From an optimization exercise on the open Yosys and OpenROAD flow, aimed at small area and a short achievable clock period; shortcuts taken in it are not production practice. At most, simulation tests tie the RTL to the original design; equivalence was not proved. The series may have gaps, and a smaller design here may also do less where the tests do not look. Only the layout flow was run in run 2; the RTL was not checked for function there.

===== flow/design.v =====
module control_unit(
    input wire [6:0] opcode,
    output reg reg_write,
    output reg alu_src,
    output reg branch,
    output reg jump,
    output reg [2:0] alu_control
);
    localparam R_TYPE = 7'b0110011;   
    localparam I_TYPE = 7'b0010011;   
    localparam S_TYPE = 7'b0100011;   
    localparam B_TYPE = 7'b1100011;   
    localparam J_TYPE = 7'b1101111;   
    localparam ADD  = 3'b000;
    localparam SUB  = 3'b001;
    localparam SLL  = 3'b010;
    localparam SLT  = 3'b011;
    localparam SLTU = 3'b100;
    localparam XOR  = 3'b101;
    localparam SRL  = 3'b110;
    localparam OR   = 3'b111;
    always @(*) begin
        reg_write = 1'b0;
        alu_src = 1'b0;
        branch = 1'b0;
        jump = 1'b0;
        alu_control = ADD;
        case (opcode)
            R_TYPE: begin
                reg_write = 1'b1;
                alu_src = 1'b0;
                branch = 1'b0;
                jump = 1'b0;
                alu_control = ADD;   
            end
            I_TYPE: begin
                reg_write = 1'b1;
                alu_src = 1'b1;
                branch = 1'b0;
                jump = 1'b0;
                alu_control = ADD;   
            end
            S_TYPE: begin
                reg_write = 1'b1;
                alu_src = 1'b0;
                branch = 1'b0;
                jump = 1'b0;
                alu_control = SLL;
            end
            B_TYPE: begin
                reg_write = 1'b0;
                alu_src = 1'b0;
                branch = 1'b1;
                jump = 1'b0;
                alu_control = SUB;   
            end
            J_TYPE: begin
                reg_write = 1'b0;
                alu_src = 1'b0;
                branch = 1'b0;
                jump = 1'b1;
                alu_control = ADD;   
            end
            default: begin
                reg_write = 1'b0;
                alu_src = 1'b0;
                branch = 1'b0;
                jump = 1'b0;
                alu_control = ADD;
            end
        endcase
    end
endmodule 
module register_file(
    input wire clk,
    input wire rst,
    input wire reg_write,
    input wire [4:0] rs1,
    input wire [4:0] rs2,
    input wire [4:0] rd,
    input wire [31:0] write_data,
    output reg [31:0] read_data1,
    output reg [31:0] read_data2
);
    reg [31:0] registers [0:31];
    always @(posedge clk or posedge rst) begin
        if (rst) begin
            for (integer i = 0; i < 32; i = i + 1) begin
                registers[i] <= 32'h0;
            end
        end else if (reg_write && rd != 0) begin
            registers[rd] <= write_data;
        end
    end
    always @(*) begin
        if (rs1 == 0)
            read_data1 = 32'h0;   
        else
            read_data1 = registers[rs1];
        if (rs2 == 0)
            read_data2 = 32'h0;   
        else
            read_data2 = registers[rs2];
    end
endmodule 
module alu(
    input wire [31:0] a,
    input wire [31:0] b,
    input wire [2:0] alu_control,
    output reg [31:0] result,
    output reg zero
);
    localparam ADD  = 3'b000;
    localparam SUB  = 3'b001;
    localparam SLL  = 3'b010;
    localparam SLT  = 3'b011;
    localparam SLTU = 3'b100;
    localparam XOR  = 3'b101;
    localparam SRL  = 3'b110;
    localparam OR   = 3'b111;
    always @(*) begin
        case (alu_control)
            ADD:  result = a + b;
            SUB:  result = a - b;
            SLL:  result = a << b[4:0];   
            SLT:  result = ($signed(a) < $signed(b)) ? 32'h1 : 32'h0;
            SLTU: result = (a < b) ? 32'h1 : 32'h0;
            XOR:  result = a ^ b;
            SRL:  result = a >> b[4:0];   
            OR:   result = a | b;
            default: result = 32'h0;
        endcase
        zero = (result == 32'h0);
    end
endmodule 
module immediate_generator(
    input wire [31:0] instruction,
    output reg [31:0] immediate
);
    wire [6:0] opcode = instruction[6:0];
    localparam I_TYPE = 7'b0010011;   
    localparam S_TYPE = 7'b0100011;   
    localparam B_TYPE = 7'b1100011;   
    localparam J_TYPE = 7'b1101111;   
    always @(*) begin
        case (opcode)
            I_TYPE: begin
                immediate = {{20{instruction[31]}}, instruction[31:20]};
            end
            S_TYPE: begin
                immediate = {{20{instruction[31]}}, instruction[31:25], instruction[11:7]};
            end
            B_TYPE: begin
                immediate = {{20{instruction[31]}}, instruction[7], instruction[30:25], instruction[11:8], 1'b0};
            end
            J_TYPE: begin
                immediate = {{12{instruction[31]}}, instruction[19:12], instruction[20], instruction[30:21], 1'b0};
            end
            default: immediate = 32'h0;
        endcase
    end
endmodule 
module seg7_controller(
    input wire clk,
    input wire rst,
    input wire [31:0] value,
    output reg [6:0] seg1,
    output reg [6:0] seg2
);
    wire [3:0] digit1 = value[3:0];
    wire [3:0] digit2 = value[7:4];
    always @(*) begin
        case (digit1)
            4'h0: seg1 = 7'b1000000;
            4'h1: seg1 = 7'b1111001;
            4'h2: seg1 = 7'b0100100;
            4'h3: seg1 = 7'b0110000;
            4'h4: seg1 = 7'b0011001;
            4'h5: seg1 = 7'b0010010;
            4'h6: seg1 = 7'b0000010;
            4'h7: seg1 = 7'b1111000;
            4'h8: seg1 = 7'b0000000;
            4'h9: seg1 = 7'b0010000;
            4'hA: seg1 = 7'b0001000;
            4'hB: seg1 = 7'b0000011;
            4'hC: seg1 = 7'b1000110;
            4'hD: seg1 = 7'b0100001;
            4'hE: seg1 = 7'b0000110;
            4'hF: seg1 = 7'b0001110;
            default: seg1 = 7'b1111111;
        endcase
        case (digit2)
            4'h0: seg2 = 7'b1000000;
            4'h1: seg2 = 7'b1111001;
            4'h2: seg2 = 7'b0100100;
            4'h3: seg2 = 7'b0110000;
            4'h4: seg2 = 7'b0011001;
            4'h5: seg2 = 7'b0010010;
            4'h6: seg2 = 7'b0000010;
            4'h7: seg2 = 7'b1111000;
            4'h8: seg2 = 7'b0000000;
            4'h9: seg2 = 7'b0010000;
            4'hA: seg2 = 7'b0001000;
            4'hB: seg2 = 7'b0000011;
            4'hC: seg2 = 7'b1000110;
            4'hD: seg2 = 7'b0100001;
            4'hE: seg2 = 7'b0000110;
            4'hF: seg2 = 7'b0001110;
            default: seg2 = 7'b1111111;
        endcase
    end
endmodule 
module cpu_top(
    input wire clk,
    input wire rst,
    input wire control,
    input wire [31:0] instr,
    output wire [31:0] pc,
    output wire [6:0] seg1,
    output wire [6:0] seg2
);
    wire [31:0] instruction;
    wire [31:0] alu_result;
    wire [31:0] reg_data1;
    wire [31:0] reg_data2;
    wire [31:0] immediate;
    wire [4:0] rs1;
    wire [4:0] rs2;
    wire [4:0] rd;
    wire [2:0] alu_control;
    wire reg_write;
    wire alu_src;
    wire branch;
    wire jump;
    wire [31:0] pc_next;
    wire [31:0] pc_plus_4;
    wire [31:0] branch_target;
    wire [31:0] jump_target;
    wire pc_src;
    wire [31:0] display_value;
    wire zero;
    reg [31:0] pc_reg;
    always @(posedge clk or posedge rst) begin
        if (rst)
            pc_reg <= 32'h0;
        else if (control)
            pc_reg <= pc_next;
    end
    assign pc = pc_reg;
    assign instruction = instr;
    control_unit ctrl(
        .opcode(instruction[6:0]),
        .reg_write(reg_write),
        .alu_src(alu_src),
        .branch(branch),
        .jump(jump),
        .alu_control(alu_control)
    );
    assign rs1 = instruction[19:15];
    assign rs2 = instruction[24:20];
    assign rd = instruction[11:7];
    register_file rf(
        .clk(clk),
        .rst(rst),
        .reg_write(reg_write),
        .rs1(rs1),
        .rs2(rs2),
        .rd(rd),
        .write_data(alu_result),
        .read_data1(reg_data1),
        .read_data2(reg_data2)
    );
    immediate_generator imm_gen(
        .instruction(instruction),
        .immediate(immediate)
    );
    alu alu_unit(
        .a(reg_data1),
        .b(alu_src ? immediate : reg_data2),
        .alu_control(alu_control),
        .result(alu_result),
        .zero(zero)
    );
    assign pc_plus_4 = pc + 4;
    assign branch_target = pc + immediate;
    assign jump_target = {pc[31:28], instruction[25:0], 2'b00};
    assign pc_src = (branch & ~zero) | jump;   
    assign pc_next = pc_src ? (jump ? jump_target : branch_target) : pc_plus_4;
    assign display_value = {{24{1'b0}}, alu_result[7:0]};   
    seg7_controller seg7_ctrl(
        .clk(clk),
        .rst(rst),
        .value(display_value),
        .seg1(seg1),
        .seg2(seg2)
    );
endmodule 

===== flow/run.sh =====
#!/bin/bash
# synth_recipe.tcl (not shown) runs the flow's synth.tcl, then flattens the netlist and writes it again
# the make line also repeats each setting of config.mk as NAME=value (left out here)
make -C /OpenROAD-flow-scripts/flow DESIGN_CONFIG=/design/flow/config.mk WORK_HOME=/design/flow/orfs CLKGATE_MAP_FILE= SYNTH_SCRIPT=/design/flow/synth_recipe.tcl finish

===== flow/config.mk =====
export PLATFORM = sky130hd
export DESIGN_NAME = cpu_top
export DESIGN_NICKNAME = cpu_top
export VERILOG_FILES = /design/flow/design.v
export SDC_FILE = /design/flow/constraint.sdc
export NUM_CORES = 4
export LEC_CHECK = 0
export CAP_MARGIN = 20
export CORE_MARGIN = 2
export CORE_UTILIZATION = 40
export SETUP_SLACK_MARGIN = 0.3
export SLEW_MARGIN = 20

===== flow/constraint.sdc =====
create_clock -name core_clock -period 9.0 [get_ports {clk}]
set_input_delay 1.8000 -clock core_clock [delete_from_list [all_inputs] [get_ports {clk}]]
set_output_delay 1.8000 -clock core_clock [all_outputs]
set_load 0.01 [all_outputs]

Fig. 1: run 1, close-up of the layout
Window x 281 to 306, y 85 to 110 µm. Cells in gray, sequential cells in the stronger gray; small squares are vias.
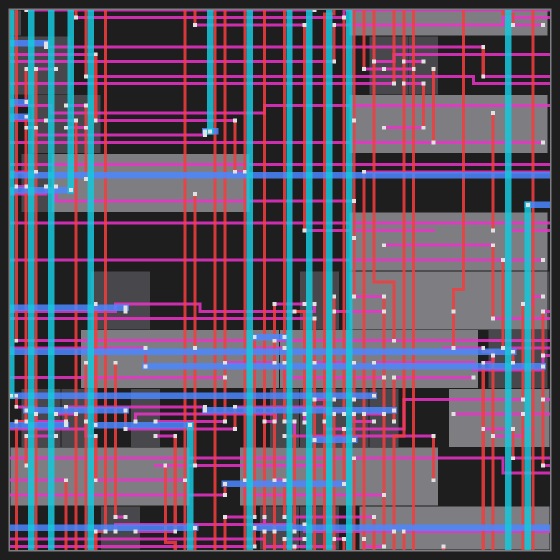
[M3] blue
[M4] cyan
[M1] magenta
[M2] red
sequential cells in the window: 10
cells with their middle in the window: 29
most frequent: dfrtp_1 (10), nand2_1 (8), o21ai_0 (7)
netlist names of flops here include: rf.registers (10)

Fig. 2: run 1, cell outlines without signal wires
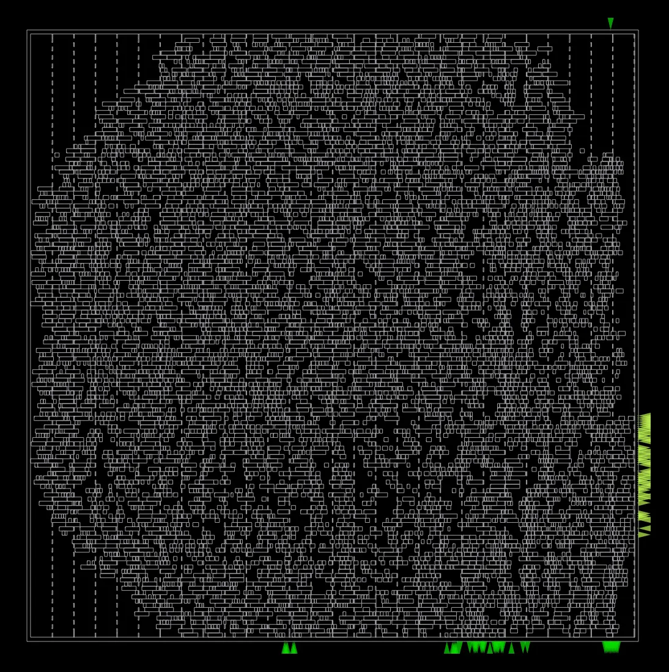
Seq Cell Count: 1,024
# Taps: 2,016
Fillers: 14,118
Finished Layout Cells: 9,548

==> summary.txt, run 1 <==
synthesized area per cell 8.654 µm²; Clock Sinks 1,024; Sequential Area 0.02562 mm²; antenna violations before repair 35; max layer used met5; Worst-Margin Slew 1.229 ns; non-clock buffer area fraction after layout 12.04%; commonest non-fill, non-tap cell in the layout dfrtp_1; GRT overflow 0; clock root cell clkbuf_16; final hold vios 0; min Tclk post-route 8.583 ns; status finished clean; Post-synth top cells dfrtp_1, nand2_1, o21ai_0; share of the yosys chip area belonging to registers 42.66%; worst skew pair latency 0.81 ns; Post-Syn Instances 6,942; vias in the first global route 61,852; CTS Hold Bufs 0; Core Area 0.1494 mm²; Yosys cell types 111; Req. time, crit path 7.20 ns; Critical Path AT 6.78 ns; most frequent cells in the layout dfrtp_1, nand2_1, buf_4; die area 0.1533 mm²; Placed Cells 9,286; largest area contributor in the synthesized netlist dfrtp_1; multi-input combinational area share 44.01%; I/O pins 81; ant diodes 25; Multi-input gate area 0.03262 mm²; slew margin rel. 17.78%; Crit path max-delay family compound AO/OA/AOI/OAI gates; Clock-cell share 5.405%; Setup crit start instr[18]; max_cap viols 0; routed vias 66,142; RSZ-0062 raised after global routing false; Buffers on Ports 80; Cell Area, Synth 0.06007 mm²; Multi-Input Combinational 5,164; Hold Worst Slack 0.4789 ns; GR peak layer met2; Worst path most repeated cell buf_4; most frequent cell after synthesis dfrtp_1; Pre-antenna DRT Iters 10; die width 391.5 µm; Final Setup Violations 0; worst hold path class reg2reg; met2 WL 142,300 µm
Fig. 3: run 1, placed cells, one color a class
(1 px per µm)
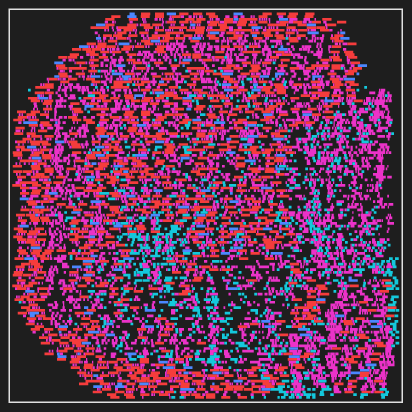
[clock drivers and dummy loads] blue | cells: 208 | share of their area: 5.6%
[remaining buffers and delay cells] cyan | cells: 1,017 | share of their area: 12%
[registers] red | cells: 1,024 | share of their area: 36%
[remaining logic cells] magenta | cells: 5,258 | share of their area: 46%
fin area: 0.07412 mm²
Layout Utilization: 49.61%
sequential cell area share: 34.57%
std cell rows: 142

==> run 1 -> run 2 <==
==> flow/design.v (replaced) <==
module cpu_top(
    input wire clk,
    input wire rst,
    input wire control,
    input wire [31:0] instr,
    output wire [31:0] pc,
    output wire [6:0] seg1,
    output wire [6:0] seg2
);
    wire [6:0] op  = instr[6:0];
    wire [4:0] rd  = instr[11:7];
    wire [4:0] rs1 = instr[19:15];
    wire [4:0] rs2 = instr[24:20];
    wire is_r = (op == 7'b0110011);
    wire is_i = (op == 7'b0010011);
    wire is_s = (op == 7'b0100011);
    wire is_b = (op == 7'b1100011);
    wire is_j = (op == 7'b1101111);
    wire reg_write = is_r | is_i | is_s;
    reg [31:0] pc_reg;
    reg [31:0] regs [1:31];
    reg [31:1] valid;
    reg [31:0] a, b2;
    integer i;
    always @(*) begin
        a = 32'h0;
        b2 = 32'h0;
        for (i = 1; i < 32; i = i + 1) begin
            a  = a  | ({32{(rs1 == i) & valid[i]}} & regs[i]);
            b2 = b2 | ({32{(rs2 == i) & valid[i]}} & regs[i]);
        end
    end
    wire [31:0] imm_i = {{20{instr[31]}}, instr[31:20]};
    wire [31:0] imm_b = {{20{instr[31]}}, instr[7], instr[30:25], instr[11:8], 1'b0};
    wire [31:0] sum = a + (is_i ? imm_i : b2);
    wire [31:0] shl = a << b2[4:0];
    wire [7:0]  dif = a[7:0] - b2[7:0];
    wire [31:0] wdata = is_s ? shl : sum;
    wire [7:0]  disp = is_s ? shl[7:0] : (is_b ? dif : sum[7:0]);
    wire taken = is_b & (a != b2);
    wire [31:0] pc_next = is_j ? {pc_reg[31:28], instr[25:0], 2'b00}
                        : taken ? pc_reg + imm_b : pc_reg + 32'd4;
    always @(posedge clk or posedge rst) begin
        if (rst)
            pc_reg <= 32'h0;
        else if (control)
            pc_reg <= pc_next;
    end
    assign pc = pc_reg;
    integer k;
    always @(posedge clk or posedge rst) begin
        if (rst)
            valid <= 31'h0;
        else if (reg_write && rd != 5'd0)
            valid[rd] <= 1'b1;
    end
    always @(posedge clk) begin
        if (reg_write && rd != 5'd0)
            regs[rd] <= wdata;
    end
    function [6:0] seg7(input [3:0] d);
        case (d)
            4'h0: seg7 = 7'b1000000;
            4'h1: seg7 = 7'b1111001;
            4'h2: seg7 = 7'b0100100;
            4'h3: seg7 = 7'b0110000;
            4'h4: seg7 = 7'b0011001;
            4'h5: seg7 = 7'b0010010;
            4'h6: seg7 = 7'b0000010;
            4'h7: seg7 = 7'b1111000;
            4'h8: seg7 = 7'b0000000;
            4'h9: seg7 = 7'b0010000;
            4'hA: seg7 = 7'b0001000;
            4'hB: seg7 = 7'b0000011;
            4'hC: seg7 = 7'b1000110;
            4'hD: seg7 = 7'b0100001;
            4'hE: seg7 = 7'b0000110;
            default: seg7 = 7'b0001110;
        endcase
    endfunction
    assign seg1 = seg7(disp[3:0]);
    assign seg2 = seg7(disp[7:4]);
endmodule
==> run 2 against run 1 <==
Now fails the layout checks on antenna rules; clock skew fell by 0.011 ns; first-iteration DRC count up 11%; via count fell by 7.0%; highest routed layer unchanged; critical endpoint is now seg2[3]; global-route usage up 8.4 points; fmax hardly changed.
==> summary.txt, run 2 <==
Post-Syn Instances 5,349; RSZ-0062 raised after global routing true; GR peak layer met2; worst skew pair latency 0.82 ns; Hold Startpoint pc_reg[31]; worst hold path class reg2reg; share of the yosys chip area belonging to registers 54.48%; Setup crit start instr[15]; Max H-tree Level 3; Req. time, crit path 7.20 ns; max layer used met5; met2 WL 159,400 µm; Final Setup Violations 0; vias in the first global route 55,013; clock root cell clkbuf_16; CTS buffer count 116; syn nets 5,480; DRT antenna net count 1; Detail Placement HPWL 267,100 µm; worst slack at placement -0.1909 ns; CP endpoint seg2[3]; Vias/cell 7.913; I/O pins 81; top cells by area, synth edfxtp_1, nand2_1, o22ai_1; GRT overflow 0; Clock Sinks 1,054; mux cell area share after synthesis 1.947%; Placed Cells 7,476; net count reported at finish 5,838; ant diodes 70; Core Area 0.1431 mm²; multi-input combinational area share 35.89%; Critical Path AT 6.78 ns; slew margin rel. 5.985%; placed inst area 0.06395 mm²; status complete, but fails checks; Sequential Area 0.03138 mm²; sequential cell area share 45.89%; largest stage delay on the critical path 0.46 ns; # Taps 1,903; Die Span Y 383.2 µm; fin area 0.06837 mm²; Synth Area in Adders 2.147%; Buffers on Ports 79; Iter 0 DRT Violations 12,640; Blocking Checks antenna rules; worst path cell trace clkdlybuf4s50_1, buf_12, and3_2, and3_1, buf_4, a221o_1, nor4_2, nand4_1, buf_4, buf_4, ha_1, a211oi_1, nor2_1, o21a_1, nor2_1, xnor2_1, a21oi_1, o21a_1, ha_1, inv_1, mux4_2, dlygate4sd2_1; final hold vios 0; synthesized area per cell 10.76 µm²; Crit path max-delay family buffers and inverters; non-clock buffer area fraction after layout 8.228%; most frequent cell after synthesis edfxtp_1; Post-synth top cells edfxtp_1, nand2_1, o22ai_1; type of origin of the critical path input pin; Worst-Margin Slew 1.410 ns; die area 0.1469 mm²; Worst path most repeated cell buf_4; Fillers 13,192; Pre-antenna DRT Iters 13; largest area contributor in the synthesized netlist edfxtp_1; pins over their slew limit 0; max_cap viols 0; Seq Cell Count 1,054; Clock-cell share 5.748%; Cell Area, Synth 0.05753 mm²; CP max stage cell mux4_2; CTS Hold Bufs 0; setup ws final 0.4205 ns; DR WL/cell 52.05 µm; Multi-input gate area 0.02454 mm²; post-CTS resize count 31; Multi-Input Combinational 3,779; WHS Path Cells 1; commonest non-fill, non-tap cell in the layout edfxtp_1; CTS max path bufs 3; Yosys cell types 117; antenna violations before repair 52; die width 383.2 µm; DRC 0; Ys Warns 1; min Tclk post-route 8.580 ns; most frequent cells in the layout edfxtp_1, nand2_1, buf_4; Hold Worst Slack 0.4721 ns
Fig. 4: run 2, placed cells, one color a class
(1 px per µm)
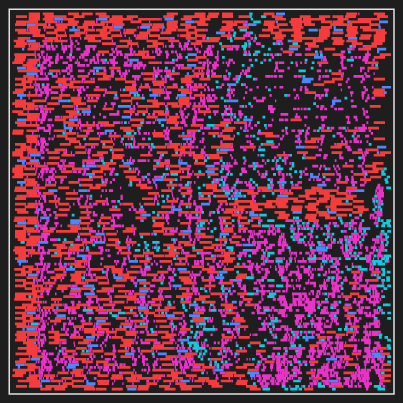
[clock drivers and dummy loads] blue | cells: 214 | share of their area: 6.0%
[registers] red | cells: 1,054 | share of their area: 48%
[remaining buffers and delay cells] cyan | cells: 665 | share of their area: 8.5%
[remaining logic cells] magenta | cells: 3,870 | share of their area: 38%

Fig. 5: run 2, close-up of the layout
Window x 275 to 300, y 83 to 108 µm. Cells in gray, sequential cells in the stronger gray; small squares are vias.
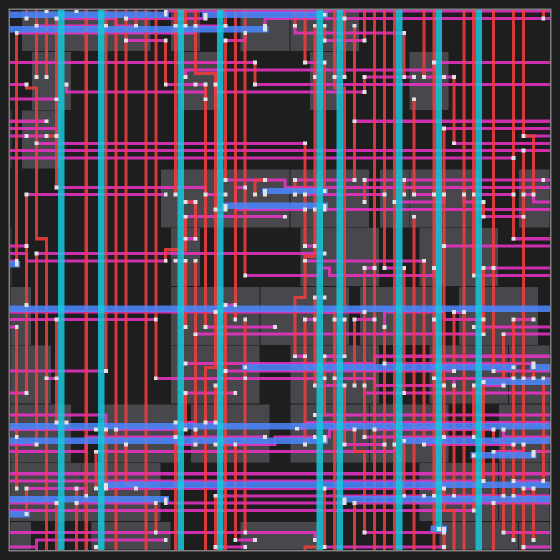
[M4] cyan
[M1] magenta
[M2] red
[M3] blue
most frequent: mux2i_1 (18), mux2_2 (5), o21ai_0 (4)
cells with their middle in the window: 38
sequential cells in the window: 0

Fig. 6: run 2, cell outlines without signal wires
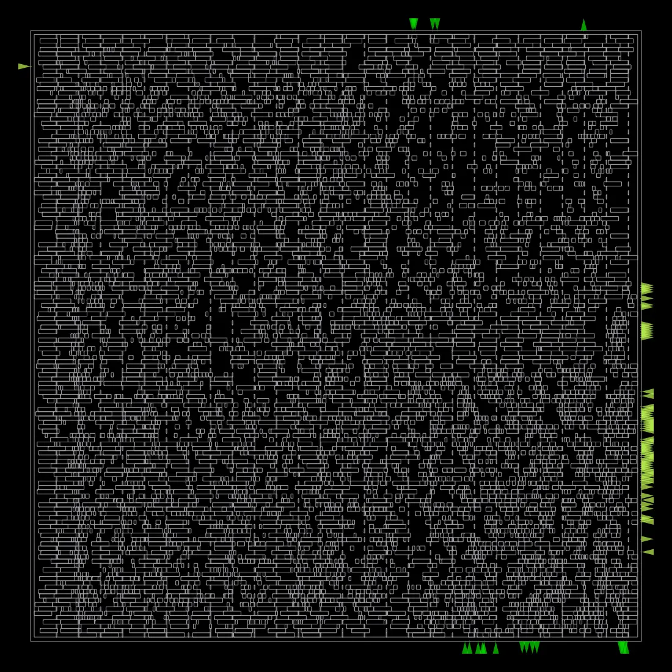
Layout Utilization: 47.77%
std cell rows: 139
Finished Layout Cells: 7,776

Fig. 7: run 2, met1 routing
(1 px per µm) Supply wires on this layer in gray.
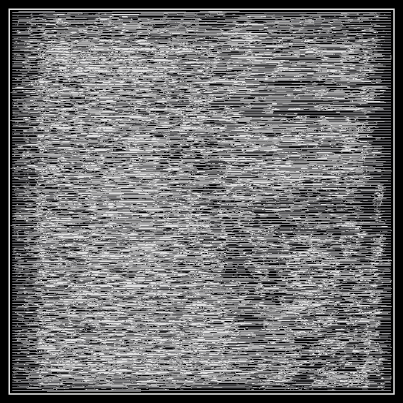
main direction: horizontal
longest straight run: 114 µm
share of all routed wire: 33%
nets with wire on the layer: 5,574
M1 GR Usage: 60.62%
DRT Wirelength: 404,800 µm
routed vias: 61,531

==> run 2 -> run 3 <==
--- a/flow/design.v
+++ b/flow/design.v
@@ -34,9 +34,25 @@
     wire [31:0] imm_b = {{20{instr[31]}}, instr[7], instr[30:25], instr[11:8], 1'b0};
     wire [31:0] sum = a + (is_i ? imm_i : b2);
     wire [31:0] shl = a << b2[4:0];
-    wire [7:0]  dif = a[7:0] - b2[7:0];
     wire [31:0] wdata = is_s ? shl : sum;
-    wire [7:0]  disp = is_s ? shl[7:0] : (is_b ? dif : sum[7:0]);
+    wire [7:0] xa = a[7:0];
+    wire [7:0] ya = is_i ? imm_i[7:0] : b2[7:0];
+    wire [7:0] ys = ~b2[7:0];
+    wire [4:0] lo_a  = {1'b0, xa[3:0]} + {1'b0, ya[3:0]};
+    wire [3:0] hi_a0 = xa[7:4] + ya[7:4];
+    wire [3:0] hi_a1 = xa[7:4] + ya[7:4] + 4'd1;
+    wire [4:0] lo_s  = {1'b0, xa[3:0]} + {1'b0, ys[3:0]} + 5'd1;
+    wire [3:0] hi_s0 = xa[7:4] + ys[7:4];
+    wire [3:0] hi_s1 = xa[7:4] + ys[7:4] + 4'd1;
+    wire [7:0] shl8 = xa << b2[4:0];
+    wire [6:0] s1_add = seg7(lo_a[3:0]);
+    wire [6:0] s2_add = lo_a[4] ? seg7(hi_a1) : seg7(hi_a0);
+    wire [6:0] s1_sub = seg7(lo_s[3:0]);
+    wire [6:0] s2_sub = lo_s[4] ? seg7(hi_s1) : seg7(hi_s0);
+    wire [6:0] s1_shl = seg7(shl8[3:0]);
+    wire [6:0] s2_shl = seg7(shl8[7:4]);
+    assign seg1 = is_s ? s1_shl : (is_b ? s1_sub : s1_add);
+    assign seg2 = is_s ? s2_shl : (is_b ? s2_sub : s2_add);
     wire taken = is_b & (a != b2);
     wire [31:0] pc_next = is_j ? {pc_reg[31:28], instr[25:0], 2'b00}
                         : taken ? pc_reg + imm_b : pc_reg + 32'd4;
@@ -78,6 +94,4 @@
             default: seg7 = 7'b0001110;
         endcase
     endfunction
-    assign seg1 = seg7(disp[3:0]);
-    assign seg2 = seg7(disp[7:4]);
 endmodule
--- a/flow/config.mk
+++ b/flow/config.mk
@@ -7,6 +7,6 @@
 export LEC_CHECK = 0
 export CAP_MARGIN = 20
 export CORE_MARGIN = 2
-export CORE_UTILIZATION = 40
-export SETUP_SLACK_MARGIN = 0.3
+export CORE_UTILIZATION = 65
+export SETUP_SLACK_MARGIN = 2.5
 export SLEW_MARGIN = 20
==> run 3 against run 2 <==
Synthesized cell count rose by 6.3%; area after synthesis up 1.3%; the flow now stops in global routing.
==> summary.txt, run 3 <==
largest net degree at the start of global routing 63; Post-Syn Instances 5,685; die width 303.5 µm; Clock Sinks 1,054; Yosys cell types 104; status stopped before the end; post-synthesis async set-or-reset flop share 5.882%; Post-synth EDFFs 992; Post-Synth Simple-Gate Area 20.21%; M1 GR Usage 79.91%; clock root cell clkbuf_16; Post-CTS Setup Inserts 96; share of the yosys chip area belonging to registers 53.76%; CTS Hold Bufs 0; Post-synth top cells nand2_1, edfxtp_1, o22ai_1; Placed Cells 6,921; GRT overflow 2; Ys Warns 1; most frequent cell after synthesis nand2_1; CTS buffer count 105; post-CTS resize count 288; largest area contributor in the synthesized netlist edfxtp_1; std cell rows 109; mux cell area share after synthesis 2.389%; Die Span Y 303.5 µm; Cell Area, Synth 0.05830 mm²; Error [ERROR GRT-0232] Routing congestion too high. Check the congestion heatmap in the GUI.; GR peak layer met2; Detail Placement HPWL 199,800 µm; placed inst area 0.06349 mm²; met2 Use GR 88.93%; Max H-tree Level 3; Synth top area share 51.09%; syn nets 5,850; Synth Area in Adders 2.871%; synthesized area per cell 10.26 µm²; Fail Step global routing; CTS max path bufs 3; Starting Density 65.77%; post-synthesis xor/xnor area fraction 1.796%; worst slack at placement -0.4214 ns; Buffers on Ports 79; top cells by area, synth edfxtp_1, nand2_1, o22ai_1; I/O pins 81
--- run 4 (changed files replaced; the others as in run 3) ---
==> flow/design.v <==
module rf_decode_a(
    input wire [4:0] rs,
    input wire [31:1] valid_n,
    output wire [31:1] sel
);
    wire [4:0] rn;
    wire [3:0] lo_n;
    wire [7:0] hi_n;
    genvar i;
    generate
        for (i = 0; i < 5; i = i + 1) begin : iv
            g_inv u (.a(rs[i]), .y(rn[i]));
        end
        for (i = 0; i < 4; i = i + 1) begin : pl
            g_nand2 u (.a(i[0] ? rs[0] : rn[0]), .b(i[1] ? rs[1] : rn[1]), .y(lo_n[i]));
        end
        for (i = 0; i < 8; i = i + 1) begin : ph
            g_nand3 u (.a(i[0] ? rs[2] : rn[2]), .b(i[1] ? rs[3] : rn[3]),
                       .c(i[2] ? rs[4] : rn[4]), .y(hi_n[i]));
        end
        for (i = 1; i < 32; i = i + 1) begin : s
            g_nor3 u (.a(lo_n[i % 4]), .b(hi_n[i / 4]), .c(valid_n[i]), .y(sel[i]));
        end
    endgenerate
endmodule
module rf_ao16(
    input wire [7:0] s,
    input wire [7:0] d,
    output wire o
);
    assign o = |(s & d);
endmodule
module rf_ao14(
    input wire [6:0] s,
    input wire [6:0] d,
    output wire o
);
    assign o = |(s & d);
endmodule
module rf_read_bit(
    input wire [31:1] sel,
    input wire [31:1] d,
    output wire q
);
    wire [3:0] o;     
    wire [1:0] u;     
    rf_ao14 n0 (.s(sel[7:1]), .d(d[7:1]), .o(o[0]));
    rf_ao16 n1 (.s(sel[15:8]), .d(d[15:8]), .o(o[1]));
    rf_ao16 n2 (.s(sel[23:16]), .d(d[23:16]), .o(o[2]));
    rf_ao16 n3 (.s(sel[31:24]), .d(d[31:24]), .o(o[3]));
    g_nor2 m0 (.a(o[0]), .b(o[1]), .y(u[0]));
    g_nor2 m1 (.a(o[2]), .b(o[3]), .y(u[1]));
    g_nand2 f (.a(u[0]), .b(u[1]), .y(q));
endmodule
module rf_read_bit2(
    input wire [31:1] sel,
    input wire [31:1] d,
    output wire q,
    output wire q2
);
    wire [3:0] o;
    wire [1:0] u;
    rf_ao14 n0 (.s(sel[7:1]), .d(d[7:1]), .o(o[0]));
    rf_ao16 n1 (.s(sel[15:8]), .d(d[15:8]), .o(o[1]));
    rf_ao16 n2 (.s(sel[23:16]), .d(d[23:16]), .o(o[2]));
    rf_ao16 n3 (.s(sel[31:24]), .d(d[31:24]), .o(o[3]));
    g_nor2 m0 (.a(o[0]), .b(o[1]), .y(u[0]));
    g_nor2 m1 (.a(o[2]), .b(o[3]), .y(u[1]));
    g_nand2 f (.a(u[0]), .b(u[1]), .y(q));
    g_nand2 f2 (.a(u[0]), .b(u[1]), .y(q2));
endmodule
module g_inv(input wire a, output wire y);
    assign y = ~a;
endmodule
module g_nand2(input wire a, input wire b, output wire y);
    assign y = ~(a & b);
endmodule
module g_nand3(input wire a, input wire b, input wire c, output wire y);
    assign y = ~(a & b & c);
endmodule
module g_nand4(input wire a, input wire b, input wire c, input wire d, output wire y);
    assign y = ~(a & b & c & d);
endmodule
module g_nor2(input wire a, input wire b, output wire y);
    assign y = ~(a | b);
endmodule
module g_nor3(input wire a, input wire b, input wire c, output wire y);
    assign y = ~(a | b | c);
endmodule
module g_xor2(input wire a, input wire b, output wire y);
    assign y = a ^ b;
endmodule
module g_xnor2(input wire a, input wire b, output wire y);
    assign y = ~(a ^ b);
endmodule
module g_mux2(input wire s, input wire a0, input wire a1, output wire y);
    assign y = s ? a1 : a0;
endmodule
module g_aoi22(input wire a1, input wire a2, input wire b1, input wire b2, output wire y);
    assign y = ~((a1 & a2) | (b1 & b2));
endmodule
module g_aoi222(input wire a1, input wire a2, input wire b1, input wire b2,
                input wire c1, input wire c2, output wire y);
    assign y = ~((a1 & a2) | (b1 & b2) | (c1 & c2));
endmodule
module g_nor2b(input wire a, input wire b, output wire y);
    assign y = ~a & b;
endmodule
module g_nand2b(input wire a, input wire b, output wire y);
    assign y = a | ~b;
endmodule
module g_and2(input wire a, input wire b, output wire y);
    assign y = a & b;
endmodule
module add32(
    input wire [31:0] a,
    input wire [31:0] b,
    output wire [31:0] s
);
    wire [31:0] g [0:5];
    wire [31:0] p [0:5];
    wire [31:0] h;
    genvar i, l;
    generate
        for (i = 0; i < 32; i = i + 1) begin : pg
            g_and2 ug (.a(a[i]), .b(b[i]), .y(g[0][i]));
            g_xor2 uh (.a(a[i]), .b(b[i]), .y(h[i]));
            assign p[0][i] = h[i];
        end
        for (l = 0; l < 5; l = l + 1) begin : lv
            for (i = 0; i < 32; i = i + 1) begin : b
                if (((i >> l) & 1) == 1) begin : c
                    pfx_gp u (.gh(g[l][i]), .ph(p[l][i]),
                              .gl(g[l][((i >> l) << l) - 1]), .pl(p[l][((i >> l) << l) - 1]),
                              .g(g[l+1][i]), .p(p[l+1][i]));
                end else begin : k
                    assign g[l+1][i] = g[l][i];
                    assign p[l+1][i] = p[l][i];
                end
            end
        end
        assign s[0] = h[0];
        for (i = 1; i < 32; i = i + 1) begin : sm
            g_xor2 us (.a(h[i]), .b(g[5][i-1]), .y(s[i]));
        end
    endgenerate
endmodule
module pfx_gp(
    input wire gh,
    input wire ph,
    input wire gl,
    input wire pl,
    output wire g,
    output wire p
);
    assign g = gh | (ph & gl);
    assign p = ph & pl;
endmodule
module seg7_digit(
    input wire [3:0] s,
    input wire [3:0] sn,
    output wire [6:0] seg
);
    wire [3:0] ta;
    g_nand4 ua0 (.a(sn[0]), .b(sn[1]), .c(s[2]), .d(sn[3]), .y(ta[0]));
    g_nand4 ua1 (.a(s[0]), .b(sn[1]), .c(sn[2]), .d(sn[3]), .y(ta[1]));
    g_nand4 ua2 (.a(s[0]), .b(sn[1]), .c(s[2]), .d(s[3]), .y(ta[2]));
    g_nand4 ua3 (.a(s[0]), .b(s[1]), .c(sn[2]), .d(s[3]), .y(ta[3]));
    g_nand4 oa (.a(ta[0]), .b(ta[1]), .c(ta[2]), .d(ta[3]), .y(seg[0]));
    wire [3:0] tb;
    g_nand3 ub0 (.a(sn[0]), .b(s[1]), .c(s[2]), .y(tb[0]));
    g_nand3 ub1 (.a(sn[0]), .b(s[2]), .c(s[3]), .y(tb[1]));
    g_nand4 ub2 (.a(s[0]), .b(sn[1]), .c(s[2]), .d(sn[3]), .y(tb[2]));
    g_nand3 ub3 (.a(s[0]), .b(s[1]), .c(s[3]), .y(tb[3]));
    g_nand4 ob (.a(tb[0]), .b(tb[1]), .c(tb[2]), .d(tb[3]), .y(seg[1]));
    wire [2:0] tc;
    g_nand4 uc0 (.a(sn[0]), .b(s[1]), .c(sn[2]), .d(sn[3]), .y(tc[0]));
    g_nand3 uc1 (.a(sn[0]), .b(s[2]), .c(s[3]), .y(tc[1]));
    g_nand3 uc2 (.a(s[1]), .b(s[2]), .c(s[3]), .y(tc[2]));
    g_nand3 oc (.a(tc[0]), .b(tc[1]), .c(tc[2]), .y(seg[2]));
    wire [3:0] td;
    g_nand4 ud0 (.a(sn[0]), .b(sn[1]), .c(s[2]), .d(sn[3]), .y(td[0]));
    g_nand4 ud1 (.a(sn[0]), .b(s[1]), .c(sn[2]), .d(s[3]), .y(td[1]));
    g_nand4 ud2 (.a(s[0]), .b(sn[1]), .c(sn[2]), .d(sn[3]), .y(td[2]));
    g_nand3 ud3 (.a(s[0]), .b(s[1]), .c(s[2]), .y(td[3]));
    g_nand4 od (.a(td[0]), .b(td[1]), .c(td[2]), .d(td[3]), .y(seg[3]));
    wire [2:0] te;
    g_nand3 ue0 (.a(s[0]), .b(sn[1]), .c(sn[2]), .y(te[0]));
    g_nand2 ue1 (.a(s[0]), .b(sn[3]), .y(te[1]));
    g_nand3 ue2 (.a(sn[1]), .b(s[2]), .c(sn[3]), .y(te[2]));
    g_nand3 oe (.a(te[0]), .b(te[1]), .c(te[2]), .y(seg[4]));
    wire [3:0] tf;
    g_nand4 uf0 (.a(s[0]), .b(sn[1]), .c(s[2]), .d(s[3]), .y(tf[0]));
    g_nand3 uf1 (.a(s[0]), .b(s[1]), .c(sn[3]), .y(tf[1]));
    g_nand3 uf2 (.a(s[0]), .b(sn[2]), .c(sn[3]), .y(tf[2]));
    g_nand3 uf3 (.a(s[1]), .b(sn[2]), .c(sn[3]), .y(tf[3]));
    g_nand4 of (.a(tf[0]), .b(tf[1]), .c(tf[2]), .d(tf[3]), .y(seg[5]));
    wire [2:0] tg;
    g_nand4 ug0 (.a(sn[0]), .b(sn[1]), .c(s[2]), .d(s[3]), .y(tg[0]));
    g_nand4 ug1 (.a(s[0]), .b(s[1]), .c(s[2]), .d(sn[3]), .y(tg[1]));
    g_nand3 ug2 (.a(sn[1]), .b(sn[2]), .c(sn[3]), .y(tg[2]));
    g_nand3 og (.a(tg[0]), .b(tg[1]), .c(tg[2]), .y(seg[6]));
endmodule
module cy2(input wire g1, input wire t1, input wire g0, output wire c);
    assign c = ~g1 | (~t1 & ~g0);
endmodule
module cy3(input wire g2, input wire t2, input wire g1, input wire t1, input wire g0,
           output wire c);
    assign c = ~g2 | (~t2 & ~g1) | (~t2 & ~t1 & ~g0);
endmodule
module cy4(input wire g3, input wire t3, input wire g2, input wire t2, input wire g1,
           input wire t1, input wire g0, output wire c);
    assign c = ~g3 | (~t3 & ~g2) | (~t3 & ~t2 & ~g1) | (~t3 & ~t2 & ~t1 & ~g0);
endmodule
module carry4_c0(
    input wire [3:0] g,
    input wire [3:0] t,
    output wire [4:1] c
);
    g_inv u1 (.a(g[0]), .y(c[1]));
    cy2 u2 (.g1(g[1]), .t1(t[1]), .g0(g[0]), .c(c[2]));
    cy3 u3 (.g2(g[2]), .t2(t[2]), .g1(g[1]), .t1(t[1]), .g0(g[0]), .c(c[3]));
    cy4 u4 (.g3(g[3]), .t3(t[3]), .g2(g[2]), .t2(t[2]), .g1(g[1]), .t1(t[1]), .g0(g[0]), .c(c[4]));
endmodule
module carry4_c1(
    input wire [3:0] g,
    input wire [3:0] t,
    output wire [4:1] c
);
    g_inv u1 (.a(t[0]), .y(c[1]));
    cy2 u2 (.g1(g[1]), .t1(t[1]), .g0(t[0]), .c(c[2]));
    cy3 u3 (.g2(g[2]), .t2(t[2]), .g1(g[1]), .t1(t[1]), .g0(t[0]), .c(c[3]));
    cy4 u4 (.g3(g[3]), .t3(t[3]), .g2(g[2]), .t2(t[2]), .g1(g[1]), .t1(t[1]), .g0(t[0]), .c(c[4]));
endmodule
module seg7_sum4(
    input wire [3:1] p,
    input wire [3:1] c,
    input wire s0,
    input wire s0n,
    output wire [6:0] seg
);
    wire [3:0] s, sn;
    assign s[0] = s0;
    assign sn[0] = s0n;
    genvar k;
    generate
        for (k = 1; k < 4; k = k + 1) begin : x
            g_xor2 u (.a(p[k]), .b(c[k]), .y(s[k]));
            g_xnor2 un (.a(p[k]), .b(c[k]), .y(sn[k]));
        end
    endgenerate
    seg7_digit d (.s(s), .sn(sn), .seg(seg));
endmodule
module seg7_add8(
    input wire [7:0] x,
    input wire [7:0] y,
    output wire [6:0] seg1,
    output wire [6:0] seg20,
    output wire [6:0] seg21,
    output wire c4
);
    wire [7:0] g, t, p, pn;
    genvar k;
    generate
        for (k = 0; k < 8; k = k + 1) begin : pg
            g_nand2 ug (.a(x[k]), .b(y[k]), .y(g[k]));      
            g_nor2  ut (.a(x[k]), .b(y[k]), .y(t[k]));      
            g_xor2  up (.a(x[k]), .b(y[k]), .y(p[k]));      
            if (k == 0 || k == 4) begin : n
                g_xnor2 un (.a(x[k]), .b(y[k]), .y(pn[k]));
            end
        end
    endgenerate
    wire [4:1] cl, ch0, ch1;
    carry4_c0 u (.g(g[3:0]), .t(t[3:0]), .c(cl));
    carry4_c0 uh0 (.g(g[7:4]), .t(t[7:4]), .c(ch0));
    carry4_c1 uh1 (.g(g[7:4]), .t(t[7:4]), .c(ch1));
    seg7_sum4 d1 (.p(p[3:1]), .c(cl[3:1]), .s0(p[0]), .s0n(pn[0]), .seg(seg1));
    seg7_sum4 d20 (.p(p[7:5]), .c(ch0[3:1]), .s0(p[4]), .s0n(pn[4]), .seg(seg20));
    seg7_sum4 d21 (.p(p[7:5]), .c(ch1[3:1]), .s0(pn[4]), .s0n(p[4]), .seg(seg21));
    assign c4 = cl[4];
endmodule
module seg7_sub8(
    input wire [7:0] x,
    input wire [7:0] y,
    output wire [6:0] seg1,
    output wire [6:0] seg20,
    output wire [6:0] seg21,
    output wire c4
);
    wire [7:0] g, t, p, pn;
    genvar k;
    generate
        for (k = 0; k < 8; k = k + 1) begin : pg
            g_nand2b ug (.a(y[k]), .b(x[k]), .y(g[k]));     
            g_nor2b  ut (.a(x[k]), .b(y[k]), .y(t[k]));     
            g_xnor2  up (.a(x[k]), .b(y[k]), .y(p[k]));     
            if (k == 0 || k == 4) begin : n
                g_xor2   un (.a(x[k]), .b(y[k]), .y(pn[k]));
            end
        end
    endgenerate
    wire [4:1] cl, ch0, ch1;
    carry4_c1 u (.g(g[3:0]), .t(t[3:0]), .c(cl));
    carry4_c0 uh0 (.g(g[7:4]), .t(t[7:4]), .c(ch0));
    carry4_c1 uh1 (.g(g[7:4]), .t(t[7:4]), .c(ch1));
    seg7_sum4 d1 (.p(p[3:1]), .c(cl[3:1]), .s0(pn[0]), .s0n(p[0]), .seg(seg1));
    seg7_sum4 d20 (.p(p[7:5]), .c(ch0[3:1]), .s0(p[4]), .s0n(pn[4]), .seg(seg20));
    seg7_sum4 d21 (.p(p[7:5]), .c(ch1[3:1]), .s0(pn[4]), .s0n(p[4]), .seg(seg21));
    assign c4 = cl[4];
endmodule
module seg7_shl8(
    input wire [7:0] x,
    input wire [4:0] s,
    output wire [6:0] seg1,
    output wire [6:0] seg2
);
    wire [7:0] v = x << s;
    wire [7:0] vn = ~v;
    seg7_digit d1 (.s(v[3:0]), .sn(vn[3:0]), .seg(seg1));
    seg7_digit d2 (.s(v[7:4]), .sn(vn[7:4]), .seg(seg2));
endmodule
module seg7_opsel(
    input wire is_s,
    input wire is_b,
    input wire is_i,
    input wire is_a,
    input wire vs,
    input wire vb,
    input wire vi,
    input wire va,
    output wire y
);
    wire t0, t1;
    g_aoi22 u0 (.a1(is_s), .a2(vs), .b1(is_b), .b2(vb), .y(t0));
    g_aoi22 u1 (.a1(is_i), .a2(vi), .b1(is_a), .b2(va), .y(t1));
    g_nand2 u2 (.a(t0), .b(t1), .y(y));
endmodule
module seg7_opsel2(
    input wire is_s,
    input wire vs,
    input wire eb1, input wire eb0, input wire vb1, input wire vb0,
    input wire ei1, input wire ei0, input wire vi1, input wire vi0,
    input wire ea1, input wire ea0, input wire va1, input wire va0,
    output wire y
);
    wire t0, t1, t2, t3;
    g_nand2 u0 (.a(is_s), .b(vs), .y(t0));
    g_aoi22 u1 (.a1(eb1), .a2(vb1), .b1(eb0), .b2(vb0), .y(t1));
    g_aoi22 u2 (.a1(ei1), .a2(vi1), .b1(ei0), .b2(vi0), .y(t2));
    g_aoi22 u3 (.a1(ea1), .a2(va1), .b1(ea0), .b2(va0), .y(t3));
    g_nand4 u4 (.a(t0), .b(t1), .c(t2), .d(t3), .y(y));
endmodule
module seg7_en(
    input wire op,
    input wire c4,
    output wire e1,
    output wire e0
);
    g_and2 u1 (.a(op), .b(c4), .y(e1));
    g_nor2b u0 (.a(c4), .b(op), .y(e0));
endmodule
module cpu_top(
    input wire clk,
    input wire rst,
    input wire control,
    input wire [31:0] instr,
    output wire [31:0] pc,
    output wire [6:0] seg1,
    output wire [6:0] seg2
);
    wire [6:0] op  = instr[6:0];
    wire [4:0] rd  = instr[11:7];
    wire [4:0] rs1 = instr[19:15];
    wire [4:0] rs2 = instr[24:20];
    wire is_r = (op == 7'b0110011);
    wire is_i = (op == 7'b0010011);
    wire is_s = (op == 7'b0100011);
    wire is_b = (op == 7'b1100011);
    wire is_j = (op == 7'b1101111);
    wire is_a = ~is_s & ~is_b & ~is_i;
    wire reg_write = is_r | is_i | is_s;
    reg [31:0] pc_reg;
    reg [31:0] regs [1:31];
    reg [31:1] valid;
    wire [31:0] imm_i = {{20{instr[31]}}, instr[31:20]};
    wire [31:0] imm_b = {{20{instr[31]}}, instr[7], instr[30:25], instr[11:8], 1'b0};
    wire [31:1] valid_n = ~valid;
    wire [31:1] sel1, sel2, sel1l, sel2l;
    rf_decode_a dec1 (.rs(rs1), .valid_n(valid_n), .sel(sel1));
    rf_decode_a dec2 (.rs(rs2), .valid_n(valid_n), .sel(sel2));
    rf_decode_a dec1l (.rs(rs1), .valid_n(valid_n), .sel(sel1l));
    rf_decode_a dec2l (.rs(rs2), .valid_n(valid_n), .sel(sel2l));
    wire [31:0] a, b;      
    wire [7:0] a_d, b_d;   
    genvar gi, gk;
    generate
        for (gk = 0; gk < 32; gk = gk + 1) begin : rb
            wire [31:1] d;
            for (gi = 1; gi < 32; gi = gi + 1) begin : r
                assign d[gi] = regs[gi][gk];
            end
            if (gk < 8) begin : lo
                rf_read_bit2 ra (.sel(sel1l), .d(d), .q(a[gk]), .q2(a_d[gk]));
                rf_read_bit2 rb (.sel(sel2l), .d(d), .q(b[gk]), .q2(b_d[gk]));
            end else begin : hi
                rf_read_bit ra (.sel(sel1), .d(d), .q(a[gk]));
                rf_read_bit rb (.sel(sel2), .d(d), .q(b[gk]));
            end
        end
    endgenerate
    wire [31:0] sum;
    add32 uadd (.a(a), .b(is_i ? imm_i : b), .s(sum));
    wire [31:0] shl = a << b[4:0];
    wire [31:0] wdata = is_s ? shl : sum;
    wire [6:0] s1_add, s20_add, s21_add, s1_adi, s20_adi, s21_adi;
    wire [6:0] s1_sub, s20_sub, s21_sub, s1_shl, s2_shl;
    wire c4_add, c4_adi, c4_sub;
    seg7_add8 dadd (.x(a_d), .y(b_d), .seg1(s1_add), .seg20(s20_add), .seg21(s21_add), .c4(c4_add));
    seg7_add8 dadi (.x(a_d), .y(imm_i[7:0]), .seg1(s1_adi), .seg20(s20_adi), .seg21(s21_adi), .c4(c4_adi));
    seg7_sub8 dsub (.x(a_d), .y(b_d), .seg1(s1_sub), .seg20(s20_sub), .seg21(s21_sub), .c4(c4_sub));
    seg7_shl8 dshl (.x(a), .s(b[4:0]), .seg1(s1_shl), .seg2(s2_shl));
    wire ea1, ea0, ei1, ei0, eb1, eb0;
    seg7_en ena (.op(is_a), .c4(c4_add), .e1(ea1), .e0(ea0));
    seg7_en eni (.op(is_i), .c4(c4_adi), .e1(ei1), .e0(ei0));
    seg7_en enb (.op(is_b), .c4(c4_sub), .e1(eb1), .e0(eb0));
    generate
        for (gk = 0; gk < 7; gk = gk + 1) begin : os
            seg7_opsel o1 (.is_s(is_s), .is_b(is_b), .is_i(is_i), .is_a(is_a),
                           .vs(s1_shl[gk]), .vb(s1_sub[gk]), .vi(s1_adi[gk]), .va(s1_add[gk]),
                           .y(seg1[gk]));
            seg7_opsel2 o2 (.is_s(is_s), .vs(s2_shl[gk]),
                            .eb1(eb1), .eb0(eb0), .vb1(s21_sub[gk]), .vb0(s20_sub[gk]),
                            .ei1(ei1), .ei0(ei0), .vi1(s21_adi[gk]), .vi0(s20_adi[gk]),
                            .ea1(ea1), .ea0(ea0), .va1(s21_add[gk]), .va0(s20_add[gk]),
                            .y(seg2[gk]));
        end
    endgenerate
    wire taken = is_b & (a != b);
    wire [31:0] pc_next = is_j ? {pc_reg[31:28], instr[25:0], 2'b00}
                        : taken ? pc_reg + imm_b : pc_reg + 32'd4;
    always @(posedge clk or posedge rst) begin
        if (rst)
            pc_reg <= 32'h0;
        else if (control)
            pc_reg <= pc_next;
    end
    assign pc = pc_reg;
    always @(posedge clk or posedge rst) begin
        if (rst)
            valid <= 31'h0;
        else if (reg_write && rd != 5'd0)
            valid[rd] <= 1'b1;
    end
    always @(posedge clk) begin
        if (reg_write && rd != 5'd0)
            regs[rd] <= wdata;
    end
endmodule
==> flow/config.mk <==
export PLATFORM = sky130hd
export DESIGN_NAME = cpu_top
export DESIGN_NICKNAME = cpu_top
export VERILOG_FILES = /design/flow/design.v
export SDC_FILE = /design/flow/constraint.sdc
export NUM_CORES = 4
export LEC_CHECK = 0
export CAP_MARGIN = 20
export CORE_MARGIN = 2
export CORE_UTILIZATION = 45
export SETUP_SLACK_MARGIN = 2.5
export SLEW_MARGIN = 20
export SYNTH_HIERARCHICAL = 1
==> run 4 against run 3 <==
Now clean on timing, DRC and antenna; area after synthesis down 6.3%; synthesized cell count decreased by 21%.
==> summary.txt, run 4 <==
status finished clean; worst slack at placement 0.08840 ns; I/O pins 81; die area 0.1242 mm²; Worst-Margin Slew 1.161 ns; clock root cell clkbuf_16; Die Span Y 352.4 µm; GRT overflow 0; largest stage delay on the critical path 0.59 ns; synthesis-to-layout area growth 23.42%; worst reg2reg path depth 20; multi-input combinational area share 37.88%; Cell Area, Synth 0.05461 mm²; worst path cell trace buf_12, clkinvlp_4, buf_12, nand2_8, buf_4, nor3_4, a22oi_1, nand4_1, nor2_4, buf_12, nand2_8, mux4_2, a22oi_2, buf_2, nand4_1, nand4_1, nand2_1, nand4_1, buf_2; CP max stage cell mux4_2; placed inst area 0.05981 mm²; DRC 0; Hold Startpoint valid[1]; Post-CTS Setup Inserts 112; Placed Cells 6,373; DR WL/cell 31.36 µm; Sequential Area 0.03134 mm²; Setup crit start instr[21]; die width 352.4 µm; CTS max path bufs 3; slew margin rel. 22.45%; Seq Cell Count 1,054; Fmax 0.1451 GHz; commonest non-fill, non-tap cell in the layout edfxtp_1; met2 Use GR 50.41%; Clock Sinks 1,054; Ys Warns 9; Max H-tree Level 3; met2 WL 94,940 µm; most frequent cells in the layout edfxtp_1, a22oi_1, nand4_1; WHS Path Cells 1; setup TNS 0 ns; M1 GR Usage 44.17%; min Tclk post-route 6.892 ns; pins over their slew limit 0; met3 Track Usage GR 5.320%; max layer used met4; max_cap viols 0; Worst path most repeated cell nand4_1; CP Class in2out; DRT Wirelength 211,800 µm; CTS Hold Bufs 0; Detail Placement HPWL 139,800 µm; Critical Path AT 5.09 ns; ant diodes 1; net count reported at finish 5,127; Reg2Reg Setup Slack 3.67 ns; DRT antenna net count 0; Hold Worst Slack 0.5477 ns; GR peak layer met2; Starting Density 45.46%; vias in the first global route 43,659; Multi-input gate area 0.02553 mm²; Critical Path End Type output pin; Final Setup Violations 0; Post-Syn Instances 4,494; worst hold path class reg2reg; Finished Layout Cells 6,754; Multi-Input Combinational 3,292; final hold vios 0; Crit path max-delay family simple AND/OR/NAND/NOR gates; layout cells sized above 1 21.71%; routed vias 46,960; Iter 0 DRT Violations 7,594; Vias/cell 6.953; setup ws final 2.108 ns; antenna violations before repair 1; Clock-cell share 5.553%; type of origin of the critical path input pin; syn nets 4,574; Req. time, crit path 7.20 ns; CP endpoint seg2[3]; clock tree from TritonCTS yes; Pre-antenna DRT Iters 7; non-clock buffer area fraction after layout 6.459%; synthesized area per cell 12.15 µm²; worst skew pair latency 0.81 ns; Buffers on Ports 79; largest net degree at the start of global routing 63; CTS buffer count 112; RSZ-0062 raised after global routing true; RePlAce Congestion 0.9892; final period utilization 76.58%; Bufs and invs on worst path 7; post-CTS resize count 496
Fig. 8: run 4, placed cells, one color a class
(1 px per µm)
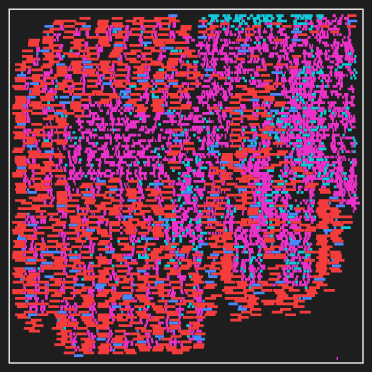
[remaining logic cells] magenta | cells: 3,388 | share of their area: 40%
[clock drivers and dummy loads] blue | cells: 208 | share of their area: 5.7%
[registers] red | cells: 1,054 | share of their area: 48%
[remaining buffers and delay cells] cyan | cells: 491 | share of their area: 6.7%
sequential cell area share: 46.50%
fin area: 0.06739 mm²
Core Area: 0.1201 mm²
Layout Utilization: 56.10%
std cell rows: 127

Fig. 9: run 4, close-up of the layout
Window x 252 to 277, y 76 to 101 µm. Cells in gray, sequential cells in the stronger gray; small squares are vias.
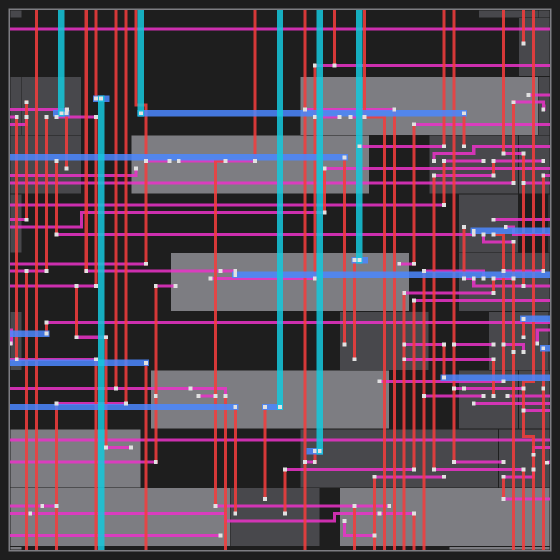
[M1] magenta
[M4] cyan
[M2] red
[M3] blue
most frequent: a22oi_1 (7), edfxtp_1 (7), nor2_4 (4)
netlist names of flops here include: regs (7)
sequential cells in the window: 7
cells with their middle in the window: 21

Fig. 10: run 4, cell outlines without signal wires
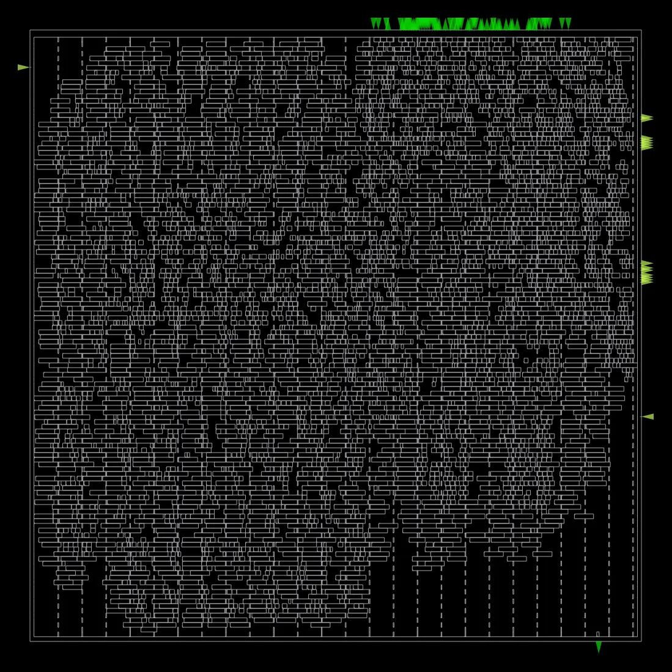
# Taps: 1,612
Fillers: 9,967

Fig. 11: run 4, met1 routing
(1 px per µm) Supply wires on this layer in gray.
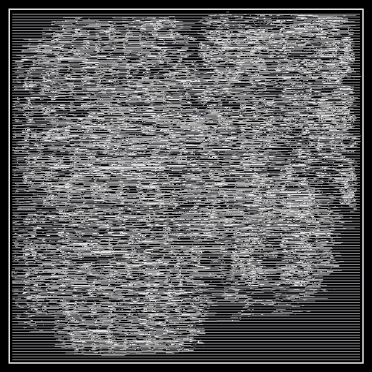
wire length on this layer: 80.8 mm
main direction: horizontal
longest straight run: 122 µm

==> run 4 -> run 5 <==
--- a/flow/config.mk
+++ b/flow/config.mk
@@ -8,6 +8,8 @@
 export CAP_MARGIN = 20
 export CORE_MARGIN = 2
 export CORE_UTILIZATION = 45
+export CTS_CLUSTER_DIAMETER = 80
+export CTS_CLUSTER_SIZE = 20
 export SETUP_SLACK_MARGIN = 2.5
 export SLEW_MARGIN = 20
 export SYNTH_HIERARCHICAL = 1
Fig. 12: run 5, placed cells, one color a class
(1 px per µm)
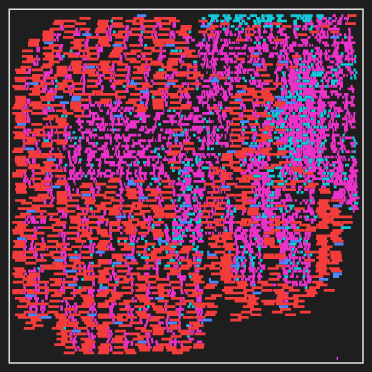
[clock drivers and dummy loads] blue | cells: 100 | share of their area: 3.3%
[remaining logic cells] magenta | cells: 3,386 | share of their area: 41%
[remaining buffers and delay cells] cyan | cells: 531 | share of their area: 7.3%
[registers] red | cells: 1,054 | share of their area: 49%

Fig. 13: run 5, close-up of the layout
Window x 252 to 277, y 76 to 101 µm. Cells in gray, sequential cells in the stronger gray; small squares are vias.
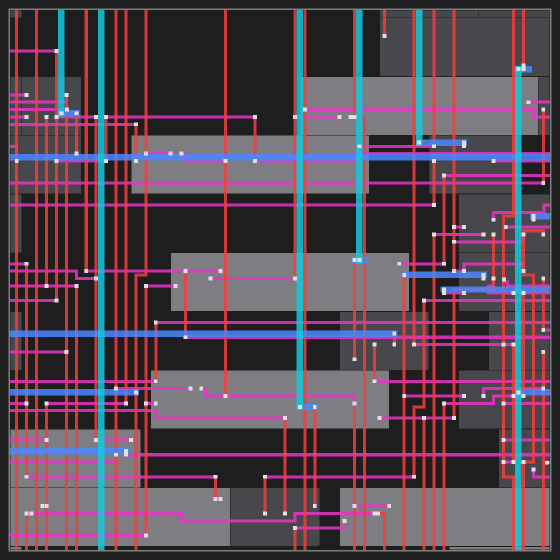
[M3] blue
[M2] red
[M1] magenta
[M4] cyan
sequential cells in the window: 7
netlist names of flops here include: regs (7)
cells with their middle in the window: 20
most frequent: edfxtp_1 (7), a22oi_1 (6), nor2_4 (4)

==> run 5 against run 4 <==
Critical path type unchanged; first-iteration DRC count down 0.79%; core utilization down 0.69 points; synthesized cell count unchanged; still clean on timing, DRC and antenna; worst setup slack better by 0.026 ns; largest cell class unchanged; highest routed layer unchanged.
==> summary.txt, run 5 <==
status finished clean; DR WL/cell 31.91 µm; non-clock buffer area fraction after layout 7.075%; most frequent cells in the layout edfxtp_1, a22oi_1, nand4_1; layout cells sized above 1 22.46%; Die Span Y 352.4 µm; CTS buffer count 70; Ys Warns 9; RePlAce Congestion 0.9892; Clock Sinks 1,054; worst slack at placement 0.08840 ns; worst hold path class reg2reg; Crit path max-delay family buffers and inverters; Cell Area, Synth 0.05461 mm²; Detail Placement HPWL 139,800 µm; Sequential Area 0.03134 mm²; worst skew pair latency 0.69 ns; die area 0.1242 mm²; synthesis-to-layout area growth 21.91%; syn nets 4,574; worst reg2reg path depth 20; DRC 0; post-CTS resize count 597; vias in the first global route 43,593; setup TNS 0 ns; antenna violations before repair 1; Iter 0 DRT Violations 7,534; Fmax 0.1456 GHz; pins over their slew limit 0; WHS Path Cells 1; largest net degree at the start of global routing 63; CTS max path bufs 3; Post-CTS Setup Inserts 147; die width 352.4 µm; ant diodes 1; sequential cell area share 47.08%; Hold Startpoint valid[1]; Worst-Margin Slew 1.143 ns; Critical Path End Type output pin; DRT antenna net count 0; CTS Hold Bufs 0; final period utilization 76.29%; GRT overflow 0; fin area 0.06657 mm²; Req. time, crit path 7.20 ns; I/O pins 81; met3 Track Usage GR 5.045%; Placed Cells 6,373; type of origin of the critical path input pin; Pre-antenna DRT Iters 10; largest stage delay on the critical path 0.29 ns; Multi-input gate area 0.02594 mm²; clock root cell clkbuf_16; Core Area 0.1201 mm²; Critical Path AT 5.07 ns; std cell rows 127; # Taps 1,612; Final Setup Violations 0; synthesized area per cell 12.15 µm²; Post-Syn Instances 4,494; RSZ-0062 raised after global routing true
Fig. 14: run 5, cell outlines without signal wires
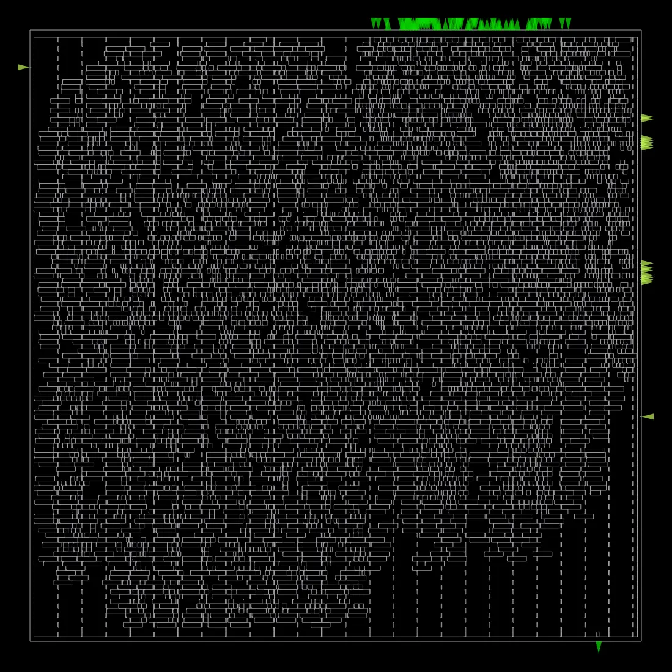
Layout Utilization: 55.41%
Finished Layout Cells: 6,684
Fillers: 9,970
Seq Cell Count: 1,054

Fig. 15: run 5, met1 routing
(1 px per µm) Supply wires on this layer in gray.
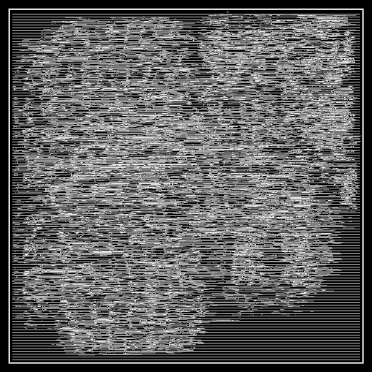
nets with wire on the layer: 4,838
share of all routed wire: 38%
DRT Wirelength: 213,300 µm
M1 GR Usage: 44.49%
routed vias: 47,037

==> run 5 -> run 6 <==
--- a/flow/config.mk
+++ b/flow/config.mk
@@ -8,8 +8,8 @@
 export CAP_MARGIN = 20
 export CORE_MARGIN = 2
 export CORE_UTILIZATION = 45
-export CTS_CLUSTER_DIAMETER = 80
-export CTS_CLUSTER_SIZE = 20
+export CTS_CLUSTER_DIAMETER = 100
+export CTS_CLUSTER_SIZE = 25
 export SETUP_SLACK_MARGIN = 2.5
 export SLEW_MARGIN = 20
 export SYNTH_HIERARCHICAL = 1
Fig. 16: run 6, close-up of the layout
Window x 252 to 277, y 76 to 101 µm. Cells in gray, sequential cells in the stronger gray; small squares are vias.
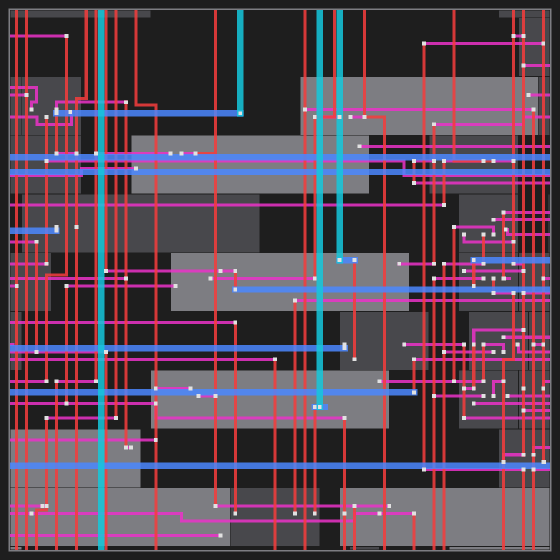
[M1] magenta
[M2] red
[M3] blue
[M4] cyan
netlist names of flops here include: regs (7)
most frequent: a22oi_1 (9), edfxtp_1 (7), nor2_4 (4)
sequential cells in the window: 7
cells with their middle in the window: 22

Fig. 17: run 6, placed cells, one color a class
(1 px per µm)
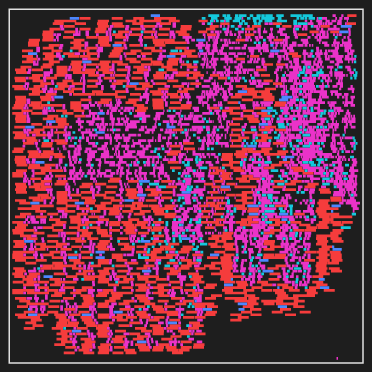
[registers] red | cells: 1,054 | share of their area: 50%
[remaining buffers and delay cells] cyan | cells: 477 | share of their area: 6.4%
[clock drivers and dummy loads] blue | cells: 75 | share of their area: 2.6%
[remaining logic cells] magenta | cells: 3,387 | share of their area: 41%

Fig. 18: run 6, met1 routing
(1 px per µm) Supply wires on this layer in gray.
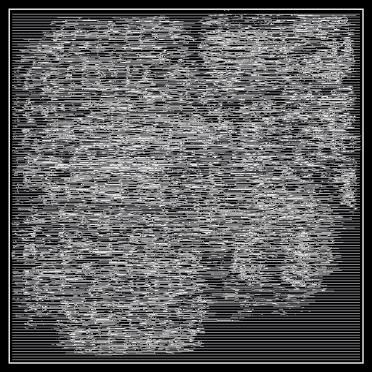
wire length on this layer: 80.8 mm
longest straight run: 135 µm
main direction: horizontal
share of all routed wire: 39%
DRT Wirelength: 209,500 µm
M1 GR Usage: 43.93%
routed vias: 46,375

Fig. 19: run 6, cell outlines without signal wires
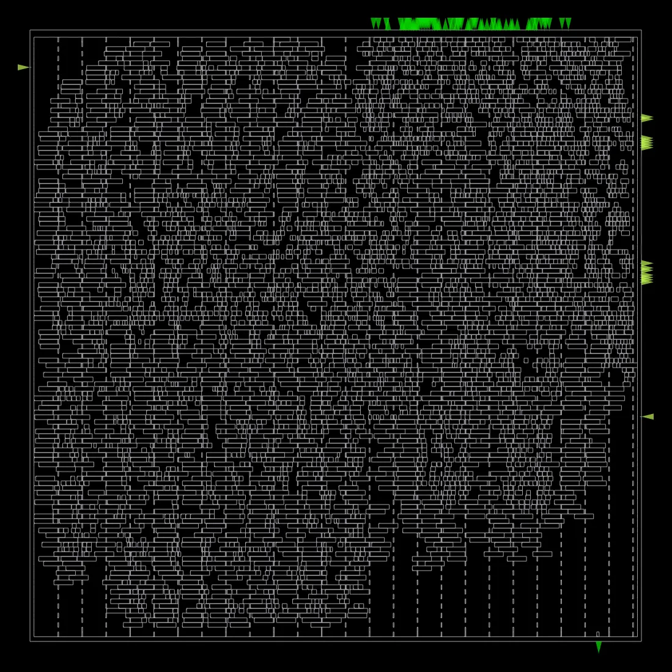
sequential cell area share: 48.21%
Layout Utilization: 54.11%
Fillers: 10,156

==> run 6 against run 5 <==
Still clean on timing, DRC and antenna; fmax decreased by 0.26%; area after synthesis unchanged; highest routed layer unchanged.
==> summary.txt, run 6 <==
Pre-antenna DRT Iters 7; Reg2Reg Setup Slack 3.71 ns; Seq Cell Count 1,054; Multi-Input Combinational 3,291; RePlAce Congestion 0.9892; CP endpoint seg2[3]; synthesized area per cell 12.15 µm²; Cell Area, Synth 0.05461 mm²; worst slack at placement 0.08840 ns; synthesis-to-layout area growth 19.04%; Core Area 0.1201 mm²; Max H-tree Level 2; syn nets 4,574; post-CTS resize count 467; vias in the first global route 42,784; setup ws final 2.116 ns; status finished clean; Finished Layout Cells 6,607; max_cap viols 0; DRC 0; GR peak layer met2; ant diodes 2; Crit path max-delay family simple AND/OR/NAND/NOR gates; met2 WL 93,670 µm; worst reg2reg path depth 20; Final Setup Violations 0; worst path cell trace buf_6, inv_4, nand3_4, nor3_4, a22oi_1, nand4_1, nor2_2, nand2_4, buf_4, nand2b_4, o21a_1, o21ai_4, buf_12, xor2_4, buf_4, nand4_1, nand4_1, a22oi_2, nand4_1, buf_2; # Taps 1,612; net count reported at finish 5,052; Buffers on Ports 79; Critical Path AT 5.08 ns; most frequent cells in the layout edfxtp_1, a22oi_1, nand4_1; Vias/cell 7.019; Setup crit start instr[18]; CP max stage cell nor2_2; Clock-cell share 2.498%; DRT antenna net count 0; Detail Placement HPWL 139,800 µm; Worst-Margin Slew 1.131 ns; clock root cell clkbuf_16; min Tclk post-route 6.884 ns; slew margin rel. 24.39%; largest stage delay on the critical path 0.33 ns; clock tree from TritonCTS yes; CP Class in2out; worst skew pair latency 0.74 ns; WHS Path Cells 1; Hold Worst Slack 0.5543 ns; fin area 0.06500 mm²; Req. time, crit path 7.20 ns; Die Span Y 352.4 µm; worst hold path class reg2reg; GRT overflow 0; met2 Use GR 49.88%; placed inst area 0.05981 mm²; I/O pins 81; layout cells sized above 1 20.15%; Bufs and invs on worst path 6; die area 0.1242 mm²; CTS buffer count 52; antenna violations before repair 1
==> run 6 -> run 7 <==
--- a/flow/design.v
+++ b/flow/design.v
@@ -1,25 +1,27 @@
 module rf_decode_a(
     input wire [4:0] rs,
-    input wire [31:1] valid_n,
+    input wire [31:1] valid,
     output wire [31:1] sel
 );
     wire [4:0] rn;
-    wire [3:0] lo_n;
-    wire [7:0] hi_n;
+    wire [3:0] lo;
+    wire [7:0] hi;
+    wire [31:1] sel_n;
     genvar i;
     generate
         for (i = 0; i < 5; i = i + 1) begin : iv
             g_inv u (.a(rs[i]), .y(rn[i]));
         end
         for (i = 0; i < 4; i = i + 1) begin : pl
-            g_nand2 u (.a(i[0] ? rs[0] : rn[0]), .b(i[1] ? rs[1] : rn[1]), .y(lo_n[i]));
+            g_nor2 u (.a(i[0] ? rn[0] : rs[0]), .b(i[1] ? rn[1] : rs[1]), .y(lo[i]));
         end
         for (i = 0; i < 8; i = i + 1) begin : ph
-            g_nand3 u (.a(i[0] ? rs[2] : rn[2]), .b(i[1] ? rs[3] : rn[3]),
-                       .c(i[2] ? rs[4] : rn[4]), .y(hi_n[i]));
+            g_nor3 u (.a(i[0] ? rn[2] : rs[2]), .b(i[1] ? rn[3] : rs[3]),
+                      .c(i[2] ? rn[4] : rs[4]), .y(hi[i]));
         end
         for (i = 1; i < 32; i = i + 1) begin : s
-            g_nor3 u (.a(lo_n[i % 4]), .b(hi_n[i / 4]), .c(valid_n[i]), .y(sel[i]));
+            g_nand3 u (.a(lo[i % 4]), .b(hi[i / 4]), .c(valid[i]), .y(sel_n[i]));
+            g_inv v (.a(sel_n[i]), .y(sel[i]));
         end
     endgenerate
 endmodule
@@ -385,12 +387,11 @@
     reg [31:1] valid;
     wire [31:0] imm_i = {{20{instr[31]}}, instr[31:20]};
     wire [31:0] imm_b = {{20{instr[31]}}, instr[7], instr[30:25], instr[11:8], 1'b0};
-    wire [31:1] valid_n = ~valid;
     wire [31:1] sel1, sel2, sel1l, sel2l;
-    rf_decode_a dec1 (.rs(rs1), .valid_n(valid_n), .sel(sel1));
-    rf_decode_a dec2 (.rs(rs2), .valid_n(valid_n), .sel(sel2));
-    rf_decode_a dec1l (.rs(rs1), .valid_n(valid_n), .sel(sel1l));
-    rf_decode_a dec2l (.rs(rs2), .valid_n(valid_n), .sel(sel2l));
+    rf_decode_a dec1 (.rs(rs1), .valid(valid), .sel(sel1));
+    rf_decode_a dec2 (.rs(rs2), .valid(valid), .sel(sel2));
+    rf_decode_a dec1l (.rs(rs1), .valid(valid), .sel(sel1l));
+    rf_decode_a dec2l (.rs(rs2), .valid(valid), .sel(sel2l));
     wire [31:0] a, b;      
     wire [7:0] a_d, b_d;   
     genvar gi, gk;
==> run 7 against run 6 <==
First-iteration DRC count decreased by 2.8%; core utilization decreased by 0.57 points; final cell count increased by 1.0%; clock-buffer cell count increased by 3; sequential share of layout area increased by 0.51 points; clock skew decreased by 0.032 ns; worst setup slack improved by 0.088 ns; hold slack got worse by 0.069 ns; non-clock buffer count decreased by 29; highest routed layer unchanged.
==> summary.txt, run 7 <==
Crit path max-delay family simple AND/OR/NAND/NOR gates; Die Span Y 352.1 µm; worst skew pair latency 0.68 ns; ant diodes 1; synthesized area per cell 11.88 µm²; CP max stage cell mux4_2; worst slack at placement 0.3402 ns; Max H-tree Level 2; Cell Area, Synth 0.05453 mm²; die width 352.1 µm; Ys Warns 9; status finished clean; # Taps 1,612; largest stage delay on the critical path 0.50 ns; Worst-Margin Slew 1.176 ns; largest net degree at the start of global routing 63; Vias/cell 6.842; CTS buffer count 49; DRT Wirelength 198,100 µm; Bufs and invs on worst path 7; worst hold path class reg2reg; antenna violations before repair 0; Sequential Area 0.03134 mm²; setup ws final 2.204 ns; Pre-antenna DRT Iters 11; die area 0.1240 mm²; Clock-cell share 2.130%; WHS Path Cells 1; worst path cell trace buf_8, inv_6, nor2_4, buf_4, nand3_1, inv_2, a22oi_2, nand4_1, nor2_4, nand2_8, mux4_2, nor4b_4, a31oi_2, buf_4, buf_6, nand4_1, nand4_1, nand2_1, nand4_1, buf_2; multi-input combinational area share 38.30%; GRT overflow 0; DR WL/cell 29.67 µm; post-CTS resize count 545; DRC 0; Seq Cell Count 1,054; routed vias 45,673; Post-CTS Setup Inserts 96; met2 WL 90,180 µm; setup TNS 0 ns; Starting Density 45.39%; net count reported at finish 5,125; Clock Sinks 1,054; met3 Track Usage GR 3.897%; M1 GR Usage 41.76%; GR peak layer met2; Critical Path AT 5.00 ns; Buffers on Ports 79; pins over their slew limit 0; Hold Startpoint pc_reg[31]; Req. time, crit path 7.20 ns; Fmax 0.1472 GHz; max_cap viols 0; Placed Cells 6,455; type of origin of the critical path input pin; slew margin rel. 21.62%; Core Area 0.1201 mm²; min Tclk post-route 6.796 ns; CP Class in2out; layout cells sized above 1 18.71%; final period utilization 75.51%; commonest non-fill, non-tap cell in the layout edfxtp_1; I/O pins 81; syn nets 4,671; clock root cell clkbuf_16; CP endpoint seg2[0]; DRT antenna net count 0; vias in the first global route 42,547; synthesis-to-layout area growth 17.97%; RePlAce Congestion 0.9835; Multi-input gate area 0.02464 mm²; clock tree from TritonCTS yes; max layer used met4; Reg2Reg Setup Slack 3.76 ns; most frequent cells in the layout edfxtp_1, a22oi_1, nand4_1; Detail Placement HPWL 132,900 µm; non-clock buffer area fraction after layout 6.480%
Fig. 20: run 7, placed cells, one color a class
(1 px per µm)
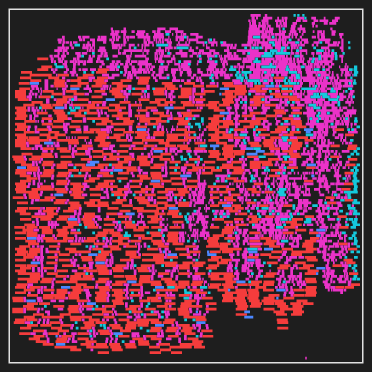
[clock drivers and dummy loads] blue | cells: 68 | share of their area: 2.2%
[remaining buffers and delay cells] cyan | cells: 448 | share of their area: 6.7%
[remaining logic cells] magenta | cells: 3,492 | share of their area: 41%
[registers] red | cells: 1,054 | share of their area: 50%
sequential cell area share: 48.72%
Layout Utilization: 53.54%
fin area: 0.06432 mm²

Fig. 21: run 7, cell outlines without signal wires
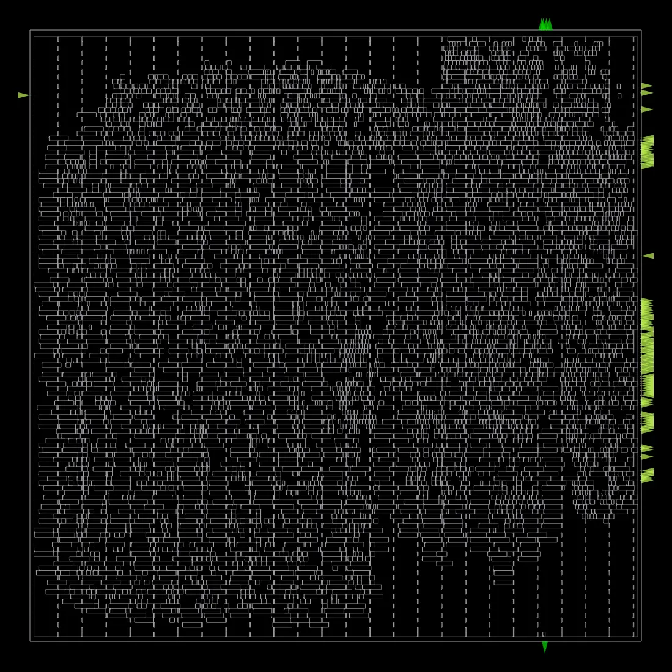
Finished Layout Cells: 6,675
Fillers: 10,223

Fig. 22: run 7, met1 routing
(1 px per µm) Supply wires on this layer in gray.
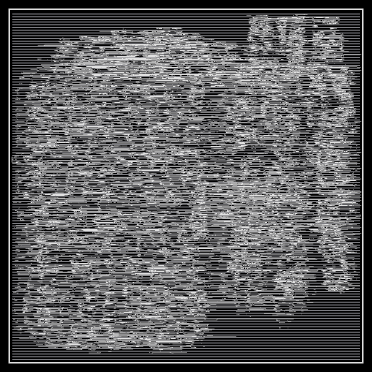
main direction: horizontal
share of all routed wire: 39%

Fig. 23: run 7, close-up of the layout
Window x 252 to 277, y 76 to 101 µm. Cells in gray, sequential cells in the stronger gray; small squares are vias.
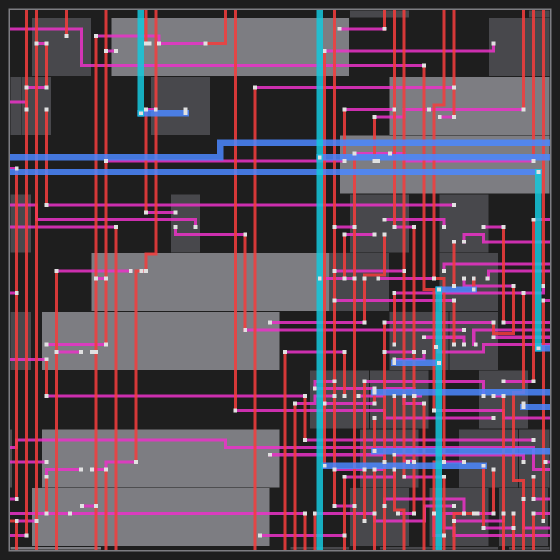
[M3] blue
[M2] red
[M1] magenta
[M4] cyan
sequential cells in the window: 7
netlist names of flops here include: regs (7)
most frequent: a22oi_1 (9), edfxtp_1 (7), nand4_1 (5)
cells with their middle in the window: 27

static timing again, ports no longer ideal:
The results above use ideal ports. As a check the final layouts listed here were re-extracted and re-timed, cells and wires unchanged.
Step 1 sets driving cells, clkbuf_16 on the clock port and buf_2 on the other inputs (assumed; they add their load-dependent delay and slew).
Step 2 adds t to the input delays and takes it off the output delays; t is the mean of the earliest and latest rising clock arrival at the registers after step 1. Input paths then give back, and output paths get back, about the clock's delay inside the block.
a / b / c = ideal ports / drivers / drivers and shift; a / b = the first two.
run	t, ns	slack for setup (ns)	hold slack, ns
run 1	0.860	0.417 / 0.392 / -0.101	0.479 / 0.479 / 0.479
run 2	0.867	0.420 / 0.394 / -0.138	0.472 / 0.472 / 0.472
run 4	0.825	2.108 / 2.060 / 1.666	0.548 / 0.548 / 0.548
run 5	0.734	2.134 / 2.056 / 1.800	0.559 / 0.559 / 0.559
run 6	0.770	2.116 / 2.077 / 1.770	0.554 / 0.554 / 0.554
run 7	0.730	2.204 / 2.140 / 1.820	0.485 / 0.485 / 0.485
The setup slack of run 2, which loses most, moves by -0.026 ns with the drivers and by -0.558 ns with both steps.
